Context: an optimization exercise on an open-source flow, tuned for small area and a short achievable clock period. The choices shown serve that exercise and are no tape-out recipe. Function was checked by simulation only, so behaviour that the tests miss may differ from the original. The series may have gaps, and a smaller design here may also do less where the tests do not look. Power and IR drop assume default switching activity.

$ cat flow/config.mk
export PLATFORM = sky130hd
export DESIGN_NAME = riscv_cpu
export DESIGN_NICKNAME = riscv_cpu
export VERILOG_FILES = /design/flow/design.v
export SDC_FILE = /design/flow/constraint.sdc
export NUM_CORES = 4
export LEC_CHECK = 0
export CAP_MARGIN = 20
export CORE_MARGIN = 2
export CORE_UTILIZATION = 40
export PLACE_DENSITY = 0.6
export SETUP_SLACK_MARGIN = 0.5
export SLEW_MARGIN = 20
$ cat flow/constraint.sdc
create_clock -name core_clock -period 13.0 [get_ports {clk}]
set_input_delay 2.6000 -clock core_clock [delete_from_list [all_inputs] [get_ports {clk}]]
set_output_delay 2.6000 -clock core_clock [all_outputs]
set_load 0.01 [all_outputs]
$ cat flow/design.v
module reset_ff #(parameter WIDTH = 8) (
    input       clk, rst,
    input       [WIDTH-1:0] d,
    output reg  [WIDTH-1:0] q
);
always @(posedge clk or posedge rst) begin
    if (rst) q <= 0;
    else     q <= d;
end
endmodule
module adder #(parameter WIDTH = 32) (
    input       [WIDTH-1:0] a, b,
    output      [WIDTH-1:0] sum
);
assign sum = a + b;
endmodule
module mux2 #(parameter WIDTH = 8) (
    input       [WIDTH-1:0] d0, d1,
    input       sel,
    output      [WIDTH-1:0] y
);
assign y = sel ? d1 : d0;
endmodule
module mux4 #(parameter WIDTH = 8) (
    input       [WIDTH-1:0] d0, d1, d2, d3,
    input       [1:0] sel,
    output      [WIDTH-1:0] y
);
assign y = sel[1] ? (sel[0] ? d3 : d2) : (sel[0] ? d1 : d0);
endmodule
module imm_extend (
    input  [31:7]     instr,
    input  [ 1:0]     immsrc,
    output reg [31:0] immext
);
always @(*) begin
    case(immsrc)
        2'b00:   immext = {{20{instr[31]}}, instr[31:20]};
        2'b01:   immext = {{20{instr[31]}}, instr[31:25], instr[11:7]};
        2'b10:   immext = {{20{instr[31]}}, instr[7], instr[30:25], instr[11:8], 1'b0};
        2'b11:   immext = {{12{instr[31]}}, instr[19:12], instr[20], instr[30:21], 1'b0};
        default: immext = 32'bx;  
    endcase
end
endmodule
module reg_file #(parameter DATA_WIDTH = 32) (
    input       clk,
    input       wr_en,
    input       [4:0] rd_addr1, rd_addr2, wr_addr,
    input       [DATA_WIDTH-1:0] wr_data,
    output      [DATA_WIDTH-1:0] rd_data1, rd_data2
);
reg [DATA_WIDTH-1:0] reg_file_arr [0:31];
always @(posedge clk) begin
    if (wr_en) reg_file_arr[wr_addr] <= wr_data;
end
assign rd_data1 = ( rd_addr1 != 0 ) ? reg_file_arr[rd_addr1] : 0;
assign rd_data2 = ( rd_addr2 != 0 ) ? reg_file_arr[rd_addr2] : 0;
endmodule
module alu #(parameter WIDTH = 32) (
    input       [WIDTH-1:0] a, b,        
    input       [3:0] alu_ctrl,          
    output reg  [WIDTH-1:0] alu_out,     
    output      zero                     
);
always @(a, b, alu_ctrl) begin
    case (alu_ctrl)
        4'b0000:  alu_out <= a + b;        
        4'b0001:  alu_out <= a + ~b + 1;   
        4'b0010:  alu_out <= a & b;        
        4'b0011:  alu_out <= a | b;        
		  4'b0110:  alu_out <= ({1'b0 , a} < {1'b0 , b}) ? 3'd1 : 3'd0;  
		  4'b0100:  alu_out <= a << b;       
		  4'b0111:  alu_out <= a ^ b;        
		  4'b0101:  alu_out <= ($signed(a)   < $signed(b)) ? 3'd1 : 3'd0;  
		  4'b1111:  alu_out <= ($signed(a)  >> $signed(b));  
		  4'b1101:  alu_out <= ($signed(a) >>> $signed(b));  
		  4'b1001:  alu_out <= a << b;  
        4'b0101:  begin                    
                     if (a[31] != b[31]) alu_out <= a[31] ? 0 : 1;
                     else alu_out <= a < b ? 1 : 0;
                 end
        default: alu_out = 0;
    endcase
end
assign zero = (alu_out == 0) ? 1'b1 : 1'b0;
endmodule
module alu_decoder (
    input            opb5,
    input [2:0]      funct3,
    input            funct7b5,
    input [1:0]      ALUOp,
    output reg [3:0] ALUControl
);
always @(*) begin
    case (ALUOp)
        2'b00: ALUControl = 4'b0000;              
        2'b01: ALUControl = 4'b0001;              
        default:
            case (funct3)  
                3'b000: begin
                    if   (funct7b5 & opb5) ALUControl = 4'b0001;  
                    else ALUControl = 4'b0000;  
                end
					 3'b001: begin
									if (!funct7b5 & !opb5) ALUControl = 4'b0100;  
							      else                   ALUControl = 4'b1001;  
								end
					 3'b101:  begin
			                  if (!funct7b5 & !opb5) ALUControl = 4'b1111;  
								   else ALUControl = 4'b1101;  
						       end 			
					 3'b100:  ALUControl = 4'b0111;  
					 3'b011:  ALUControl = 4'b0110;  
                3'b010:  ALUControl = 4'b0101;  
                3'b110:  ALUControl = 4'b0011;  
                3'b111:  ALUControl = 4'b0010;  
                default: ALUControl = 4'b0000;  
            endcase
    endcase
end
endmodule
module main_decoder (
    input  [6:0] op,
	 input  [2:0] funct3, 
	 input        Zero, ALUR31,
    output [1:0] ResultSrc,
    output       MemWrite, Branch, ALUSrc,
    output       RegWrite, Jump, Jalr,
    output [1:0] ImmSrc,
    output [1:0] ALUOp
);
reg [10:0] controls;
reg TakeBranch;
always @(*) begin
TakeBranch = 0;
    casez (op)
        7'b0000011: controls = 11'b1_00_1_0_01_00_0_0;  
        7'b0100011: controls = 11'b0_01_1_1_00_00_0_0;  
        7'b0110011: controls = 11'b1_00_0_0_00_10_0_0;  
        7'b1100011: begin  
						  controls = 11'b0_10_0_0_00_01_0_0;
							  case(funct3)
								  3'b000: TakeBranch =    Zero;
								  3'b001: TakeBranch =   !Zero;
								  3'b101: TakeBranch = !ALUR31;
								  3'b100: TakeBranch =  ALUR31;
								  3'b111: TakeBranch = !ALUR31;
								  3'b110: TakeBranch =  ALUR31;
							  endcase
						  end
        7'b0010011: controls = 11'b1_00_1_0_00_10_0_0;  
        7'b1101111: controls = 11'b1_11_0_0_10_00_1_0;  
		  7'b1100111: controls = 11'b1_00_1_0_10_00_0_1;  
		  7'b0?10111: controls = 11'b1_00_0_0_11_00_0_0;  
        default:    controls = 11'b0_00_0_0_00_00_0_0;  
    endcase
end
assign Branch = TakeBranch;
assign {RegWrite, ImmSrc, ALUSrc, MemWrite, ResultSrc, ALUOp, Jump, Jalr} = controls;
endmodule
module controller (
    input [6:0]  op,
    input [2:0]  funct3,
    input        funct7b5,
    input        Zero, ALUR31,
    output       [1:0] ResultSrc,
    output       MemWrite,
    output       PCSrc, ALUSrc,
    output       RegWrite, Jump, Jalr,
    output [1:0] ImmSrc,
    output [3:0] ALUControl
);
wire [1:0] ALUOp;
wire       Branch;
main_decoder    md (op, funct3, Zero, ALUR31, ResultSrc, MemWrite, Branch,
                    ALUSrc, RegWrite, Jump, Jalr, ImmSrc, ALUOp);
alu_decoder     ad (op[5], funct3, funct7b5, ALUOp, ALUControl);
assign PCSrc = Branch | Jump;
endmodule
module datapath (
    input         clk, reset,
    input [1:0]   ResultSrc,
    input         PCSrc, ALUSrc,
    input         RegWrite,
    input [1:0]   ImmSrc,
    input [3:0]   ALUControl,
	 input         Jalr,
    output        Zero, ALUR31,
    output [31:0] PC,
    input  [31:0] Instr,
    output [31:0] Mem_WrAddr, Mem_WrData,
    input  [31:0] ReadData,
    output [31:0] Result
);
wire [31:0] PCNext, PCJalr, PCPlus4, PCTarget, AuiPC, LAuiPC;
wire [31:0] ImmExt, SrcA, SrcB, WriteData, ALUResult;
mux2 #(32) pcmux (PCPlus4, PCTarget, PCSrc, PCNext);
mux2 #(32) jalmux (PCNext, ALUResult, Jalr, PCJalr);
reset_ff #(32) pcreg (clk, reset, PCJalr, PC);
adder pcadd4 (PC, 32'd4, PCPlus4);
adder pcaddbranch (PC, ImmExt, PCTarget);
reg_file       rf (clk, RegWrite, Instr[19:15], Instr[24:20], Instr[11:7], Result, SrcA, WriteData);
imm_extend     ext (Instr[31:7], ImmSrc, ImmExt);
mux2 #(32)     srcbmux(WriteData, ImmExt, ALUSrc, SrcB);
alu            alu (SrcA, SrcB, ALUControl, ALUResult, Zero);
adder #(32) auipcadder ({Instr[31:12], 12'b0}, PC, AuiPC);
mux2 #(32) laaipcmux (AuiPC, {Instr[31:12], 12'b0},Instr[5], LAuiPC);
mux4 #(32)     resultmux(ALUResult, ReadData, PCPlus4, LAuiPC, ResultSrc, Result);
assign ALUR31     = ALUResult[31];
assign Mem_WrData = WriteData;
assign Mem_WrAddr = ALUResult;
endmodule
module riscv_cpu (
    input         clk, reset,
    output [31:0] PC,
    input  [31:0] Instr,
    output        MemWrite,
    output [31:0] Mem_WrAddr, Mem_WrData,
    input  [31:0] ReadData,
    output [31:0] Result
);
wire        ALUSrc, RegWrite, Jump, Jalr, Zero, ALUR31;
wire [1:0]  ResultSrc, ImmSrc;
wire [3:0]  ALUControl;
controller  c   (Instr[6:0], Instr[14:12], Instr[30], Zero, ALUR31,
                ResultSrc, MemWrite, PCSrc, ALUSrc, RegWrite, Jump, Jalr,
                ImmSrc, ALUControl);
datapath    dp  (clk, reset, ResultSrc, PCSrc,
                ALUSrc, RegWrite, ImmSrc, ALUControl, Jalr,
                Zero, ALUR31, PC, Instr, Mem_WrAddr, Mem_WrData, ReadData, Result);
endmodule
$ cat flow/run.sh
#!/bin/bash
# synth_recipe.tcl (not shown) runs the flow's synth.tcl, then flattens the netlist and writes it again
# the make line also repeats each setting of config.mk as NAME=value (left out here)
make -C /OpenROAD-flow-scripts/flow DESIGN_CONFIG=/design/flow/config.mk WORK_HOME=/design/flow/orfs CLKGATE_MAP_FILE= SYNTH_SCRIPT=/design/flow/synth_recipe.tcl finish
==> run_1/ir_drop.png <==
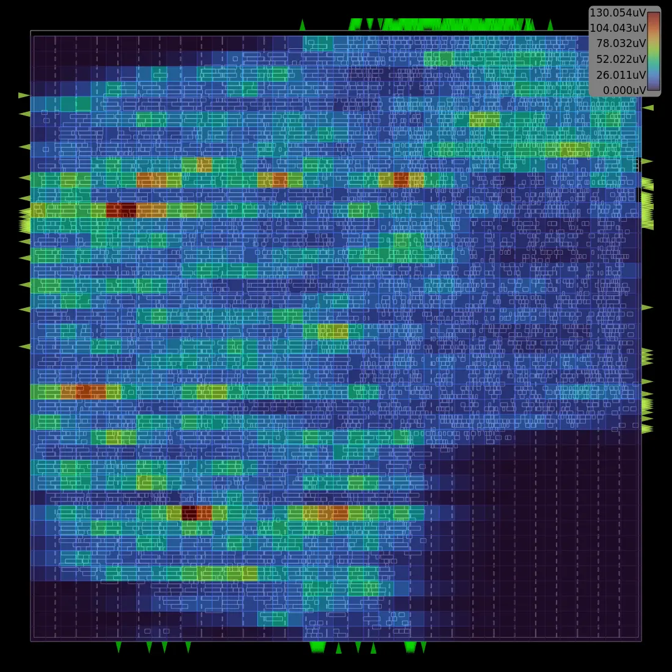
total chip power: 11.58 mW
cell-internal power: 7.385 mW
pwr dens: 157.1 nW/µm²

==> run_1/flops_by_reg.png <==
(1 px per µm)
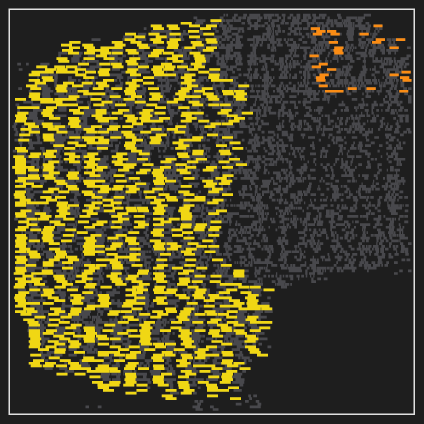
dp.rf.reg_file_arr: marked yellow, placed flops 1,024. dp.pcreg.q: marked orange, placed flops 32, where top right.

==> qor.csv, run 1 <==
stage;metric;value;unit
grt;grt_pass1_wl;398.6;mm
cts;clock-root-buffer;clkbuf_16;
critical_path;r2r_start;dp.rf.reg_file_arr[24][0]$_DFFE_PP_;
synthesis;ys_async_sr_fraction;3.030;%
critical_path;critPathBufInv;4;
sta;finalSetupViolations;0;
worst_hold_path;min_from;dp.pcreg.q[1]$_DFFE_PP0P_;
sta;clock_skew;0.06935;ns
power_and_ir_drop;net-switching-power;4.191;mW
floorplan;fp-row-count;146;
synthesis;synth_adder_area_share;3.025;%
layout;final_nets;5554;
critical_path;cpPeakStageDelay;0.88;ns
grt;grt.overflow.total;0;
sta;setup_tns;0;ns
layout;largest_class;registers;
cts;cts_buffers;110;
critical_path;crit_arrival;10.03;ns
layout;design.seq.count;1056;
layout;layout_common_cells;1,024 x edfxtp_1, 476 x mux2i_1, 350 x mux4_2;
critical_path;crit_cells;18;
placed_design;pre_cts_slack;0.02218;ns
grt;grtUsageMet2;52.07;%
layout;multi_input_comb_cells;3510;
routing;vias_per_cell;6.991;
grt;grtUsageTotal;34.96;%
layout;multiInputGateArea;30730;µm²
critical_path;r2r-end;dp.pcreg.q[18]$_DFF_PP0_;
power_and_ir_drop;p_seq_share;37.6;%
synthesis;yosys_warnings;7;
routing;drt_iter0_markers;8198;
synthesis;synth_top_area_cell;edfxtp_1;
routing;drc;0;
layout;reg_top3;dp.rf.reg_file_arr: 1024 flops, dp.pcreg.q: 32 flops;
routing;wl_met1;102.9;mm
sta;slew_viol_final;0;
synthesis;yosysMostFrequentCell;edfxtp_1;
routing;highest_layer;met5;
critical_path;crit_start;Instr[21];
placed_design;gp_congestion;1.069;
synthesis;synthMuxAreaShare;20.45;%
cts;cts_buffer_depth;3;
cts;post_cts_resized;7;
floorplan;dieHeight;403.6;µm
synthesis;syn_area;63870;µm²
run;cap_violations;0;
sta;max_clock_freq;79.20;MHz
run_status;status;no timing/DRC/antenna violations;
sta;max_slew_margin;13.39;%
cts;clkSinkCount;1056;
grt;antenna_found_initial;24;
layout;final_area;73690;µm²
==> run_1/cell_density.png <==
(1 px per µm) The die is cut into 20 by 20 equal tiles; dark purple is low, yellow is high, 0 to 100% covered.
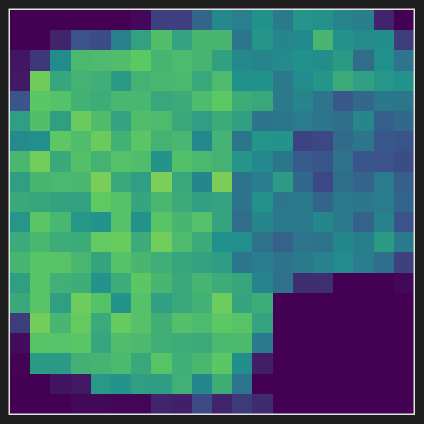
16% of the tiles are nearly empty. The fullest tile reaches 80%. The emptiest ninth of the die: bottom right. 4.0% of the tiles are over 75% full. The mean over all tiles is 44%.

==> run_1/layer_met3.png <==
(1 px per µm)
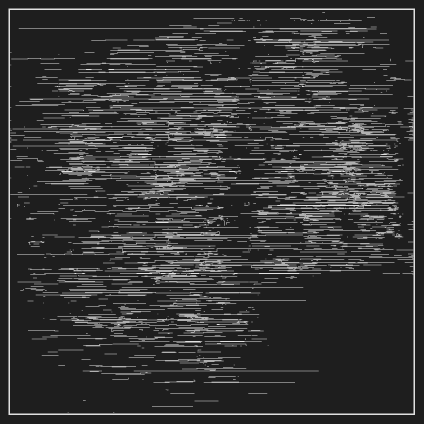

==> run 2: a larger rewrite; changed files in full <==
==> flow/design.v <==
module reg_file (
    input         clk,
    input         wr_en,
    input  [4:0]  rd_addr1, rd_addr2, wr_addr,
    input  [31:0] wr_data,
    output [31:0] rd_data1, rd_data2
);
reg  [31:0] regs [1:31];
wire [31:0] sel1 = 32'd1 << rd_addr1;
wire [31:0] sel2 = 32'd1 << rd_addr2;
wire [31:0] wsel = 32'd1 << wr_addr;
genvar g;
generate
    for (g = 1; g < 32; g = g + 1) begin : r
        always @(posedge clk)
            if (wr_en & wsel[g]) regs[g] <= wr_data;
    end
endgenerate
reg [31:0] d1, d2;
integer i;
always @(*) begin
    d1 = 32'd0;
    d2 = 32'd0;
    for (i = 1; i < 32; i = i + 1) begin
        d1 = d1 | ({32{sel1[i]}} & regs[i]);
        d2 = d2 | ({32{sel2[i]}} & regs[i]);
    end
end
assign rd_data1 = d1;
assign rd_data2 = d2;
endmodule
module alu (
    input  [31:0] a,           
    input  [31:0] b,           
    input         sub,         
    input         shl,         
    input         arith,       
    output [31:0] sum,
    output        lt, ltu,
    output [31:0] sll_out, sr_out,
    output [31:0] xor_out, or_out, and_out
);
wire [32:0] s = {1'b0, a} + {1'b0, b ^ {32{sub}}} + {32'd0, sub};
assign sum = s[31:0];
assign ltu = ~s[32];
assign lt  = (a[31] ^ b[31]) ? a[31] : ~s[32];
wire big = |b[31:5];
wire fill = arith & a[31];
reg [31:0] a_rev, r_rev;
integer i;
always @(*)
    for (i = 0; i < 32; i = i + 1) a_rev[i] = a[31-i];
wire [31:0] sh_in = shl ? a_rev : a;
wire [63:0] sh_ext = {{32{fill}}, sh_in} >> b[4:0];
assign sr_out = big ? {32{fill}} : sh_ext[31:0];
always @(*)
    for (i = 0; i < 32; i = i + 1) r_rev[i] = sr_out[31-i];
assign sll_out = r_rev;
assign xor_out = a ^ b;
assign or_out  = a | b;
assign and_out = a & b;
endmodule
module riscv_cpu (
    input         clk, reset,
    output [31:0] PC,
    input  [31:0] Instr,
    output        MemWrite,
    output [31:0] Mem_WrAddr, Mem_WrData,
    input  [31:0] ReadData,
    output [31:0] Result
);
wire [6:0] op = Instr[6:0];
wire [2:0] f3 = Instr[14:12];
wire is_load  = (op == 7'b0000011);
wire is_store = (op == 7'b0100011);
wire is_r     = (op == 7'b0110011);
wire is_i     = (op == 7'b0010011);
wire is_br    = (op == 7'b1100011);
wire is_jal   = (op == 7'b1101111);
wire is_jalr  = (op == 7'b1100111);
wire is_lui   = (op == 7'b0110111);
wire is_auipc = (op == 7'b0010111);
wire is_alu   = is_r | is_i;
wire RegWrite = is_load | is_alu | is_jal | is_jalr | is_lui | is_auipc;
assign MemWrite = is_store;
wire [31:0] immI = {{20{Instr[31]}}, Instr[31:20]};
wire [31:0] immS = {{20{Instr[31]}}, Instr[31:25], Instr[11:7]};
wire [31:0] immB = {{20{Instr[31]}}, Instr[7], Instr[30:25], Instr[11:8], 1'b0};
wire [31:0] immJ = {{12{Instr[31]}}, Instr[19:12], Instr[20], Instr[30:21], 1'b0};
wire [31:0] immU = {Instr[31:12], 12'b0};
wire [31:0] rs1, rs2;
reg_file rf (.clk(clk), .wr_en(RegWrite), .rd_addr1(Instr[19:15]), .rd_addr2(Instr[24:20]),
             .wr_addr(Instr[11:7]), .wr_data(Result), .rd_data1(rs1), .rd_data2(rs2));
wire use_rs2 = is_r | is_br;
wire [31:0] bsel = use_rs2 ? rs2 : (is_store ? immS : immI);
wire sub = is_br | (is_alu & ((f3 == 3'b010) | (f3 == 3'b011))) |
           (is_r & (f3 == 3'b000) & Instr[30]);
wire [31:0] sum, sll_out, sr_out, xor_out, or_out, and_out;
wire lt, ltu;
alu alu (.a(rs1), .b(bsel), .sub(sub), .shl(~f3[2]), .arith(f3[2] & (is_r | Instr[30])),
         .sum(sum), .lt(lt), .ltu(ltu), .sll_out(sll_out), .sr_out(sr_out),
         .xor_out(xor_out), .or_out(or_out), .and_out(and_out));
reg  [31:0] pc_q;
wire [31:0] pc_plus4 = {pc_q[31:2] + 30'd1, pc_q[1:0]};
wire [31:0] pc_imm   = pc_q + (is_jal ? immJ : (is_br ? immB : immU));
wire eq = (rs1 == rs2);
reg  take;
always @(*) begin
    case (f3)
        3'b000:  take = eq;
        3'b001:  take = ~eq;
        3'b100,
        3'b110:  take = sum[31];
        3'b101,
        3'b111:  take = ~sum[31];
        default: take = 1'b0;
    endcase
end
wire [31:0] pc_next = is_jalr ? sum :
                      (is_jal | (is_br & take)) ? pc_imm : pc_plus4;
always @(posedge clk or posedge reset)
    if (reset) pc_q <= 32'd0;
    else       pc_q <= pc_next;
assign PC = pc_q;
wire s_add  = is_alu & (f3 == 3'b000);
wire s_sll  = is_alu & (f3 == 3'b001);
wire s_slt  = is_alu & (f3 == 3'b010);
wire s_sltu = is_alu & (f3 == 3'b011);
wire s_xor  = is_alu & (f3 == 3'b100);
wire s_sr   = is_alu & (f3 == 3'b101);
wire s_or   = is_alu & (f3 == 3'b110);
wire s_and  = is_alu & (f3 == 3'b111);
wire s_pc4  = is_jal | is_jalr;
assign Result = ({32{s_add}}    & sum)
              | ({32{s_sll}}    & sll_out)
              | ({32{s_sr}}     & sr_out)
              | ({32{s_xor}}    & xor_out)
              | ({32{s_or}}     & or_out)
              | ({32{s_and}}    & and_out)
              | {31'd0, (s_slt & lt) | (s_sltu & ltu)}
              | ({32{is_load}}  & ReadData)
              | ({32{s_pc4}}    & pc_plus4)
              | ({32{is_lui}}   & immU)
              | ({32{is_auipc}} & pc_imm);
assign Mem_WrAddr = sum;
assign Mem_WrData = rs2;
endmodule
==> run_2/layer_met3.png <==
(1 px per µm)
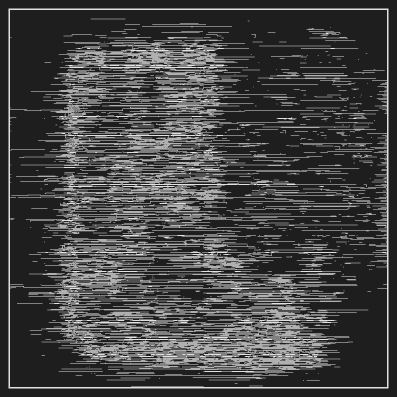
The layer carries 56.9 mm of wire. The wires run mostly horizontal. 1,394 nets have wire on it.
vias post-DR: 54,640
met3 Use GR: 22.05%

==> run_2/placement_by_type.png <==
(1.5 px per µm)
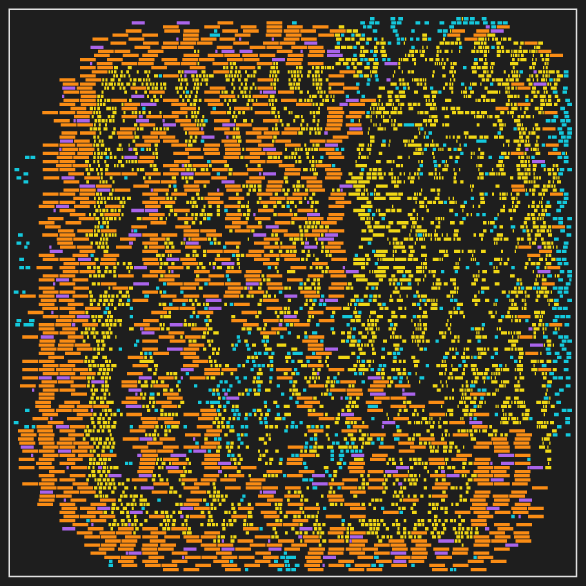
combinational and other logic: marked yellow, cells 3,350, share of their area 38%. other buffers and delay cells: marked cyan, cells 629, share of their area 8.4%. clock drivers and dummy loads: marked purple, cells 207, share of their area 5.7%. flops: marked orange, cells 1,024, share of their area 48%.
core area: 137,800 µm²
# rows: 136

==> run 2 against run 1 <==
Effect of this change: sequential cell count is 32 lower; sequential power is 14% lower; wire length is 17% higher; count of clock-buffer cells in the layout is 7 lower; utilization is 1.3 points higher; via count is 4.0% higher; clock skew is 0.019 ns lower; final cell count is 6.4% lower; synthesized area is 13% lower; setup slack better by 0.012 ns; first-iteration DRC count is 50% higher; critical path type unchanged; critical endpoint is now Result[17].
==> qor.csv, run 2 <==
stage;metric;value;unit
run_status;status;no timing/DRC/antenna violations;
sta;clock_skew;0.05032;ns
synthesis;yosysMostFrequentCell;edfxtp_1;
cts;clkSinkCount;1024;
critical_path;crit_start;Instr[20];
grt;antenna_found_initial;47;
sta;max_clock_freq;79.27;MHz
synthesis;synthMuxAreaShare;3.685;%
synthesis;avgSynthCellArea;11.58;µm²
worst_hold_path;min_from;pc_q[0]$_DFFE_PP0P_;
layout;final_nets;5309;
synthesis;syn_area;55690;µm²
sta;setup_tns;0;ns
layout;design.seq.count;1024;
placed_design;placed_area;62000;µm²
routing;highest_layer;met5;
power_and_ir_drop;finalPower;9.206;mW
routing;drc;0;
power_and_ir_drop;p_int;6.228;mW
critical_path;r2r_start;rf.regs[12][23]$_DFFE_PP_;
cts;insertion_delay;0.78;ns
power_and_ir_drop;power.group.top;sequential cells;
critical_path;crit_arrival;10.01;ns
placed_design;gp_congestion;1.092;
grt;grt_pass1_wl;449.7;mm
sta;hold_viol;0;
routing;vias_per_cell;7.763;
grt;grt.overflow.total;0;
critical_path;crit_cells;24;
synthesis;yosys_warnings;4;
synthesis;synth_top_area_cell;edfxtp_1;
synthesis;ys_async_sr_fraction;3.125;%
routing;drt_iter0_markers;12320;
power_and_ir_drop;net-switching-power;2.978;mW
grt;grtUsageTotal;46.78;%
cts;cts_buffer_depth;3;
layout;reg_top3;rf.regs: 992 flops, pc_q: 32 flops;
floorplan;dieHeight;377.1;µm
layout;final_area;65910;µm²
sta;finalSetupViolations;0;
sta;slew_viol_final;0;
power_and_ir_drop;p_seq_share;40.6;%
critical_path;cpPeakStageDelay;0.81;ns
cts;cts_buffers;110;
routing;wl_met1;115.1;mm
power_and_ir_drop;power_density;139.7;nW/µm²
sta;max_slew_margin;17.41;%
grt;grtUsageMet2;64.15;%
cts;clock-root-buffer;clkbuf_16;
placed_design;pre_cts_slack;0.04765;ns
layout;layout_common_cells;992 x edfxtp_1, 462 x nand3_1, 424 x a22oi_1;
==> run_2/cell_density.png <==
(1 px per µm) The die is cut into 38 by 38 equal tiles; dark purple is low, yellow is high, 0 to 100% covered.
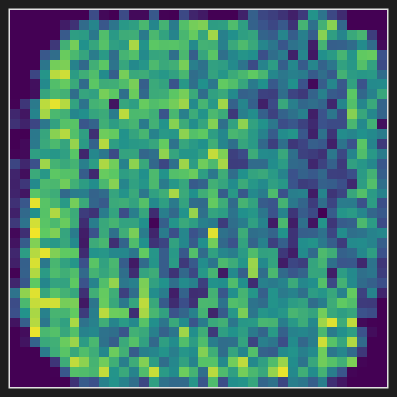

==> run 3: changes to the inputs <==
--- a/flow/design.v
+++ b/flow/design.v
@@ -1,3 +1,25 @@
+module aoi222 (
+    input  a0, b0, a1, b1, a2, b2,
+    output y
+);
+assign y = ~((a0 & b0) | (a1 & b1) | (a2 & b2));
+endmodule
+module sel31 (
+    input  [30:0] s,
+    input  [30:0] d,
+    output        y
+);
+wire [10:0] n;
+genvar g;
+generate
+    for (g = 0; g < 10; g = g + 1) begin : grp
+        aoi222 u (.a0(s[3*g]), .b0(d[3*g]), .a1(s[3*g+1]), .b1(d[3*g+1]),
+                  .a2(s[3*g+2]), .b2(d[3*g+2]), .y(n[g]));
+    end
+endgenerate
+assign n[10] = ~(s[30] & d[30]);
+assign y = ~&n;
+endmodule
 module reg_file (
     input         clk,
     input         wr_en,
@@ -9,25 +31,21 @@
 wire [31:0] sel1 = 32'd1 << rd_addr1;
 wire [31:0] sel2 = 32'd1 << rd_addr2;
 wire [31:0] wsel = 32'd1 << wr_addr;
-genvar g;
+genvar g, b;
 generate
     for (g = 1; g < 32; g = g + 1) begin : r
         always @(posedge clk)
             if (wr_en & wsel[g]) regs[g] <= wr_data;
     end
+    for (b = 0; b < 32; b = b + 1) begin : rd
+        wire [30:0] col;
+        for (g = 1; g < 32; g = g + 1) begin : c
+            assign col[g-1] = regs[g][b];
+        end
+        sel31 m1 (.s(sel1[31:1]), .d(col), .y(rd_data1[b]));
+        sel31 m2 (.s(sel2[31:1]), .d(col), .y(rd_data2[b]));
+    end
 endgenerate
-reg [31:0] d1, d2;
-integer i;
-always @(*) begin
-    d1 = 32'd0;
-    d2 = 32'd0;
-    for (i = 1; i < 32; i = i + 1) begin
-        d1 = d1 | ({32{sel1[i]}} & regs[i]);
-        d2 = d2 | ({32{sel2[i]}} & regs[i]);
-    end
-end
-assign rd_data1 = d1;
-assign rd_data2 = d2;
 endmodule
 module alu (
     input  [31:0] a,           
@@ -40,10 +58,10 @@
     output [31:0] sll_out, sr_out,
     output [31:0] xor_out, or_out, and_out
 );
-wire [32:0] s = {1'b0, a} + {1'b0, b ^ {32{sub}}} + {32'd0, sub};
-assign sum = s[31:0];
-assign ltu = ~s[32];
-assign lt  = (a[31] ^ b[31]) ? a[31] : ~s[32];
+wire [33:0] s = {1'b0, a, 1'b1} + {1'b0, b ^ {32{sub}}, sub};
+assign sum = s[32:1];
+assign ltu = ~s[33];
+assign lt  = (a[31] ^ b[31]) ? a[31] : ~s[33];
 wire big = |b[31:5];
 wire fill = arith & a[31];
 reg [31:0] a_rev, r_rev;
@@ -51,7 +69,7 @@
 always @(*)
     for (i = 0; i < 32; i = i + 1) a_rev[i] = a[31-i];
 wire [31:0] sh_in = shl ? a_rev : a;
-wire [63:0] sh_ext = {{32{fill}}, sh_in} >> b[4:0];
+wire [32:0] sh_ext = $signed({fill, sh_in}) >>> b[4:0];
 assign sr_out = big ? {32{fill}} : sh_ext[31:0];
 always @(*)
     for (i = 0; i < 32; i = i + 1) r_rev[i] = sr_out[31-i];
==> flow/flow/run.sh (new file) <==
#!/bin/bash
# The standard ORFS layout (standard.sh), with two knobs changed:
#  - ports are buffered with buf_4 instead of the delay cell buffer_ports picks by default
#  - timing repair may swap cells of different footprints
# make's full output goes to orfs_make.log; ORFS keeps each step's log under orfs/logs/.
set -euo pipefail
bash standard.sh \
  'BUFFER_PORTS_ARGS=-buffer_cell sky130_fd_sc_hd__buf_4' \
  MATCH_CELL_FOOTPRINT=0 \
  finish > orfs_make.log 2>&1
==> flow/standard.sh (new file) <==
#!/bin/bash
# synth_recipe.tcl (not shown) runs the flow's synth.tcl, then flattens the netlist and writes it again
# the make line also repeats each setting of config.mk as NAME=value (left out here)
make -C /OpenROAD-flow-scripts/flow DESIGN_CONFIG=/design/flow/config.mk WORK_HOME=/design/flow/orfs CLKGATE_MAP_FILE= SYNTH_SCRIPT=/design/flow/synth_recipe.tcl "${@:-finish}"
--- a/flow/config.mk
+++ b/flow/config.mk
@@ -9,5 +9,6 @@
 export CORE_MARGIN = 2
 export CORE_UTILIZATION = 40
 export PLACE_DENSITY = 0.6
-export SETUP_SLACK_MARGIN = 0.5
+export SETUP_SLACK_MARGIN = 3.5
 export SLEW_MARGIN = 20
+export SYNTH_HIERARCHICAL = 1
removed: flow/run.sh
==> run_3/cell_density.png <==
(1 px per µm) The die is cut into 36 by 36 equal tiles; dark purple is low, yellow is high, 0 to 100% covered.
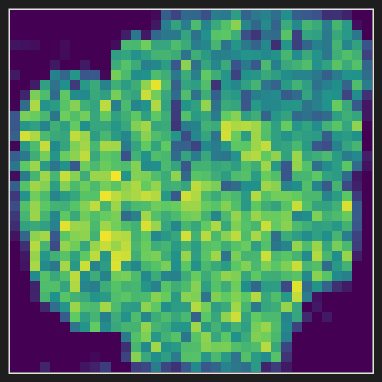
16% of the tiles are nearly empty. The emptiest ninth of the die: top left. The mean over all tiles is 48%.

==> run_3/flops_by_reg.png <==
(1 px per µm)
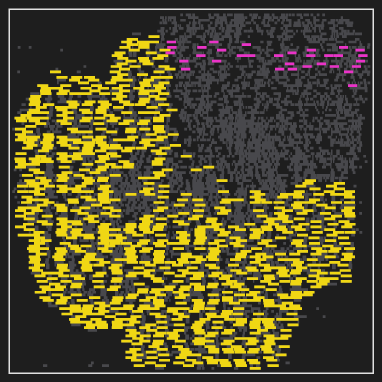
seq pwr: 3.74 mW
Seq area share: 46.62%
register area: 30,590 µm²
Finished Core Util: 51.45%

==> run 3 against run 2 <==
Effect of this change: count of clock-buffer cells in the layout is 10 lower; worst hold slack got worse by 0.046 ns; sequential cell count unchanged; largest power group unchanged; global-route usage decreased by 9.4 points.
==> qor.csv, run 3 <==
stage;metric;value;unit
run_status;status;no timing/DRC/antenna violations;
floorplan;dieHeight;362.5;µm
placed_design;gp_congestion;1.022;
critical_path;critPathBufInv;6;
routing;highest_layer;met5;
layout;layout_common_cells;992 x edfxtp_1, 697 x a222oi_1, 618 x buf_4;
critical_path;cpPeakStageDelay;0.60;ns
critical_path;crit_arrival;8.71;ns
sta;hold_viol;0;
synthesis;syn_inst;3760;
routing;drt_iter0_markers;13740;
grt;grtUsageMet3;14.42;%
placed_design;placed_area;56770;µm²
power_and_ir_drop;power_density;141.2;nW/µm²
placed_design;pre_cts_slack;0.9856;ns
critical_path;r2r_start;rf.regs[25][8]$_DFFE_PP_;
layout;multiInputGateArea;22010;µm²
power_and_ir_drop;combPwrFrac;26.3;%
grt;grt_pass1_wl;344.3;mm
synthesis;syn_area;51410;µm²
sta;slew_viol_final;0;
layout;design.seq.count;1024;
layout;largest_class;registers;
power_and_ir_drop;net-switching-power;2.975;mW
cts;clock-root-buffer;clkbuf_16;
cts;cts_buffers;105;
grt;grtUsageMet2;53.86;%
floorplan;fp-row-count;131;
routing;wl_met1;89.35;mm
synthesis;ys.flop_type;edfxtp_1;
cts;insertion_delay;0.75;ns
synthesis;synth_adder_area_share;3.179;%
grt;grtUsageTotal;37.38;%
layout;largest_register_ffs;992;
routing;drc;0;
critical_path;crit_start;Instr[20];
sta;setup_tns;0;ns
routing;vias;46910;
power_and_ir_drop;power.group.top;sequential cells;
layout;n_antenna_cell;14;
power_and_ir_drop;p_int;6.288;mW
synthesis;synthMuxAreaShare;3.094;%
run;cap_violations;0;
critical_path;r2r-end;pc_q[28]$_DFF_PP0_;
layout;final_area;65610;µm²
power_and_ir_drop;p_seq_share;40.4;%
synthesis;yosys_warnings;10;
layout;multi_input_area_share;33.55;%
routing;vias_per_cell;7.482;
worst_hold_path;min_from;pc_q[0]$_DFFE_PP0P_;
grt;antenna_found_initial;22;
power_and_ir_drop;finalPower;9.263;mW
==> run_3/layer_met3.png <==
(1 px per µm)
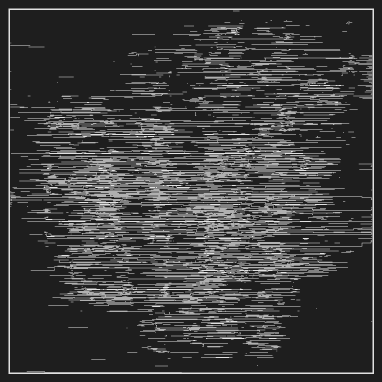

## Run 4: files that changed since run 3, shown whole
==> flow/design.v <==
module xor32 (
    input  [31:0] a, b,
    output [31:0] y
);
assign y = a ^ b;
endmodule
module and32 (
    input  [31:0] a, b,
    output [31:0] y
);
assign y = a & b;
endmodule
module ks_prefix32 (
    input  [31:0] p, g,
    input         cin,
    output [31:0] c,
    output        cout
);
wire [31:0] gl [0:5];
wire [31:0] pl [0:5];
assign gl[0] = {g[31:1], g[0] | (p[0] & cin)};
assign pl[0] = {p[31:1], 1'b0};
genvar k, i;
generate
    for (k = 0; k < 5; k = k + 1) begin : lvl
        for (i = 0; i < 32; i = i + 1) begin : n
            if (i >= (1 << k)) begin : m
                assign gl[k+1][i] = gl[k][i] | (pl[k][i] & gl[k][i-(1<<k)]);
                assign pl[k+1][i] = pl[k][i] & pl[k][i-(1<<k)];
            end else begin : t
                assign gl[k+1][i] = gl[k][i];
                assign pl[k+1][i] = pl[k][i];
            end
        end
    end
endgenerate
assign c    = {gl[5][30:0], cin};
assign cout = gl[5][31];
endmodule
module adder (
    input  [31:0] a, b,
    input         cin,
    output [31:0] sum,
    output        cout,
    output [31:0] p, g       
);
wire [31:0] c;
xor32       up (.a(a), .b(b), .y(p));
and32       ug (.a(a), .b(b), .y(g));
ks_prefix32 uk (.p(p), .g(g), .cin(cin), .c(c), .cout(cout));
xor32       us (.a(p), .b(c), .y(sum));
endmodule
module mux2 (
    input  d0, d1, s,
    output y
);
assign y = s ? d1 : d0;
endmodule
module ao221 (
    input  a0, b0, a1, b1, c,
    output y
);
assign y = (a0 & b0) | (a1 & b1) | c;
endmodule
module ao2211 (
    input  a0, b0, a1, b1, c, d,
    output y
);
assign y = (a0 & b0) | (a1 & b1) | c | d;
endmodule
module aoi222 (
    input  a0, b0, a1, b1, a2, b2,
    output y
);
assign y = ~((a0 & b0) | (a1 & b1) | (a2 & b2));
endmodule
module nand4m (
    input  a, b, c, d,
    output y
);
assign y = ~(a & b & c & d);
endmodule
module nand3m (
    input  a, b, c,
    output y
);
assign y = ~(a & b & c);
endmodule
module or3m (
    input  a, b, c,
    output y
);
assign y = a | b | c;
endmodule
module sel31 (
    input  [30:0] s,
    input  [30:0] d,
    output        y
);
wire [10:0] n;
genvar g;
generate
    for (g = 0; g < 10; g = g + 1) begin : grp
        aoi222 u (.a0(s[3*g]), .b0(d[3*g]), .a1(s[3*g+1]), .b1(d[3*g+1]),
                  .a2(s[3*g+2]), .b2(d[3*g+2]), .y(n[g]));
    end
endgenerate
assign n[10] = ~(s[30] & d[30]);
wire [2:0] o;
nand4m u0 (.a(n[0]), .b(n[1]), .c(n[2]), .d(n[3]), .y(o[0]));
nand4m u1 (.a(n[4]), .b(n[5]), .c(n[6]), .d(n[7]), .y(o[1]));
nand3m u2 (.a(n[8]), .b(n[9]), .c(n[10]), .y(o[2]));
or3m   u3 (.a(o[0]), .b(o[1]), .c(o[2]), .y(y));
endmodule
module reg_file (
    input         clk,
    input         wr_en,
    input  [4:0]  rd_addr1, rd_addr2, wr_addr,
    input  [31:0] wr_data,
    output [31:0] rd_data1, rd_data2
);
reg  [31:0] regs [1:31];
wire [31:0] sel1 = 32'd1 << rd_addr1;
wire [31:0] sel2 = 32'd1 << rd_addr2;
wire [31:0] wsel = 32'd1 << wr_addr;
genvar g, b;
generate
    for (g = 1; g < 32; g = g + 1) begin : r
        always @(posedge clk)
            if (wr_en & wsel[g]) regs[g] <= wr_data;
    end
    for (b = 0; b < 32; b = b + 1) begin : rd
        wire [30:0] col;
        for (g = 1; g < 32; g = g + 1) begin : c
            assign col[g-1] = regs[g][b];
        end
        sel31 m1 (.s(sel1[31:1]), .d(col), .y(rd_data1[b]));
        sel31 m2 (.s(sel2[31:1]), .d(col), .y(rd_data2[b]));
    end
endgenerate
endmodule
module alu (
    input  [31:0] a,           
    input  [31:0] b,           
    input         sub,
    input         shl,         
    input         arith,       
    output [31:0] sum,
    output        cout,
    output [31:0] sh_out,      
    output [31:0] xor_out, or_out, and_out
);
wire [31:0] p, g;
adder add (.a(a), .b(b), .cin(sub), .sum(sum), .cout(cout), .p(p), .g(g));
wire big = |b[31:5];
wire fill = arith & a[31];
reg [31:0] a_rev, r_rev;
integer i;
always @(*)
    for (i = 0; i < 32; i = i + 1) a_rev[i] = a[31-i];
wire [31:0] sh_in = shl ? a_rev : a;
wire [32:0] sh_ext = $signed({fill, sh_in}) >>> b[4:0];
wire [31:0] sr_out = big ? {32{fill}} : sh_ext[31:0];
always @(*)
    for (i = 0; i < 32; i = i + 1) r_rev[i] = sr_out[31-i];
assign sh_out = shl ? r_rev : sr_out;
assign xor_out = p;
assign or_out  = p | g;
assign and_out = g;
endmodule
module riscv_cpu (
    input         clk, reset,
    output [31:0] PC,
    input  [31:0] Instr,
    output        MemWrite,
    output [31:0] Mem_WrAddr, Mem_WrData,
    input  [31:0] ReadData,
    output [31:0] Result
);
wire [6:0] op = Instr[6:0];
wire [2:0] f3 = Instr[14:12];
wire is_load  = (op == 7'b0000011);
wire is_store = (op == 7'b0100011);
wire is_r     = (op == 7'b0110011);
wire is_i     = (op == 7'b0010011);
wire is_br    = (op == 7'b1100011);
wire is_jal   = (op == 7'b1101111);
wire is_jalr  = (op == 7'b1100111);
wire is_lui   = (op == 7'b0110111);
wire is_auipc = (op == 7'b0010111);
wire is_alu   = is_r | is_i;
wire RegWrite = is_load | is_alu | is_jal | is_jalr | is_lui | is_auipc;
assign MemWrite = is_store;
wire b6 = Instr[6], b5 = Instr[5], b4 = Instr[4], b2 = Instr[2];
wire d_alu   = b4 & ~b2;                  
wire d_r     = b5 & b4 & ~b2;             
wire d_br    = b6 & ~b2;                  
wire d_store = ~b6 & b5 & ~b4;            
wire d_load  = ~b6 & ~b5 & ~b4;           
wire d_lui   = b5 & b4 & b2;              
wire d_auipc = ~b5 & b4 & b2;             
wire d_pc4   = b6 & b2;                   
wire d_rs2   = b5 & ~b2 & (b4 | b6);      
wire [31:0] immI = {{20{Instr[31]}}, Instr[31:20]};
wire [31:0] immS = {{20{Instr[31]}}, Instr[31:25], Instr[11:7]};
wire [31:0] immB = {{20{Instr[31]}}, Instr[7], Instr[30:25], Instr[11:8], 1'b0};
wire [31:0] immJ = {{12{Instr[31]}}, Instr[19:12], Instr[20], Instr[30:21], 1'b0};
wire [31:0] immU = {Instr[31:12], 12'b0};
wire [31:0] rs1, rs2;
reg_file rf (.clk(clk), .wr_en(RegWrite), .rd_addr1(Instr[19:15]), .rd_addr2(Instr[24:20]),
             .wr_addr(Instr[11:7]), .wr_data(Result), .rd_data1(rs1), .rd_data2(rs2));
wire use_rs2 = d_rs2;
wire sub = d_br | (d_alu & ~f3[2] & f3[1]) | (d_r & (f3 == 3'b000) & Instr[30]);
wire [31:0] imm  = d_store ? immS : immI;
wire [31:0] b_one  = use_rs2 ? {32{~sub}} : (imm ^ {32{sub}});
wire [31:0] b_zero = use_rs2 ? {32{ sub}} : (imm ^ {32{sub}});
wire [31:0] bsel;
genvar gb;
generate
    for (gb = 0; gb < 32; gb = gb + 1) begin : bm
        mux2 m (.d0(b_zero[gb]), .d1(b_one[gb]), .s(rs2[gb]), .y(bsel[gb]));
    end
endgenerate
wire [31:0] sum, sh_out, xor_out, or_out, and_out;
wire cout;
alu alu (.a(rs1), .b(bsel), .sub(sub), .shl(~f3[2]), .arith(f3[2] & (b5 | Instr[30])),
         .sum(sum), .cout(cout), .sh_out(sh_out),
         .xor_out(xor_out), .or_out(or_out), .and_out(and_out));
reg  [31:0] pc_q;
wire [31:0] pc_plus4 = {pc_q[31:2] + 30'd1, pc_q[1:0]};
wire [31:0] pc_imm   = pc_q + (is_jal ? immJ : (is_br ? immB : immU));
wire eq = (rs1 == rs2);
reg  take;
always @(*) begin
    case (f3)
        3'b000:  take = eq;
        3'b001:  take = ~eq;
        3'b100,
        3'b110:  take = sum[31];
        3'b101,
        3'b111:  take = ~sum[31];
        default: take = 1'b0;
    endcase
end
wire [31:0] pc_next = is_jalr ? sum :
                      (is_jal | (is_br & take)) ? pc_imm : pc_plus4;
always @(posedge clk or posedge reset)
    if (reset) pc_q <= 32'd0;
    else       pc_q <= pc_next;
assign PC = pc_q;
wire s_add  = d_alu & (f3 == 3'b000);
wire s_sh   = d_alu & (f3[1:0] == 2'b01);
wire s_slt  = d_alu & (f3 == 3'b010);
wire s_sltu = d_alu & (f3 == 3'b011);
wire s_xor  = d_alu & (f3 == 3'b100);
wire s_or   = d_alu & (f3 == 3'b110);
wire s_and  = d_alu & (f3 == 3'b111);
wire sdiff  = rs1[31] ^ ~bsel[31];
wire cmp1   = s_slt & sdiff & rs1[31];
wire cmp0   = s_sltu | (s_slt & (~sdiff | rs1[31]));
wire cmp;
mux2 cmpm (.d0(cmp0), .d1(cmp1), .s(cout), .y(cmp));
wire [31:0] early = ({32{s_xor}}    & xor_out)
                  | ({32{s_or}}     & or_out)
                  | ({32{s_and}}    & and_out)
                  | ({32{d_load}}   & ReadData)
                  | ({32{d_pc4}}    & pc_plus4)
                  | ({32{d_lui}}    & immU)
                  | ({32{d_auipc}}  & pc_imm);
ao2211 m0 (.a0(s_add), .b0(sum[0]), .a1(s_sh), .b1(sh_out[0]), .c(early[0]), .d(cmp), .y(Result[0]));
genvar gr;
generate
    for (gr = 1; gr < 32; gr = gr + 1) begin : rm
        ao221 m (.a0(s_add), .b0(sum[gr]), .a1(s_sh), .b1(sh_out[gr]), .c(early[gr]), .y(Result[gr]));
    end
endgenerate
assign Mem_WrAddr = sum;
assign Mem_WrData = rs2;
endmodule
==> flow/config.mk <==
export PLATFORM = sky130hd
export DESIGN_NAME = riscv_cpu
export DESIGN_NICKNAME = riscv_cpu
export VERILOG_FILES = /design/flow/design.v
export SDC_FILE = /design/flow/constraint.sdc
export NUM_CORES = 4
export LEC_CHECK = 0
export CAP_MARGIN = 20
export CORE_MARGIN = 2
export CORE_UTILIZATION = 40
export PLACE_DENSITY = 0.6
export SETUP_SLACK_MARGIN = 2.5
export SLEW_MARGIN = 20
export SYNTH_HIERARCHICAL = 1
==> run_4/layer_met3.png <==
(1 px per µm)
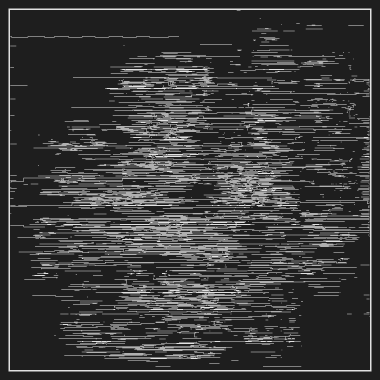
1,172 nets have wire on it. The longest straight run is 200 µm. The layer carries 37.2 mm of wire. The wires run mostly horizontal.

==> run 4 against run 3 <==
Effect of this change: die area decreased by 1.4%; final cell count down 5.9%; register-to-register slack better by 0.81 ns; largest power group unchanged; global-route usage down 1.4 points; sequential share of layout area rose by 3.2 points; cell area is 6.4% lower; still clean on timing, DRC and antenna; count of clock-buffer cells in the layout is 6 higher; setup slack gained 0.53 ns; critical endpoint is now Result[15]; synthesized cell count shrank 3.5%.
==> qor.csv, run 4 <==
stage;metric;value;unit
routing;drc;0;
synthesis;ys.flop_type;edfxtp_1;
synthesis;synth_top_family_by_area;compound AO/OA/AOI/OAI gates;
routing;highest_layer;met5;
critical_path;r2r-end;pc_q[5]$_DFF_PP0_;
power_and_ir_drop;power_density;166.1;nW/µm²
power_and_ir_drop;power.group.top;sequential cells;
critical_path;r2r_start;rf.regs[10][27]$_DFFE_PP_;
cts;cts_buffer_depth;3;
synthesis;synth_adder_area_share;0.8291;%
layout;design.seq.count;1024;
power_and_ir_drop;p_int;6.599;mW
critical_path;cp.required;10.40;ns
critical_path;cpPeakStageDelay;0.85;ns
layout;drive_gt1_share;25.28;%
sta;min_period;10.78;ns
synthesis;synth_cell_types;102;
cts;post_cts_resized;156;
grt;grtUsageMet2;52.44;%
layout;multi_input_comb_cells;2505;
sta;finalSetupViolations;0;
critical_path;cp_slowest_cell;or3_1;
cts;clkSinkCount;1024;
layout;final_nets;4257;
layout;nNonClkBuffers;491;
floorplan;num_io_pins;195;
layout;seq_share;49.79;%
routing;route.met2.wl;103.4;mm
synthesis;synth_common_cells;992 x edfxtp_1, 663 x a222oi_1, 210 x nand2_1, 189 x nor2_1, 144 x nand4_1;
routing;wl_met1;83.99;mm
sta;setup_tns;0;ns
layout;layout_common_cells;992 x edfxtp_1, 663 x a222oi_1, 458 x buf_4;
placed_design;placed_area;55730;µm²
critical_path;crit_cells;15;
synthesis;synth-edff-count;992;
cts;cts-hold-fix-buffers;0;
sta;max_slew_margin;31.27;%
power_and_ir_drop;finalPower;10.21;mW
layout;num-nonclk-inverters;32;
layout;multiInputGateArea;21520;µm²
power_and_ir_drop;p_seq_share;39.6;%
critical_path;critPathTopFamily;simple AND/OR/NAND/NOR gates;
grt;grt_max_degree;68;
synthesis;avgSynthCellArea;13.98;µm²
floorplan;fp-row-count;130;
layout;n_antenna_cell;7;
layout;multi_input_area_share;35.02;%
sta;max_clock_freq;92.75;MHz
grt;antenna_found_initial;11;
layout;regMostFlops;rf.regs;
routing;vias_per_cell;7.624;
placed_design;gp_congestion;1.042;
synthesis;synth_top_area_cell;edfxtp_1;
sta;hold_viol;0;
synthesis;yosysMostFrequentCell;edfxtp_1;
floorplan;dieHeight;360.0;µm
power_and_ir_drop;p_seq;4.04;mW
sta;whs;0.5598;ns
synthesis;ys_ff_latch;1024;
synthesis;yosys_warnings;11;
layout;seq_area;30590;µm²
synthesis;synth_compound_area_share;19.93;%
layout;largest_class;registers;
routing;vias;44960;
layout;n_fill_cell;10880;
grt;grtUsageTotal;35.97;%
cts;insertion_delay;0.77;ns
layout;reg_top3;rf.regs: 992 flops, pc_q: 32 flops;
sta;slew_viol_final;0;
synthesis;ys_async_sr_fraction;3.125;%
layout;largest_register_ffs;992;
critical_path;crit_start;Instr[18];
grt;grt.overflow.total;0;
grt;grtUsageMet3;11.01;%
power_and_ir_drop;combPwrFrac;32.4;%
grt;grt_pass1_wl;329.4;mm
synthesis;synth_top_area_share;58.75;%
critical_path;endpoint_kind;output pin;
sta;post-route-period-util;82.93;%
synthesis;syn_area;50700;µm²
power_and_ir_drop;net-switching-power;3.607;mW
sta;clock_skew;0.07051;ns
synthesis;syn_inst;3627;
critical_path;critPathBufInv;3;
power_and_ir_drop;p_clk;2.85;mW
placed_design;pre_cts_slack;0.9769;ns
power_and_ir_drop;ir_worst_vdd;0.1097;mV
routing;drt_wl_total;245.3;mm
cts;cts_tree;built;
sta;rsz0062_at_grt;yes;
routing;drt_iter0_markers;11550;
run;cap_violations;0;
cts;clock-root-buffer;clkbuf_16;
worst_hold_path;min_from;pc_q[0]$_DFFE_PP0P_;
grt;grt_pass1_vias;41090;
layout;final_area;61440;µm²
layout;mostFrequentLayoutCell;edfxtp_1;
synthesis;synthMuxAreaShare;4.960;%
run_status;status;no timing/DRC/antenna violations;
worst_hold_path;worstHoldEndpoint;pc_q[0]$_DFFE_PP0P_;
critical_path;crit_arrival;8.18;ns
cts;cts_buffers;104;
critical_path;r2r_cells;17;
placed_design;dp_hpwl;158.3;mm
placed_design;port_buffers;194;
==> run_4/cell_density.png <==
(1 px per µm) The die is cut into 36 by 36 equal tiles; dark purple is low, yellow is high, 0 to 100% covered.
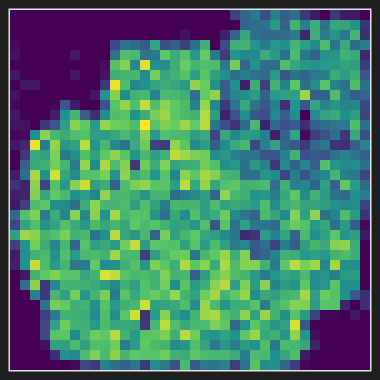
Finished Core Util: 48.86%
core area: 125,700 µm²
starting density of the core: 40.33%

==> run_4/ir_drop.png <==
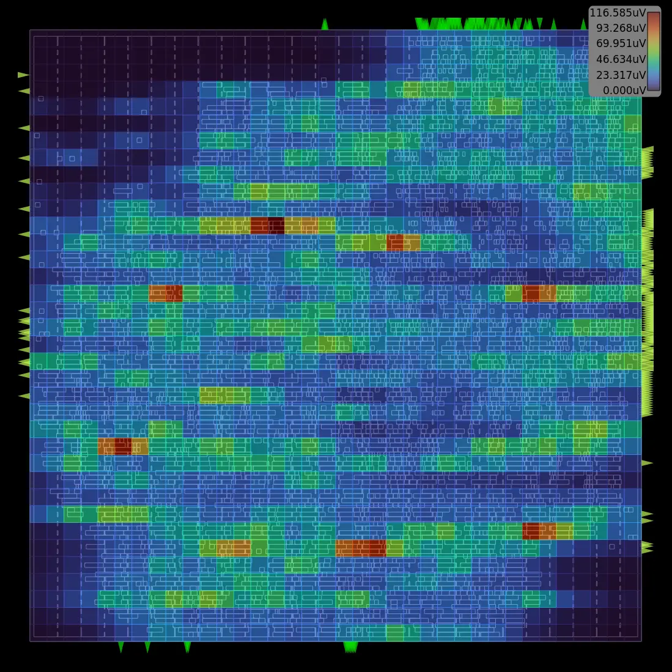

--- run 5 (changed files replaced; the others as in run 4) ---
==> flow/design.v <==
module xor32 (
    input  [31:0] a, b,
    output [31:0] y
);
assign y = a ^ b;
endmodule
module and32 (
    input  [31:0] a, b,
    output [31:0] y
);
assign y = a & b;
endmodule
module pf_inv (input a, output y);
assign y = ~a;
endmodule
module pf_a21o (input a1, a2, b1, output y);
assign y = (a1 & a2) | b1;
endmodule
module pf_a21oi (input a1, a2, b1, output y);
assign y = ~((a1 & a2) | b1);
endmodule
module pf_o21ai (input a1, a2, b1, output y);
assign y = ~((a1 | a2) & b1);
endmodule
module pf_nand2 (input a, b, output y);
assign y = ~(a & b);
endmodule
module pf_nor2 (input a, b, output y);
assign y = ~(a | b);
endmodule
module pf_xor2 (input a, b, output y);
assign y = a ^ b;
endmodule
module pf_xnor2 (input a, b, output y);
assign y = ~(a ^ b);
endmodule
module adder (
    input  [31:0] a, b,
    input         cin,
    output [31:0] sum,
    output        cout,
    output [31:0] p, g       
);
xor32 up (.a(a), .b(b), .y(p));
and32 ug (.a(a), .b(b), .y(g));
wire g0_0;
wire G1_1;
wire G1_2;
wire P1_2;
wire G1_3;
wire P1_3;
wire G1_4;
wire P1_4;
wire G1_5;
wire P1_5;
wire G1_6;
wire P1_6;
wire G1_7;
wire P1_7;
wire G1_8;
wire P1_8;
wire G1_9;
wire P1_9;
wire G1_10;
wire P1_10;
wire G1_11;
wire P1_11;
wire G1_12;
wire P1_12;
wire G1_13;
wire P1_13;
wire G1_14;
wire P1_14;
wire G1_15;
wire P1_15;
wire G1_16;
wire P1_16;
wire G1_17;
wire P1_17;
wire G1_18;
wire P1_18;
wire G1_19;
wire P1_19;
wire G1_20;
wire P1_20;
wire G1_21;
wire P1_21;
wire G1_22;
wire P1_22;
wire G1_23;
wire P1_23;
wire G1_24;
wire P1_24;
wire G1_25;
wire P1_25;
wire G1_26;
wire P1_26;
wire G1_27;
wire P1_27;
wire G1_28;
wire P1_28;
wire G1_29;
wire P1_29;
wire G1_30;
wire P1_30;
wire G1_31;
wire P1_31;
wire i_0;
wire G2_2;
wire G2_3;
wire G2_4;
wire P2_4;
wire G2_5;
wire P2_5;
wire G2_6;
wire P2_6;
wire G2_7;
wire P2_7;
wire G2_8;
wire P2_8;
wire G2_9;
wire P2_9;
wire G2_10;
wire P2_10;
wire G2_11;
wire P2_11;
wire G2_12;
wire P2_12;
wire G2_13;
wire P2_13;
wire G2_14;
wire P2_14;
wire G2_15;
wire P2_15;
wire G2_16;
wire P2_16;
wire G2_17;
wire P2_17;
wire G2_18;
wire P2_18;
wire G2_19;
wire P2_19;
wire G2_20;
wire P2_20;
wire G2_21;
wire P2_21;
wire G2_22;
wire P2_22;
wire G2_23;
wire P2_23;
wire G2_24;
wire P2_24;
wire G2_25;
wire P2_25;
wire G2_26;
wire P2_26;
wire G2_27;
wire P2_27;
wire G2_28;
wire P2_28;
wire G2_29;
wire P2_29;
wire G2_30;
wire P2_30;
wire G2_31;
wire P2_31;
wire G3_4;
wire i_1;
wire G3_5;
wire G3_6;
wire G3_7;
wire G3_8;
wire P3_8;
wire G3_9;
wire P3_9;
wire G3_10;
wire P3_10;
wire G3_11;
wire P3_11;
wire G3_12;
wire P3_12;
wire G3_13;
wire P3_13;
wire G3_14;
wire P3_14;
wire G3_15;
wire P3_15;
wire G3_16;
wire P3_16;
wire G3_17;
wire P3_17;
wire G3_18;
wire P3_18;
wire G3_19;
wire P3_19;
wire G3_20;
wire P3_20;
wire G3_21;
wire P3_21;
wire G3_22;
wire P3_22;
wire G3_23;
wire P3_23;
wire G3_24;
wire P3_24;
wire G3_25;
wire P3_25;
wire G3_26;
wire P3_26;
wire G3_27;
wire P3_27;
wire G3_28;
wire P3_28;
wire G3_29;
wire P3_29;
wire G3_30;
wire P3_30;
wire G3_31;
wire P3_31;
wire G4_8;
wire G4_9;
wire i_2;
wire G4_10;
wire i_3;
wire G4_11;
wire G4_12;
wire G4_13;
wire G4_14;
wire G4_15;
wire G4_16;
wire P4_16;
wire G4_17;
wire P4_17;
wire G4_18;
wire P4_18;
wire G4_19;
wire P4_19;
wire G4_20;
wire P4_20;
wire G4_21;
wire P4_21;
wire G4_22;
wire P4_22;
wire G4_23;
wire P4_23;
wire G4_24;
wire P4_24;
wire G4_25;
wire P4_25;
wire G4_26;
wire P4_26;
wire G4_27;
wire P4_27;
wire G4_28;
wire P4_28;
wire G4_29;
wire P4_29;
wire G4_30;
wire P4_30;
wire G4_31;
wire P4_31;
wire G5_16;
wire G5_17;
wire G5_18;
wire G5_19;
wire i_4;
wire G5_20;
wire i_5;
wire G5_21;
wire i_6;
wire G5_22;
wire i_7;
wire G5_23;
wire G5_24;
wire G5_25;
wire G5_26;
wire G5_27;
wire G5_28;
wire G5_29;
wire G5_30;
wire G5_31;
pf_a21o u1 (.a1(p[0]), .a2(cin), .b1(g[0]), .y(g0_0));
pf_a21oi u2 (.a1(p[1]), .a2(g0_0), .b1(g[1]), .y(G1_1));
pf_a21oi u3 (.a1(p[2]), .a2(g[1]), .b1(g[2]), .y(G1_2));
pf_nand2 u4 (.a(p[2]), .b(p[1]), .y(P1_2));
pf_a21oi u5 (.a1(p[3]), .a2(g[2]), .b1(g[3]), .y(G1_3));
pf_nand2 u6 (.a(p[3]), .b(p[2]), .y(P1_3));
pf_a21oi u7 (.a1(p[4]), .a2(g[3]), .b1(g[4]), .y(G1_4));
pf_nand2 u8 (.a(p[4]), .b(p[3]), .y(P1_4));
pf_a21oi u9 (.a1(p[5]), .a2(g[4]), .b1(g[5]), .y(G1_5));
pf_nand2 u10 (.a(p[5]), .b(p[4]), .y(P1_5));
pf_a21oi u11 (.a1(p[6]), .a2(g[5]), .b1(g[6]), .y(G1_6));
pf_nand2 u12 (.a(p[6]), .b(p[5]), .y(P1_6));
pf_a21oi u13 (.a1(p[7]), .a2(g[6]), .b1(g[7]), .y(G1_7));
pf_nand2 u14 (.a(p[7]), .b(p[6]), .y(P1_7));
pf_a21oi u15 (.a1(p[8]), .a2(g[7]), .b1(g[8]), .y(G1_8));
pf_nand2 u16 (.a(p[8]), .b(p[7]), .y(P1_8));
pf_a21oi u17 (.a1(p[9]), .a2(g[8]), .b1(g[9]), .y(G1_9));
pf_nand2 u18 (.a(p[9]), .b(p[8]), .y(P1_9));
pf_a21oi u19 (.a1(p[10]), .a2(g[9]), .b1(g[10]), .y(G1_10));
pf_nand2 u20 (.a(p[10]), .b(p[9]), .y(P1_10));
pf_a21oi u21 (.a1(p[11]), .a2(g[10]), .b1(g[11]), .y(G1_11));
pf_nand2 u22 (.a(p[11]), .b(p[10]), .y(P1_11));
pf_a21oi u23 (.a1(p[12]), .a2(g[11]), .b1(g[12]), .y(G1_12));
pf_nand2 u24 (.a(p[12]), .b(p[11]), .y(P1_12));
pf_a21oi u25 (.a1(p[13]), .a2(g[12]), .b1(g[13]), .y(G1_13));
pf_nand2 u26 (.a(p[13]), .b(p[12]), .y(P1_13));
pf_a21oi u27 (.a1(p[14]), .a2(g[13]), .b1(g[14]), .y(G1_14));
pf_nand2 u28 (.a(p[14]), .b(p[13]), .y(P1_14));
pf_a21oi u29 (.a1(p[15]), .a2(g[14]), .b1(g[15]), .y(G1_15));
pf_nand2 u30 (.a(p[15]), .b(p[14]), .y(P1_15));
pf_a21oi u31 (.a1(p[16]), .a2(g[15]), .b1(g[16]), .y(G1_16));
pf_nand2 u32 (.a(p[16]), .b(p[15]), .y(P1_16));
pf_a21oi u33 (.a1(p[17]), .a2(g[16]), .b1(g[17]), .y(G1_17));
pf_nand2 u34 (.a(p[17]), .b(p[16]), .y(P1_17));
pf_a21oi u35 (.a1(p[18]), .a2(g[17]), .b1(g[18]), .y(G1_18));
pf_nand2 u36 (.a(p[18]), .b(p[17]), .y(P1_18));
pf_a21oi u37 (.a1(p[19]), .a2(g[18]), .b1(g[19]), .y(G1_19));
pf_nand2 u38 (.a(p[19]), .b(p[18]), .y(P1_19));
pf_a21oi u39 (.a1(p[20]), .a2(g[19]), .b1(g[20]), .y(G1_20));
pf_nand2 u40 (.a(p[20]), .b(p[19]), .y(P1_20));
pf_a21oi u41 (.a1(p[21]), .a2(g[20]), .b1(g[21]), .y(G1_21));
pf_nand2 u42 (.a(p[21]), .b(p[20]), .y(P1_21));
pf_a21oi u43 (.a1(p[22]), .a2(g[21]), .b1(g[22]), .y(G1_22));
pf_nand2 u44 (.a(p[22]), .b(p[21]), .y(P1_22));
pf_a21oi u45 (.a1(p[23]), .a2(g[22]), .b1(g[23]), .y(G1_23));
pf_nand2 u46 (.a(p[23]), .b(p[22]), .y(P1_23));
pf_a21oi u47 (.a1(p[24]), .a2(g[23]), .b1(g[24]), .y(G1_24));
pf_nand2 u48 (.a(p[24]), .b(p[23]), .y(P1_24));
pf_a21oi u49 (.a1(p[25]), .a2(g[24]), .b1(g[25]), .y(G1_25));
pf_nand2 u50 (.a(p[25]), .b(p[24]), .y(P1_25));
pf_a21oi u51 (.a1(p[26]), .a2(g[25]), .b1(g[26]), .y(G1_26));
pf_nand2 u52 (.a(p[26]), .b(p[25]), .y(P1_26));
pf_a21oi u53 (.a1(p[27]), .a2(g[26]), .b1(g[27]), .y(G1_27));
pf_nand2 u54 (.a(p[27]), .b(p[26]), .y(P1_27));
pf_a21oi u55 (.a1(p[28]), .a2(g[27]), .b1(g[28]), .y(G1_28));
pf_nand2 u56 (.a(p[28]), .b(p[27]), .y(P1_28));
pf_a21oi u57 (.a1(p[29]), .a2(g[28]), .b1(g[29]), .y(G1_29));
pf_nand2 u58 (.a(p[29]), .b(p[28]), .y(P1_29));
pf_a21oi u59 (.a1(p[30]), .a2(g[29]), .b1(g[30]), .y(G1_30));
pf_nand2 u60 (.a(p[30]), .b(p[29]), .y(P1_30));
pf_a21oi u61 (.a1(p[31]), .a2(g[30]), .b1(g[31]), .y(G1_31));
pf_nand2 u62 (.a(p[31]), .b(p[30]), .y(P1_31));
pf_inv u63 (.a(g0_0), .y(i_0));
pf_o21ai u64 (.a1(P1_2), .a2(i_0), .b1(G1_2), .y(G2_2));
pf_o21ai u65 (.a1(P1_3), .a2(G1_1), .b1(G1_3), .y(G2_3));
pf_o21ai u66 (.a1(P1_4), .a2(G1_2), .b1(G1_4), .y(G2_4));
pf_nor2 u67 (.a(P1_4), .b(P1_2), .y(P2_4));
pf_o21ai u68 (.a1(P1_5), .a2(G1_3), .b1(G1_5), .y(G2_5));
pf_nor2 u69 (.a(P1_5), .b(P1_3), .y(P2_5));
pf_o21ai u70 (.a1(P1_6), .a2(G1_4), .b1(G1_6), .y(G2_6));
pf_nor2 u71 (.a(P1_6), .b(P1_4), .y(P2_6));
pf_o21ai u72 (.a1(P1_7), .a2(G1_5), .b1(G1_7), .y(G2_7));
pf_nor2 u73 (.a(P1_7), .b(P1_5), .y(P2_7));
pf_o21ai u74 (.a1(P1_8), .a2(G1_6), .b1(G1_8), .y(G2_8));
pf_nor2 u75 (.a(P1_8), .b(P1_6), .y(P2_8));
pf_o21ai u76 (.a1(P1_9), .a2(G1_7), .b1(G1_9), .y(G2_9));
pf_nor2 u77 (.a(P1_9), .b(P1_7), .y(P2_9));
pf_o21ai u78 (.a1(P1_10), .a2(G1_8), .b1(G1_10), .y(G2_10));
pf_nor2 u79 (.a(P1_10), .b(P1_8), .y(P2_10));
pf_o21ai u80 (.a1(P1_11), .a2(G1_9), .b1(G1_11), .y(G2_11));
pf_nor2 u81 (.a(P1_11), .b(P1_9), .y(P2_11));
pf_o21ai u82 (.a1(P1_12), .a2(G1_10), .b1(G1_12), .y(G2_12));
pf_nor2 u83 (.a(P1_12), .b(P1_10), .y(P2_12));
pf_o21ai u84 (.a1(P1_13), .a2(G1_11), .b1(G1_13), .y(G2_13));
pf_nor2 u85 (.a(P1_13), .b(P1_11), .y(P2_13));
pf_o21ai u86 (.a1(P1_14), .a2(G1_12), .b1(G1_14), .y(G2_14));
pf_nor2 u87 (.a(P1_14), .b(P1_12), .y(P2_14));
pf_o21ai u88 (.a1(P1_15), .a2(G1_13), .b1(G1_15), .y(G2_15));
pf_nor2 u89 (.a(P1_15), .b(P1_13), .y(P2_15));
pf_o21ai u90 (.a1(P1_16), .a2(G1_14), .b1(G1_16), .y(G2_16));
pf_nor2 u91 (.a(P1_16), .b(P1_14), .y(P2_16));
pf_o21ai u92 (.a1(P1_17), .a2(G1_15), .b1(G1_17), .y(G2_17));
pf_nor2 u93 (.a(P1_17), .b(P1_15), .y(P2_17));
pf_o21ai u94 (.a1(P1_18), .a2(G1_16), .b1(G1_18), .y(G2_18));
pf_nor2 u95 (.a(P1_18), .b(P1_16), .y(P2_18));
pf_o21ai u96 (.a1(P1_19), .a2(G1_17), .b1(G1_19), .y(G2_19));
pf_nor2 u97 (.a(P1_19), .b(P1_17), .y(P2_19));
pf_o21ai u98 (.a1(P1_20), .a2(G1_18), .b1(G1_20), .y(G2_20));
pf_nor2 u99 (.a(P1_20), .b(P1_18), .y(P2_20));
pf_o21ai u100 (.a1(P1_21), .a2(G1_19), .b1(G1_21), .y(G2_21));
pf_nor2 u101 (.a(P1_21), .b(P1_19), .y(P2_21));
pf_o21ai u102 (.a1(P1_22), .a2(G1_20), .b1(G1_22), .y(G2_22));
pf_nor2 u103 (.a(P1_22), .b(P1_20), .y(P2_22));
pf_o21ai u104 (.a1(P1_23), .a2(G1_21), .b1(G1_23), .y(G2_23));
pf_nor2 u105 (.a(P1_23), .b(P1_21), .y(P2_23));
pf_o21ai u106 (.a1(P1_24), .a2(G1_22), .b1(G1_24), .y(G2_24));
pf_nor2 u107 (.a(P1_24), .b(P1_22), .y(P2_24));
pf_o21ai u108 (.a1(P1_25), .a2(G1_23), .b1(G1_25), .y(G2_25));
pf_nor2 u109 (.a(P1_25), .b(P1_23), .y(P2_25));
pf_o21ai u110 (.a1(P1_26), .a2(G1_24), .b1(G1_26), .y(G2_26));
pf_nor2 u111 (.a(P1_26), .b(P1_24), .y(P2_26));
pf_o21ai u112 (.a1(P1_27), .a2(G1_25), .b1(G1_27), .y(G2_27));
pf_nor2 u113 (.a(P1_27), .b(P1_25), .y(P2_27));
pf_o21ai u114 (.a1(P1_28), .a2(G1_26), .b1(G1_28), .y(G2_28));
pf_nor2 u115 (.a(P1_28), .b(P1_26), .y(P2_28));
pf_o21ai u116 (.a1(P1_29), .a2(G1_27), .b1(G1_29), .y(G2_29));
pf_nor2 u117 (.a(P1_29), .b(P1_27), .y(P2_29));
pf_o21ai u118 (.a1(P1_30), .a2(G1_28), .b1(G1_30), .y(G2_30));
pf_nor2 u119 (.a(P1_30), .b(P1_28), .y(P2_30));
pf_o21ai u120 (.a1(P1_31), .a2(G1_29), .b1(G1_31), .y(G2_31));
pf_nor2 u121 (.a(P1_31), .b(P1_29), .y(P2_31));
pf_a21oi u122 (.a1(P2_4), .a2(g0_0), .b1(G2_4), .y(G3_4));
pf_inv u123 (.a(G1_1), .y(i_1));
pf_a21oi u124 (.a1(P2_5), .a2(i_1), .b1(G2_5), .y(G3_5));
pf_a21oi u125 (.a1(P2_6), .a2(G2_2), .b1(G2_6), .y(G3_6));
pf_a21oi u126 (.a1(P2_7), .a2(G2_3), .b1(G2_7), .y(G3_7));
pf_a21oi u127 (.a1(P2_8), .a2(G2_4), .b1(G2_8), .y(G3_8));
pf_nand2 u128 (.a(P2_8), .b(P2_4), .y(P3_8));
pf_a21oi u129 (.a1(P2_9), .a2(G2_5), .b1(G2_9), .y(G3_9));
pf_nand2 u130 (.a(P2_9), .b(P2_5), .y(P3_9));
pf_a21oi u131 (.a1(P2_10), .a2(G2_6), .b1(G2_10), .y(G3_10));
pf_nand2 u132 (.a(P2_10), .b(P2_6), .y(P3_10));
pf_a21oi u133 (.a1(P2_11), .a2(G2_7), .b1(G2_11), .y(G3_11));
pf_nand2 u134 (.a(P2_11), .b(P2_7), .y(P3_11));
pf_a21oi u135 (.a1(P2_12), .a2(G2_8), .b1(G2_12), .y(G3_12));
pf_nand2 u136 (.a(P2_12), .b(P2_8), .y(P3_12));
pf_a21oi u137 (.a1(P2_13), .a2(G2_9), .b1(G2_13), .y(G3_13));
pf_nand2 u138 (.a(P2_13), .b(P2_9), .y(P3_13));
pf_a21oi u139 (.a1(P2_14), .a2(G2_10), .b1(G2_14), .y(G3_14));
pf_nand2 u140 (.a(P2_14), .b(P2_10), .y(P3_14));
pf_a21oi u141 (.a1(P2_15), .a2(G2_11), .b1(G2_15), .y(G3_15));
pf_nand2 u142 (.a(P2_15), .b(P2_11), .y(P3_15));
pf_a21oi u143 (.a1(P2_16), .a2(G2_12), .b1(G2_16), .y(G3_16));
pf_nand2 u144 (.a(P2_16), .b(P2_12), .y(P3_16));
pf_a21oi u145 (.a1(P2_17), .a2(G2_13), .b1(G2_17), .y(G3_17));
pf_nand2 u146 (.a(P2_17), .b(P2_13), .y(P3_17));
pf_a21oi u147 (.a1(P2_18), .a2(G2_14), .b1(G2_18), .y(G3_18));
pf_nand2 u148 (.a(P2_18), .b(P2_14), .y(P3_18));
pf_a21oi u149 (.a1(P2_19), .a2(G2_15), .b1(G2_19), .y(G3_19));
pf_nand2 u150 (.a(P2_19), .b(P2_15), .y(P3_19));
pf_a21oi u151 (.a1(P2_20), .a2(G2_16), .b1(G2_20), .y(G3_20));
pf_nand2 u152 (.a(P2_20), .b(P2_16), .y(P3_20));
pf_a21oi u153 (.a1(P2_21), .a2(G2_17), .b1(G2_21), .y(G3_21));
pf_nand2 u154 (.a(P2_21), .b(P2_17), .y(P3_21));
pf_a21oi u155 (.a1(P2_22), .a2(G2_18), .b1(G2_22), .y(G3_22));
pf_nand2 u156 (.a(P2_22), .b(P2_18), .y(P3_22));
pf_a21oi u157 (.a1(P2_23), .a2(G2_19), .b1(G2_23), .y(G3_23));
pf_nand2 u158 (.a(P2_23), .b(P2_19), .y(P3_23));
pf_a21oi u159 (.a1(P2_24), .a2(G2_20), .b1(G2_24), .y(G3_24));
pf_nand2 u160 (.a(P2_24), .b(P2_20), .y(P3_24));
pf_a21oi u161 (.a1(P2_25), .a2(G2_21), .b1(G2_25), .y(G3_25));
pf_nand2 u162 (.a(P2_25), .b(P2_21), .y(P3_25));
pf_a21oi u163 (.a1(P2_26), .a2(G2_22), .b1(G2_26), .y(G3_26));
pf_nand2 u164 (.a(P2_26), .b(P2_22), .y(P3_26));
pf_a21oi u165 (.a1(P2_27), .a2(G2_23), .b1(G2_27), .y(G3_27));
pf_nand2 u166 (.a(P2_27), .b(P2_23), .y(P3_27));
pf_a21oi u167 (.a1(P2_28), .a2(G2_24), .b1(G2_28), .y(G3_28));
pf_nand2 u168 (.a(P2_28), .b(P2_24), .y(P3_28));
pf_a21oi u169 (.a1(P2_29), .a2(G2_25), .b1(G2_29), .y(G3_29));
pf_nand2 u170 (.a(P2_29), .b(P2_25), .y(P3_29));
pf_a21oi u171 (.a1(P2_30), .a2(G2_26), .b1(G2_30), .y(G3_30));
pf_nand2 u172 (.a(P2_30), .b(P2_26), .y(P3_30));
pf_a21oi u173 (.a1(P2_31), .a2(G2_27), .b1(G2_31), .y(G3_31));
pf_nand2 u174 (.a(P2_31), .b(P2_27), .y(P3_31));
pf_o21ai u175 (.a1(P3_8), .a2(i_0), .b1(G3_8), .y(G4_8));
pf_o21ai u176 (.a1(P3_9), .a2(G1_1), .b1(G3_9), .y(G4_9));
pf_inv u177 (.a(G2_2), .y(i_2));
pf_o21ai u178 (.a1(P3_10), .a2(i_2), .b1(G3_10), .y(G4_10));
pf_inv u179 (.a(G2_3), .y(i_3));
pf_o21ai u180 (.a1(P3_11), .a2(i_3), .b1(G3_11), .y(G4_11));
pf_o21ai u181 (.a1(P3_12), .a2(G3_4), .b1(G3_12), .y(G4_12));
pf_o21ai u182 (.a1(P3_13), .a2(G3_5), .b1(G3_13), .y(G4_13));
pf_o21ai u183 (.a1(P3_14), .a2(G3_6), .b1(G3_14), .y(G4_14));
pf_o21ai u184 (.a1(P3_15), .a2(G3_7), .b1(G3_15), .y(G4_15));
pf_o21ai u185 (.a1(P3_16), .a2(G3_8), .b1(G3_16), .y(G4_16));
pf_nor2 u186 (.a(P3_16), .b(P3_8), .y(P4_16));
pf_o21ai u187 (.a1(P3_17), .a2(G3_9), .b1(G3_17), .y(G4_17));
pf_nor2 u188 (.a(P3_17), .b(P3_9), .y(P4_17));
pf_o21ai u189 (.a1(P3_18), .a2(G3_10), .b1(G3_18), .y(G4_18));
pf_nor2 u190 (.a(P3_18), .b(P3_10), .y(P4_18));
pf_o21ai u191 (.a1(P3_19), .a2(G3_11), .b1(G3_19), .y(G4_19));
pf_nor2 u192 (.a(P3_19), .b(P3_11), .y(P4_19));
pf_o21ai u193 (.a1(P3_20), .a2(G3_12), .b1(G3_20), .y(G4_20));
pf_nor2 u194 (.a(P3_20), .b(P3_12), .y(P4_20));
pf_o21ai u195 (.a1(P3_21), .a2(G3_13), .b1(G3_21), .y(G4_21));
pf_nor2 u196 (.a(P3_21), .b(P3_13), .y(P4_21));
pf_o21ai u197 (.a1(P3_22), .a2(G3_14), .b1(G3_22), .y(G4_22));
pf_nor2 u198 (.a(P3_22), .b(P3_14), .y(P4_22));
pf_o21ai u199 (.a1(P3_23), .a2(G3_15), .b1(G3_23), .y(G4_23));
pf_nor2 u200 (.a(P3_23), .b(P3_15), .y(P4_23));
pf_o21ai u201 (.a1(P3_24), .a2(G3_16), .b1(G3_24), .y(G4_24));
pf_nor2 u202 (.a(P3_24), .b(P3_16), .y(P4_24));
pf_o21ai u203 (.a1(P3_25), .a2(G3_17), .b1(G3_25), .y(G4_25));
pf_nor2 u204 (.a(P3_25), .b(P3_17), .y(P4_25));
pf_o21ai u205 (.a1(P3_26), .a2(G3_18), .b1(G3_26), .y(G4_26));
pf_nor2 u206 (.a(P3_26), .b(P3_18), .y(P4_26));
pf_o21ai u207 (.a1(P3_27), .a2(G3_19), .b1(G3_27), .y(G4_27));
pf_nor2 u208 (.a(P3_27), .b(P3_19), .y(P4_27));
pf_o21ai u209 (.a1(P3_28), .a2(G3_20), .b1(G3_28), .y(G4_28));
pf_nor2 u210 (.a(P3_28), .b(P3_20), .y(P4_28));
pf_o21ai u211 (.a1(P3_29), .a2(G3_21), .b1(G3_29), .y(G4_29));
pf_nor2 u212 (.a(P3_29), .b(P3_21), .y(P4_29));
pf_o21ai u213 (.a1(P3_30), .a2(G3_22), .b1(G3_30), .y(G4_30));
pf_nor2 u214 (.a(P3_30), .b(P3_22), .y(P4_30));
pf_o21ai u215 (.a1(P3_31), .a2(G3_23), .b1(G3_31), .y(G4_31));
pf_nor2 u216 (.a(P3_31), .b(P3_23), .y(P4_31));
pf_a21oi u217 (.a1(P4_16), .a2(g0_0), .b1(G4_16), .y(G5_16));
pf_a21oi u218 (.a1(P4_17), .a2(i_1), .b1(G4_17), .y(G5_17));
pf_a21oi u219 (.a1(P4_18), .a2(G2_2), .b1(G4_18), .y(G5_18));
pf_a21oi u220 (.a1(P4_19), .a2(G2_3), .b1(G4_19), .y(G5_19));
pf_inv u221 (.a(G3_4), .y(i_4));
pf_a21oi u222 (.a1(P4_20), .a2(i_4), .b1(G4_20), .y(G5_20));
pf_inv u223 (.a(G3_5), .y(i_5));
pf_a21oi u224 (.a1(P4_21), .a2(i_5), .b1(G4_21), .y(G5_21));
pf_inv u225 (.a(G3_6), .y(i_6));
pf_a21oi u226 (.a1(P4_22), .a2(i_6), .b1(G4_22), .y(G5_22));
pf_inv u227 (.a(G3_7), .y(i_7));
pf_a21oi u228 (.a1(P4_23), .a2(i_7), .b1(G4_23), .y(G5_23));
pf_a21oi u229 (.a1(P4_24), .a2(G4_8), .b1(G4_24), .y(G5_24));
pf_a21oi u230 (.a1(P4_25), .a2(G4_9), .b1(G4_25), .y(G5_25));
pf_a21oi u231 (.a1(P4_26), .a2(G4_10), .b1(G4_26), .y(G5_26));
pf_a21oi u232 (.a1(P4_27), .a2(G4_11), .b1(G4_27), .y(G5_27));
pf_a21oi u233 (.a1(P4_28), .a2(G4_12), .b1(G4_28), .y(G5_28));
pf_a21oi u234 (.a1(P4_29), .a2(G4_13), .b1(G4_29), .y(G5_29));
pf_a21oi u235 (.a1(P4_30), .a2(G4_14), .b1(G4_30), .y(G5_30));
pf_a21oi u236 (.a1(P4_31), .a2(G4_15), .b1(G4_31), .y(G5_31));
pf_xor2 u237 (.a(p[0]), .b(cin), .y(sum[0]));
pf_xor2 u238 (.a(p[1]), .b(g0_0), .y(sum[1]));
pf_xnor2 u239 (.a(p[2]), .b(G1_1), .y(sum[2]));
pf_xor2 u240 (.a(p[3]), .b(G2_2), .y(sum[3]));
pf_xor2 u241 (.a(p[4]), .b(G2_3), .y(sum[4]));
pf_xnor2 u242 (.a(p[5]), .b(G3_4), .y(sum[5]));
pf_xnor2 u243 (.a(p[6]), .b(G3_5), .y(sum[6]));
pf_xnor2 u244 (.a(p[7]), .b(G3_6), .y(sum[7]));
pf_xnor2 u245 (.a(p[8]), .b(G3_7), .y(sum[8]));
pf_xor2 u246 (.a(p[9]), .b(G4_8), .y(sum[9]));
pf_xor2 u247 (.a(p[10]), .b(G4_9), .y(sum[10]));
pf_xor2 u248 (.a(p[11]), .b(G4_10), .y(sum[11]));
pf_xor2 u249 (.a(p[12]), .b(G4_11), .y(sum[12]));
pf_xor2 u250 (.a(p[13]), .b(G4_12), .y(sum[13]));
pf_xor2 u251 (.a(p[14]), .b(G4_13), .y(sum[14]));
pf_xor2 u252 (.a(p[15]), .b(G4_14), .y(sum[15]));
pf_xor2 u253 (.a(p[16]), .b(G4_15), .y(sum[16]));
pf_xnor2 u254 (.a(p[17]), .b(G5_16), .y(sum[17]));
pf_xnor2 u255 (.a(p[18]), .b(G5_17), .y(sum[18]));
pf_xnor2 u256 (.a(p[19]), .b(G5_18), .y(sum[19]));
pf_xnor2 u257 (.a(p[20]), .b(G5_19), .y(sum[20]));
pf_xnor2 u258 (.a(p[21]), .b(G5_20), .y(sum[21]));
pf_xnor2 u259 (.a(p[22]), .b(G5_21), .y(sum[22]));
pf_xnor2 u260 (.a(p[23]), .b(G5_22), .y(sum[23]));
pf_xnor2 u261 (.a(p[24]), .b(G5_23), .y(sum[24]));
pf_xnor2 u262 (.a(p[25]), .b(G5_24), .y(sum[25]));
pf_xnor2 u263 (.a(p[26]), .b(G5_25), .y(sum[26]));
pf_xnor2 u264 (.a(p[27]), .b(G5_26), .y(sum[27]));
pf_xnor2 u265 (.a(p[28]), .b(G5_27), .y(sum[28]));
pf_xnor2 u266 (.a(p[29]), .b(G5_28), .y(sum[29]));
pf_xnor2 u267 (.a(p[30]), .b(G5_29), .y(sum[30]));
pf_xnor2 u268 (.a(p[31]), .b(G5_30), .y(sum[31]));
pf_inv u269 (.a(G5_31), .y(cout));
endmodule
module mux2 (
    input  d0, d1, s,
    output y
);
assign y = s ? d1 : d0;
endmodule
module ao221 (
    input  a0, b0, a1, b1, c,
    output y
);
assign y = (a0 & b0) | (a1 & b1) | c;
endmodule
module ao2211 (
    input  a0, b0, a1, b1, c, d,
    output y
);
assign y = (a0 & b0) | (a1 & b1) | c | d;
endmodule
module aoi222 (
    input  a0, b0, a1, b1, a2, b2,
    output y
);
assign y = ~((a0 & b0) | (a1 & b1) | (a2 & b2));
endmodule
module nand4m (
    input  a, b, c, d,
    output y
);
assign y = ~(a & b & c & d);
endmodule
module nand3m (
    input  a, b, c,
    output y
);
assign y = ~(a & b & c);
endmodule
module or3m (
    input  a, b, c,
    output y
);
assign y = a | b | c;
endmodule
module sel31 (
    input  [30:0] s,
    input  [30:0] d,
    output        y
);
wire [10:0] n;
genvar g;
generate
    for (g = 0; g < 10; g = g + 1) begin : grp
        aoi222 u (.a0(s[3*g]), .b0(d[3*g]), .a1(s[3*g+1]), .b1(d[3*g+1]),
                  .a2(s[3*g+2]), .b2(d[3*g+2]), .y(n[g]));
    end
endgenerate
assign n[10] = ~(s[30] & d[30]);
wire [2:0] o;
nand4m u0 (.a(n[0]), .b(n[1]), .c(n[2]), .d(n[3]), .y(o[0]));
nand4m u1 (.a(n[4]), .b(n[5]), .c(n[6]), .d(n[7]), .y(o[1]));
nand3m u2 (.a(n[8]), .b(n[9]), .c(n[10]), .y(o[2]));
or3m   u3 (.a(o[0]), .b(o[1]), .c(o[2]), .y(y));
endmodule
module hold_mux (
    input  we, wen, d, q,
    output y
);
assign y = (we & d) | (wen & q);
endmodule
module reg_file (
    input         clk,
    input         wr_en,
    input  [4:0]  rd_addr1, rd_addr2, wr_addr,
    input  [31:0] wr_data,
    output [31:0] rd_data1, rd_data2
);
reg  [31:0] regs [1:31];
wire [31:0] sel1 = 32'd1 << rd_addr1;
wire [31:0] sel2 = 32'd1 << rd_addr2;
wire [31:0] wsel = 32'd1 << wr_addr;
genvar g, b;
generate
    for (g = 1; g < 32; g = g + 1) begin : r
        wire we  = wr_en & wsel[g];
        wire wen = ~we;
        wire [31:0] nxt;
        for (b = 0; b < 32; b = b + 1) begin : h
            hold_mux m (.we(we), .wen(wen), .d(wr_data[b]), .q(regs[g][b]), .y(nxt[b]));
        end
        always @(posedge clk)
            regs[g] <= nxt;
    end
    for (b = 0; b < 32; b = b + 1) begin : rd
        wire [30:0] col;
        for (g = 1; g < 32; g = g + 1) begin : c
            assign col[g-1] = regs[g][b];
        end
        sel31 m1 (.s(sel1[31:1]), .d(col), .y(rd_data1[b]));
        sel31 m2 (.s(sel2[31:1]), .d(col), .y(rd_data2[b]));
    end
endgenerate
endmodule
module alu (
    input  [31:0] a,           
    input  [31:0] b,           
    input         sub,
    input         shl,         
    input         arith,       
    output [31:0] sum,
    output        cout,
    output [31:0] sh_out,      
    output [31:0] xor_out, or_out, and_out
);
wire [31:0] p, g;
adder add (.a(a), .b(b), .cin(sub), .sum(sum), .cout(cout), .p(p), .g(g));
wire big = |b[31:5];
wire fill = arith & a[31];
reg [31:0] a_rev, r_rev;
integer i;
always @(*)
    for (i = 0; i < 32; i = i + 1) a_rev[i] = a[31-i];
wire [31:0] sh_in = shl ? a_rev : a;
wire [32:0] sh_ext = $signed({fill, sh_in}) >>> b[4:0];
wire [31:0] sr_out = big ? {32{fill}} : sh_ext[31:0];
always @(*)
    for (i = 0; i < 32; i = i + 1) r_rev[i] = sr_out[31-i];
assign sh_out = shl ? r_rev : sr_out;
assign xor_out = p;
assign or_out  = p | g;
assign and_out = g;
endmodule
module riscv_cpu (
    input         clk, reset,
    output [31:0] PC,
    input  [31:0] Instr,
    output        MemWrite,
    output [31:0] Mem_WrAddr, Mem_WrData,
    input  [31:0] ReadData,
    output [31:0] Result
);
wire [6:0] op = Instr[6:0];
wire [2:0] f3 = Instr[14:12];
wire is_load  = (op == 7'b0000011);
wire is_store = (op == 7'b0100011);
wire is_r     = (op == 7'b0110011);
wire is_i     = (op == 7'b0010011);
wire is_br    = (op == 7'b1100011);
wire is_jal   = (op == 7'b1101111);
wire is_jalr  = (op == 7'b1100111);
wire is_lui   = (op == 7'b0110111);
wire is_auipc = (op == 7'b0010111);
wire is_alu   = is_r | is_i;
wire RegWrite = is_load | is_alu | is_jal | is_jalr | is_lui | is_auipc;
assign MemWrite = is_store;
wire b6 = Instr[6], b5 = Instr[5], b4 = Instr[4], b2 = Instr[2];
wire d_alu   = b4 & ~b2;                  
wire d_r     = b5 & b4 & ~b2;             
wire d_br    = b6 & ~b2;                  
wire d_store = ~b6 & b5 & ~b4;            
wire d_load  = ~b6 & ~b5 & ~b4;           
wire d_lui   = b5 & b4 & b2;              
wire d_auipc = ~b5 & b4 & b2;             
wire d_pc4   = b6 & b2;                   
wire d_rs2   = b5 & ~b2 & (b4 | b6);      
wire [31:0] immI = {{20{Instr[31]}}, Instr[31:20]};
wire [31:0] immS = {{20{Instr[31]}}, Instr[31:25], Instr[11:7]};
wire [31:0] immB = {{20{Instr[31]}}, Instr[7], Instr[30:25], Instr[11:8], 1'b0};
wire [31:0] immJ = {{12{Instr[31]}}, Instr[19:12], Instr[20], Instr[30:21], 1'b0};
wire [31:0] immU = {Instr[31:12], 12'b0};
wire [31:0] rs1, rs2;
reg_file rf (.clk(clk), .wr_en(RegWrite), .rd_addr1(Instr[19:15]), .rd_addr2(Instr[24:20]),
             .wr_addr(Instr[11:7]), .wr_data(Result), .rd_data1(rs1), .rd_data2(rs2));
wire use_rs2 = d_rs2;
wire sub = d_br | (d_alu & ~f3[2] & f3[1]) | (d_r & (f3 == 3'b000) & Instr[30]);
wire [31:0] imm  = d_store ? immS : immI;
wire [31:0] b_one  = use_rs2 ? {32{~sub}} : (imm ^ {32{sub}});
wire [31:0] b_zero = use_rs2 ? {32{ sub}} : (imm ^ {32{sub}});
wire [31:0] bsel;
genvar gb;
generate
    for (gb = 0; gb < 32; gb = gb + 1) begin : bm
        mux2 m (.d0(b_zero[gb]), .d1(b_one[gb]), .s(rs2[gb]), .y(bsel[gb]));
    end
endgenerate
wire [31:0] sum, sh_out, xor_out, or_out, and_out;
wire cout;
alu alu (.a(rs1), .b(bsel), .sub(sub), .shl(~f3[2]), .arith(f3[2] & (b5 | Instr[30])),
         .sum(sum), .cout(cout), .sh_out(sh_out),
         .xor_out(xor_out), .or_out(or_out), .and_out(and_out));
reg  [31:0] pc_q;
wire [31:0] pc_plus4 = {pc_q[31:2] + 30'd1, pc_q[1:0]};
wire [31:0] pc_imm   = pc_q + (is_jal ? immJ : (is_br ? immB : immU));
wire eq = (rs1 == rs2);
reg  take;
always @(*) begin
    case (f3)
        3'b000:  take = eq;
        3'b001:  take = ~eq;
        3'b100,
        3'b110:  take = sum[31];
        3'b101,
        3'b111:  take = ~sum[31];
        default: take = 1'b0;
    endcase
end
wire [31:0] pc_next = is_jalr ? sum :
                      (is_jal | (is_br & take)) ? pc_imm : pc_plus4;
always @(posedge clk or posedge reset)
    if (reset) pc_q <= 32'd0;
    else       pc_q <= pc_next;
assign PC = pc_q;
wire s_add  = d_alu & (f3 == 3'b000);
wire s_sh   = d_alu & (f3[1:0] == 2'b01);
wire s_slt  = d_alu & (f3 == 3'b010);
wire s_sltu = d_alu & (f3 == 3'b011);
wire s_xor  = d_alu & (f3 == 3'b100);
wire s_or   = d_alu & (f3 == 3'b110);
wire s_and  = d_alu & (f3 == 3'b111);
wire sdiff  = rs1[31] ^ ~bsel[31];
wire cmp1   = s_slt & sdiff & rs1[31];
wire cmp0   = s_sltu | (s_slt & (~sdiff | rs1[31]));
wire cmp;
mux2 cmpm (.d0(cmp0), .d1(cmp1), .s(cout), .y(cmp));
wire [31:0] early = ({32{s_xor}}    & xor_out)
                  | ({32{s_or}}     & or_out)
                  | ({32{s_and}}    & and_out)
                  | ({32{d_load}}   & ReadData)
                  | ({32{d_pc4}}    & pc_plus4)
                  | ({32{d_lui}}    & immU)
                  | ({32{d_auipc}}  & pc_imm);
ao2211 m0 (.a0(s_add), .b0(sum[0]), .a1(s_sh), .b1(sh_out[0]), .c(early[0]), .d(cmp), .y(Result[0]));
genvar gr;
generate
    for (gr = 1; gr < 32; gr = gr + 1) begin : rm
        ao221 m (.a0(s_add), .b0(sum[gr]), .a1(s_sh), .b1(sh_out[gr]), .c(early[gr]), .y(Result[gr]));
    end
endgenerate
assign Mem_WrAddr = sum;
assign Mem_WrData = rs2;
endmodule
==> flow/config.mk <==
export PLATFORM = sky130hd
export DESIGN_NAME = riscv_cpu
export DESIGN_NICKNAME = riscv_cpu
export VERILOG_FILES = /design/flow/design.v
export SDC_FILE = /design/flow/constraint.sdc
export NUM_CORES = 4
export LEC_CHECK = 0
export CAP_MARGIN = 20
export CORE_MARGIN = 2
export CORE_UTILIZATION = 40
export CTS_CLUSTER_DIAMETER = 100
export CTS_CLUSTER_SIZE = 22
export PLACE_DENSITY = 0.6
export SETUP_SLACK_MARGIN = 2.5
export SLEW_MARGIN = 20
export SYNTH_HIERARCHICAL = 1
==> run_5/ir_drop.png <==
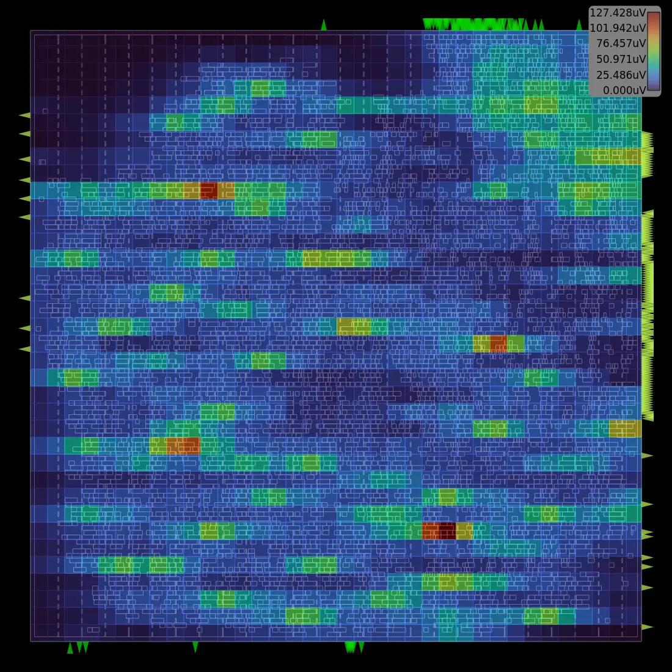
pwr dens: 132.8 nW/µm²
cell-internal power: 4.930 mW

==> run_5/cell_density.png <==
(1 px per µm) The die is cut into 36 by 36 equal tiles; dark purple is low, yellow is high, 0 to 100% covered.
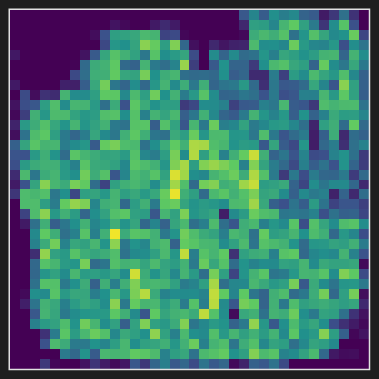
core area: 125,200 µm²
starting density of the core: 40.21%
Finished Core Util: 47.88%

==> run 5 against run 4 <==
Effect of this change: utilization decreased by 0.99 points; fmax increased by 0.80%; cell area decreased by 2.4%; count of clock-buffer cells in the layout is 70 lower; synthesized area fell by 0.67%; largest cell class is now multi-input gates.
==> qor.csv, run 5 <==
stage;metric;value;unit
run_status;status;no timing/DRC/antenna violations;
sta;min_period;10.70;ns
critical_path;crit_cells;15;
cts;clkSinkCount;1024;
layout;seq_area;20660;µm²
cts;post_cts_resized;181;
cts;insertion_delay;0.76;ns
layout;final_nets;5398;
routing;wl_met1;104.9;mm
power_and_ir_drop;power.group.top;sequential cells;
synthesis;synth_top_area_share;39.43;%
floorplan;num_io_pins;195;
power_and_ir_drop;net-switching-power;3.032;mW
placed_design;placed_area;55450;µm²
sta;hold_viol;0;
sta;finalSetupViolations;0;
critical_path;r2r-end;pc_q[27]$_DFF_PP0_;
layout;seq_share;34.46;%
sta;rsz0062_at_grt;no;
layout;mostFrequentLayoutCell;a22o_1;
placed_design;gp_congestion;1.085;
critical_path;critPathTopFamily;simple AND/OR/NAND/NOR gates;
layout;design.seq.count;1024;
placed_design;pre_cts_slack;0.7803;ns
layout;multiInputGateArea;31120;µm²
synthesis;avgSynthCellArea;10.46;µm²
sta;slew_viol_final;0;
layout;largest_class;multi-input gates;
placed_design;port_buffers;194;
worst_hold_path;worstHoldEndpoint;rf.regs[26][3]$_DFF_P_;
synthesis;syn_inst;4814;
layout;multi_input_comb_cells;3674;
grt;grt.overflow.total;0;
sta;max_slew_margin;11.39;%
cts;cts_buffer_depth;3;
layout;n_fill_cell;11680;
layout;layout_common_cells;998 x a22o_1, 992 x dfxtp_1, 668 x a222oi_1;
critical_path;cp_slowest_cell;nand4_1;
worst_hold_path;min_from;rf.regs[26][3]$_DFF_P_;
synthesis;synth_compound_area_share;38.04;%
grt;grt_pass1_wl;403.6;mm
==> run_5/flops_by_reg.png <==
(1.5 px per µm)
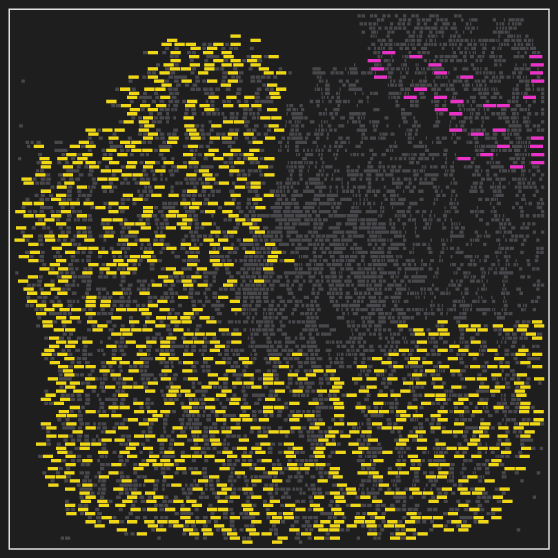

==> run 6: changes to the inputs <==
--- a/flow/design.v
+++ b/flow/design.v
@@ -653,6 +653,7 @@
 module alu (
     input  [31:0] a,           
     input  [31:0] b,           
+    input  [4:0]  shamt,       
     input         sub,
     input         shl,         
     input         arith,       
@@ -670,7 +671,7 @@
 always @(*)
     for (i = 0; i < 32; i = i + 1) a_rev[i] = a[31-i];
 wire [31:0] sh_in = shl ? a_rev : a;
-wire [32:0] sh_ext = $signed({fill, sh_in}) >>> b[4:0];
+wire [32:0] sh_ext = $signed({fill, sh_in}) >>> shamt;
 wire [31:0] sr_out = big ? {32{fill}} : sh_ext[31:0];
 always @(*)
     for (i = 0; i < 32; i = i + 1) r_rev[i] = sr_out[31-i];
@@ -718,8 +719,9 @@
 wire [31:0] immJ = {{12{Instr[31]}}, Instr[19:12], Instr[20], Instr[30:21], 1'b0};
 wire [31:0] immU = {Instr[31:12], 12'b0};
 wire [31:0] rs1, rs2;
+wire [31:0] wdata;    
 reg_file rf (.clk(clk), .wr_en(RegWrite), .rd_addr1(Instr[19:15]), .rd_addr2(Instr[24:20]),
-             .wr_addr(Instr[11:7]), .wr_data(Result), .rd_data1(rs1), .rd_data2(rs2));
+             .wr_addr(Instr[11:7]), .wr_data(wdata), .rd_data1(rs1), .rd_data2(rs2));
 wire use_rs2 = d_rs2;
 wire sub = d_br | (d_alu & ~f3[2] & f3[1]) | (d_r & (f3 == 3'b000) & Instr[30]);
 wire [31:0] imm  = d_store ? immS : immI;
@@ -732,9 +734,15 @@
         mux2 m (.d0(b_zero[gb]), .d1(b_one[gb]), .s(rs2[gb]), .y(bsel[gb]));
     end
 endgenerate
+wire [4:0] shamt;
+generate
+    for (gb = 0; gb < 5; gb = gb + 1) begin : sm
+        mux2 m (.d0(b_zero[gb]), .d1(b_one[gb]), .s(rs2[gb]), .y(shamt[gb]));
+    end
+endgenerate
 wire [31:0] sum, sh_out, xor_out, or_out, and_out;
 wire cout;
-alu alu (.a(rs1), .b(bsel), .sub(sub), .shl(~f3[2]), .arith(f3[2] & (b5 | Instr[30])),
+alu alu (.a(rs1), .b(bsel), .shamt(shamt), .sub(sub), .shl(~f3[2]), .arith(f3[2] & (b5 | Instr[30])),
          .sum(sum), .cout(cout), .sh_out(sh_out),
          .xor_out(xor_out), .or_out(or_out), .and_out(and_out));
 reg  [31:0] pc_q;
@@ -779,10 +787,12 @@
                   | ({32{d_lui}}    & immU)
                   | ({32{d_auipc}}  & pc_imm);
 ao2211 m0 (.a0(s_add), .b0(sum[0]), .a1(s_sh), .b1(sh_out[0]), .c(early[0]), .d(cmp), .y(Result[0]));
+ao2211 w0 (.a0(s_add), .b0(sum[0]), .a1(s_sh), .b1(sh_out[0]), .c(early[0]), .d(cmp), .y(wdata[0]));
 genvar gr;
 generate
     for (gr = 1; gr < 32; gr = gr + 1) begin : rm
         ao221 m (.a0(s_add), .b0(sum[gr]), .a1(s_sh), .b1(sh_out[gr]), .c(early[gr]), .y(Result[gr]));
+        ao221 w (.a0(s_add), .b0(sum[gr]), .a1(s_sh), .b1(sh_out[gr]), .c(early[gr]), .y(wdata[gr]));
     end
 endgenerate
 assign Mem_WrAddr = sum;
--- a/flow/config.mk
+++ b/flow/config.mk
@@ -11,6 +11,6 @@
 export CTS_CLUSTER_DIAMETER = 100
 export CTS_CLUSTER_SIZE = 22
 export PLACE_DENSITY = 0.6
-export SETUP_SLACK_MARGIN = 2.5
+export SETUP_SLACK_MARGIN = 3.0
 export SLEW_MARGIN = 20
 export SYNTH_HIERARCHICAL = 1
==> run_6/flops_by_reg.png <==
(1 px per µm)
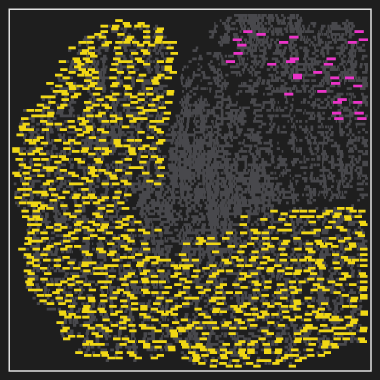
rf.regs: marked yellow, placed flops 992, where widely spread. pc_q: marked magenta, placed flops 32, where top right.

==> run_6/ir_drop.png <==
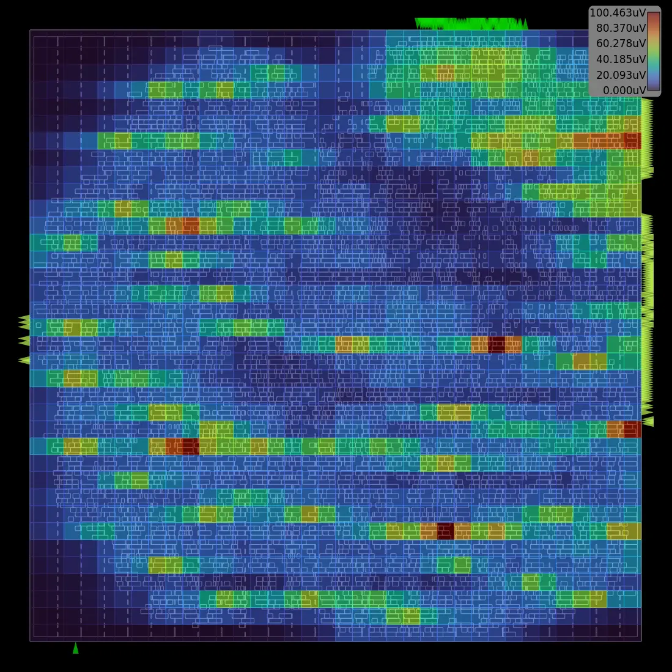
cell-internal power: 5.007 mW
pwr dens: 127.7 nW/µm²
Net Sw Power: 3.062 mW
total chip power: 8.069 mW

==> run 6 against run 5 <==
Effect of this change: critical path depth grew 2; worst hold slack gained 0.0011 ns; sequential cell count is the same; count of clock-buffer cells in the layout shrank 1; largest cell class unchanged; cell area grew 5.4%; highest routed layer unchanged; total power grew 1.3%.
==> qor.csv, run 6 <==
stage;metric;value;unit
power_and_ir_drop;combPwrFrac;32.1;%
critical_path;critPathTopFamily;compound AO/OA/AOI/OAI gates;
layout;seq_area;20660;µm²
power_and_ir_drop;p_seq_share;44.0;%
placed_design;pre_cts_slack;1.404;ns
floorplan;dieHeight;360.2;µm
layout;multiInputGateArea;32560;µm²
grt;antenna_found_initial;25;
grt;grt_pass1_wl;412.4;mm
cts;clkSinkCount;1024;
critical_path;critPathBufInv;4;
sta;clock_skew;0.03072;ns
synthesis;syn_inst;4853;
placed_design;port_buffers;194;
layout;multi_input_comb_cells;3712;
layout;mostFrequentLayoutCell;a22o_1;
layout;num-nonclk-inverters;39;
synthesis;avgSynthCellArea;10.46;µm²
cts;clock-root-buffer;clkbuf_16;
routing;highest_layer;met5;
synthesis;synth_compound_area_share;38.37;%
layout;reg_top3;rf.regs: 992 flops, pc_q: 32 flops;
sta;max_clock_freq;94.45;MHz
power_and_ir_drop;ir_worst_vdd;0.1174;mV
sta;setup_tns;0;ns
synthesis;synth_common_cells;998 x a22o_1, 992 x dfxtp_1, 668 x a222oi_1, 321 x nand2_1, 230 x nor2_1;
synthesis;synth_top_area_share;39.12;%
layout;post-route-util;50.27;%
layout;drive_gt1_share;25.14;%
run;cap_violations;0;
synthesis;yosys-top-cells-area;dfxtp_1 39%, a22o_1 17%, a222oi_1 13%;
critical_path;r2r-end;pc_q[29]$_DFF_PP0_;
synthesis;yosysMostFrequentCell;a22o_1;
grt;grtUsageMet2;60.79;%
critical_path;endpoint_kind;output pin;
layout;largest_register_ffs;992;
placed_design;gp_congestion;1.060;
layout;multi_input_area_share;51.51;%
cts;cts_buffer_depth;3;
layout;regMostFlops;rf.regs;
cts;clk_pin_slew;0.09;ns
layout;seq_share;32.69;%
synthesis;ys.flop_type;dfxtp_1;
sta;rsz0062_at_grt;yes;
cts;insertion_delay;0.72;ns
power_and_ir_drop;p_clk;1.93;mW
synthesis;ys_async_sr_fraction;3.125;%
synthesis;yosys_warnings;11;
layout;nNonClkBuffers;663;
synthesis;synthMuxAreaShare;5.082;%
floorplan;coreArea;125700;µm²
critical_path;r2r_start;rf.regs[16][1]$_DFF_P_;
layout;layout_common_cells;997 x a22o_1, 992 x dfxtp_1, 668 x a222oi_1;
worst_hold_path;worstHoldEndpoint;rf.regs[31][17]$_DFF_P_;
grt;grtUsageTotal;43.80;%
grt;grtUsageMet3;19.85;%
routing;drt_iter0_markers;14970;
critical_path;crit_arrival;7.99;ns
power_and_ir_drop;power.group.top;sequential cells;
critical_path;cpPeakStageDelay;0.65;ns
layout;n_fill_cell;11380;
layout;n_antenna_cell;19;
floorplan;start_util;40.38;%
layout;final_area;63210;µm²
sta;hold_viol;0;
sta;finalSetupViolations;0;
cts;cts_tree;built;
floorplan;fp-row-count;130;
synthesis;synth-edff-count;0;
sta;post-route-period-util;81.44;%
placed_design;placed_area;56410;µm²
sta;slew_viol_final;0;
synthesis;ys_ff_latch;1024;
critical_path;r2r_cells;18;
routing;vias;57480;
synthesis;synth_cell_types;99;
synthesis;synth_adder_area_share;0.8281;%
floorplan;num_io_pins;195;
critical_path;cp_slowest_cell;a22oi_1;
critical_path;cp.required;10.40;ns
routing;drt_wl_total;303.4;mm
cts;post_cts_resized;273;
placed_design;dp_hpwl;191.9;mm
synthesis;synth_top_family_by_area;compound AO/OA/AOI/OAI gates;
critical_path;crit_start;Instr[22];
synthesis;syn_area;50760;µm²
layout;largest_class;multi-input gates;
sta;min_period;10.59;ns
layout;design.seq.count;1024;
critical_path;crit_cells;17;
worst_hold_path;min_from;rf.regs[31][17]$_DFF_P_;
sta;max_slew_margin;18.59;%
power_and_ir_drop;p_seq;3.55;mW
synthesis;synth_top_area_cell;dfxtp_1;
run_status;status;no timing/DRC/antenna violations;
==> run_6/cell_density.png <==
(1 px per µm) The die is cut into 36 by 36 equal tiles; dark purple is low, yellow is high, 0 to 100% covered.
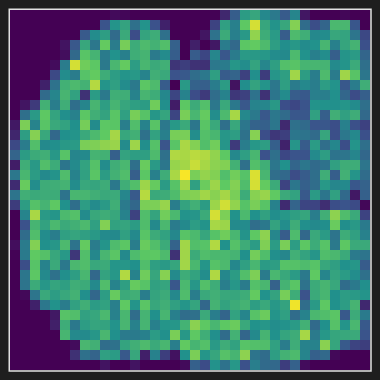

==> run 7: changes to the inputs <==
--- a/flow/config.mk
+++ b/flow/config.mk
@@ -11,6 +11,6 @@
 export CTS_CLUSTER_DIAMETER = 100
 export CTS_CLUSTER_SIZE = 22
 export PLACE_DENSITY = 0.6
-export SETUP_SLACK_MARGIN = 3.0
+export SETUP_SLACK_MARGIN = 2.5
 export SLEW_MARGIN = 20
 export SYNTH_HIERARCHICAL = 1
==> run_7/cell_density.png <==
(1 px per µm) The die is cut into 36 by 36 equal tiles; dark purple is low, yellow is high, 0 to 100% covered.
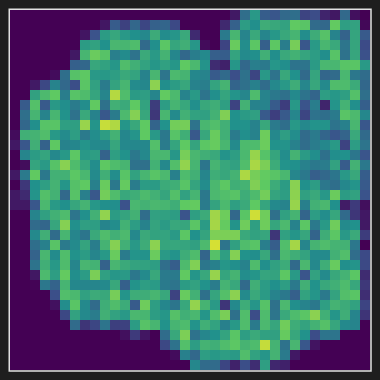
core area: 125,700 µm²
Finished Core Util: 47.27%
starting density of the core: 40.38%

==> run 7 against run 6 <==
Effect of this change: utilization fell by 3.0 points; worst hold slack worse by 0.0043 ns; highest routed layer unchanged; wire length decreased by 6.2%; register-to-register slack better by 0.09 ns; global-route usage fell by 2.9 points.
==> qor.csv, run 7 <==
stage;metric;value;unit
grt;grt.overflow.total;0;
synthesis;synth_top_area_cell;dfxtp_1;
critical_path;r2r_start;rf.regs[4][0]$_DFF_P_;
placed_design;port_buffers;194;
synthesis;synth_adder_area_share;0.8281;%
sta;min_period;10.75;ns
synthesis;synthMuxAreaShare;5.082;%
layout;num-nonclk-inverters;38;
critical_path;r2r_cells;18;
cts;cts_tree;built;
synthesis;yosys-top-cells-area;dfxtp_1 39%, a22o_1 17%, a222oi_1 13%;
sta;clock_skew;0.07068;ns
power_and_ir_drop;net-switching-power;2.979;mW
critical_path;r2r-end;pc_q[29]$_DFF_PP0_;
critical_path;critPathBufInv;6;
run;cap_violations;0;
placed_design;dp_hpwl;182.0;mm
critical_path;cp_slowest_cell;or3_4;
synthesis;synth_top_area_share;39.12;%
layout;layout_common_cells;998 x a22o_1, 992 x dfxtp_1, 668 x a222oi_1;
sta;finalSetupViolations;0;
synthesis;yosysMostFrequentCell;a22o_1;
grt;grtUsageMet3;17.71;%
routing;vias_per_cell;8.050;
worst_hold_path;min_from;rf.regs[26][18]$_DFF_P_;
power_and_ir_drop;finalPower;7.895;mW
power_and_ir_drop;combPwrFrac;30.3;%
cts;clock-root-buffer;clkbuf_16;
grt;grt_max_degree;65;
grt;grt_pass1_wl;388.5;mm
layout;nNonClkBuffers;450;
layout;multiInputGateArea;31210;µm²
placed_design;placed_area;55940;µm²
layout;drive_gt1_share;19.58;%
cts;insertion_delay;0.76;ns
layout;design.seq.count;1024;
run_status;status;no timing/DRC/antenna violations;
critical_path;cpPeakStageDelay;0.66;ns
layout;n_fill_cell;11750;
power_and_ir_drop;p_seq;3.54;mW
floorplan;dieHeight;360.2;µm
layout;multi_input_area_share;52.51;%
power_and_ir_drop;power_density;132.8;nW/µm²
cts;cts_buffer_depth;3;
sta;max_slew_margin;12.63;%
worst_hold_path;worstHoldEndpoint;rf.regs[26][18]$_DFF_P_;
sta;whs;0.4992;ns
sta;max_clock_freq;93.02;MHz
==> run_7/layer_met3.png <==
(1 px per µm)
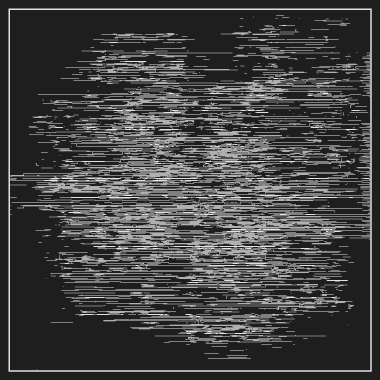
The wires run mostly horizontal. The layer carries 48.5 mm of wire. 1,390 nets have wire on it.

==> run_7/placement_by_type.png <==
(1.5 px per µm)
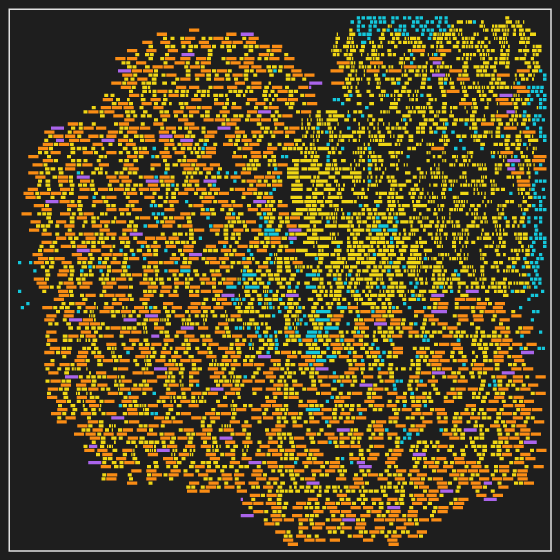

==> run 8: changes to the inputs <==
--- a/flow/design.v
+++ b/flow/design.v
@@ -611,12 +611,6 @@
 nand3m u2 (.a(n[8]), .b(n[9]), .c(n[10]), .y(o[2]));
 or3m   u3 (.a(o[0]), .b(o[1]), .c(o[2]), .y(y));
 endmodule
-module hold_mux (
-    input  we, wen, d, q,
-    output y
-);
-assign y = (we & d) | (wen & q);
-endmodule
 module reg_file (
     input         clk,
     input         wr_en,
@@ -631,14 +625,8 @@
 genvar g, b;
 generate
     for (g = 1; g < 32; g = g + 1) begin : r
-        wire we  = wr_en & wsel[g];
-        wire wen = ~we;
-        wire [31:0] nxt;
-        for (b = 0; b < 32; b = b + 1) begin : h
-            hold_mux m (.we(we), .wen(wen), .d(wr_data[b]), .q(regs[g][b]), .y(nxt[b]));
-        end
         always @(posedge clk)
-            regs[g] <= nxt;
+            if (wr_en & wsel[g]) regs[g] <= wr_data;
     end
     for (b = 0; b < 32; b = b + 1) begin : rd
         wire [30:0] col;
--- a/flow/config.mk
+++ b/flow/config.mk
@@ -11,6 +11,6 @@
 export CTS_CLUSTER_DIAMETER = 100
 export CTS_CLUSTER_SIZE = 22
 export PLACE_DENSITY = 0.6
-export SETUP_SLACK_MARGIN = 2.5
+export SETUP_SLACK_MARGIN = 3.0
 export SLEW_MARGIN = 20
 export SYNTH_HIERARCHICAL = 1
==> run_8/placement_by_type.png <==
(1.5 px per µm)
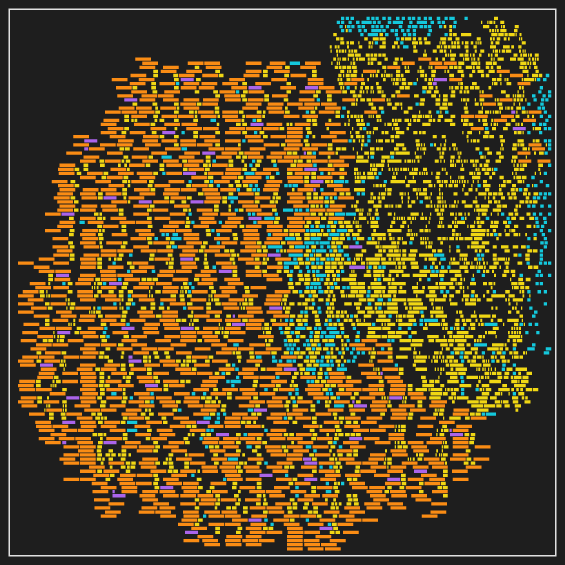
Finished Cell Area: 62,830 µm²
Finished Core Util: 49.14%
core area: 127,800 µm²
# rows: 131

==> run 8 against run 7 <==
Effect of this change: combinational power grew 52%; synthesized area is 1.7% higher; global-route usage is 6.2 points lower; clock skew down 0.030 ns; non-clock buffer count up 134; total power rose by 20%; fmax increased by 2.5%; wire length shrank 15%; critical path depth up 1; worst hold slack better by 0.11 ns; via count fell by 17%; critical path type unchanged; largest cell class is now registers; highest routed layer unchanged.
==> qor.csv, run 8 <==
stage;metric;value;unit
cts;cts_buffers;53;
critical_path;crit_arrival;7.88;ns
layout;multi_input_comb_cells;2675;
synthesis;synth_adder_area_share;0.8143;%
routing;drt_wl_total;241.7;mm
layout;drive_gt1_share;28.38;%
routing;wl_met1;82.39;mm
sta;min_period;10.48;ns
sta;finalSetupViolations;0;
layout;layout_common_cells;992 x edfxtp_1, 671 x a222oi_1, 505 x buf_4;
critical_path;cp_slowest_cell;or3_1;
sta;clock_skew;0.04065;ns
placed_design;placed_area;56980;µm²
grt;grt_pass1_vias;41770;
floorplan;start_util;40.38;%
grt;antenna_found_initial;4;
synthesis;syn_area;51630;µm²
grt;grtUsageTotal;34.60;%
synthesis;synthMuxAreaShare;4.769;%
layout;largest_register_ffs;992;
sta;rsz0062_at_grt;yes;
layout;largest_class;registers;
synthesis;yosys_warnings;10;
routing;highest_layer;met5;
sta;slew_viol_final;0;
run_status;status;no timing/DRC/antenna violations;
layout;regMostFlops;rf.regs;
power_and_ir_drop;ir_worst_vdd;0.1063;mV
routing;route.met2.wl;102.5;mm
power_and_ir_drop;combPwrFrac;38.3;%
grt;grtUsageMet3;10.36;%
synthesis;ys_ff_latch;1024;
sta;setup_tns;0;ns
layout;n_fill_cell;11050;
cts;clkSinkCount;1024;
sta;whs;0.6114;ns
layout;multiInputGateArea;23430;µm²
floorplan;dieHeight;363.3;µm
routing;vias;46250;
cts;clk_pin_slew;0.09;ns
synthesis;ys.flop_type;edfxtp_1;
==> run_8/ir_drop.png <==
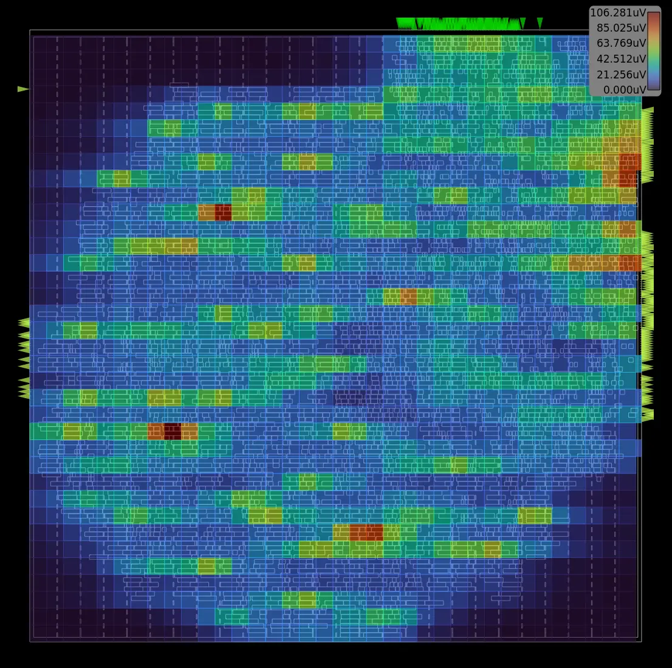
cell-internal power: 5.933 mW
pwr dens: 151.1 nW/µm²


==> notes/layouts.md <==
Pictures saved along the way, in no particular order.

Sequential cells coloured by netlist name.
(1 px per µm)
image #1
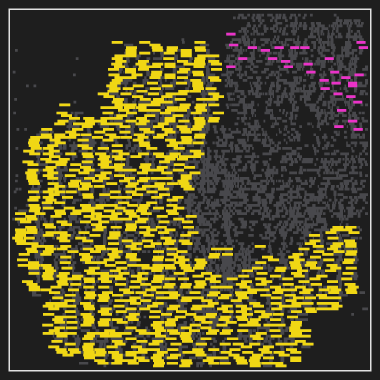
image #2
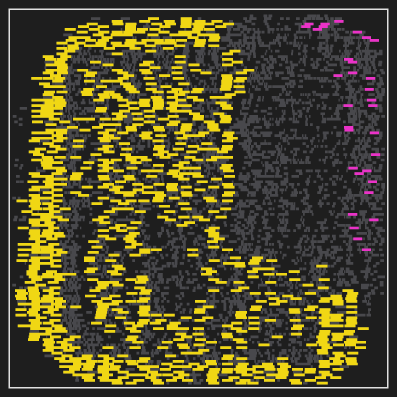
image #3
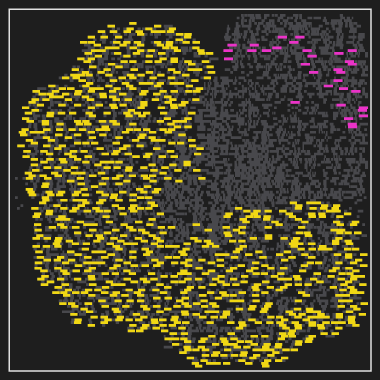
image #1: run 4
image #2: run 2
image #3: run 7
Of these, fewest cells: image #1

Key to image #1:
rf.regs: marked yellow, placed flops 992, where widely spread. pc_q: marked magenta, placed flops 32, where top right.


==> notes/layouts.md <==
Pictures saved along the way, in no particular order.

Supply voltage drop heat map.
shot_01.png
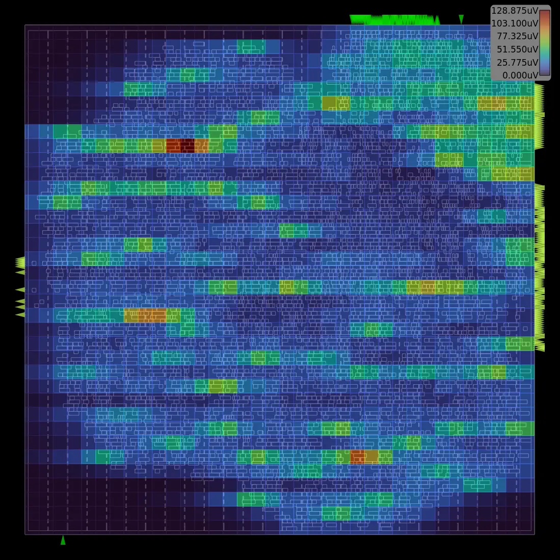
shot_02.png
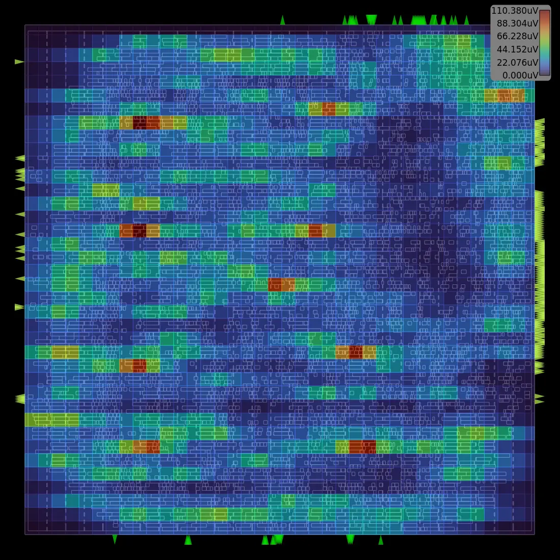
shot_01.png comes from run 7.
shot_02.png comes from run 2.

==> port drivers added, routing unchanged <==
The flow's constraints put no driver on any port. The routed layouts listed below were extracted and timed again, unchanged, in two steps.
Step 1, drivers: a clkbuf_16 drives clk and a buf_2 each remaining input, both assumed.
Step 2, shift: input delay + t, output delay - t, t = (earliest + latest rising clock arrival at the registers) / 2. This alone moves slack from input paths to output paths.
Three values: ideal ports, drivers, drivers and shift; two values: the first two.
run	t (ns)	setup slack, ns	slew at the worst register clock pin (ns)
run 1	0.818	0.373 / 0.308 / 0.308	0.08 / 0.08
run 2	0.828	0.385 / 0.361 / 0.361	0.07 / 0.07
run 3	0.795	1.692 / 1.511 / 1.511	0.07 / 0.07
run 4	0.809	2.219 / 2.190 / 2.190	0.07 / 0.07
run 5	0.811	2.305 / 2.262 / 2.262	0.10 / 0.10
run 6	0.792	2.413 / 2.248 / 2.248	0.10 / 0.10
run 7	0.804	2.250 / 2.200 / 2.200	0.10 / 0.10
run 8	0.776	2.516 / 2.449 / 2.449	0.10 / 0.10
After both steps setup and hold are still met in every run listed. The setup slack of run 3, which loses most, moves by -0.181 ns with the drivers and by -0.181 ns with both steps.
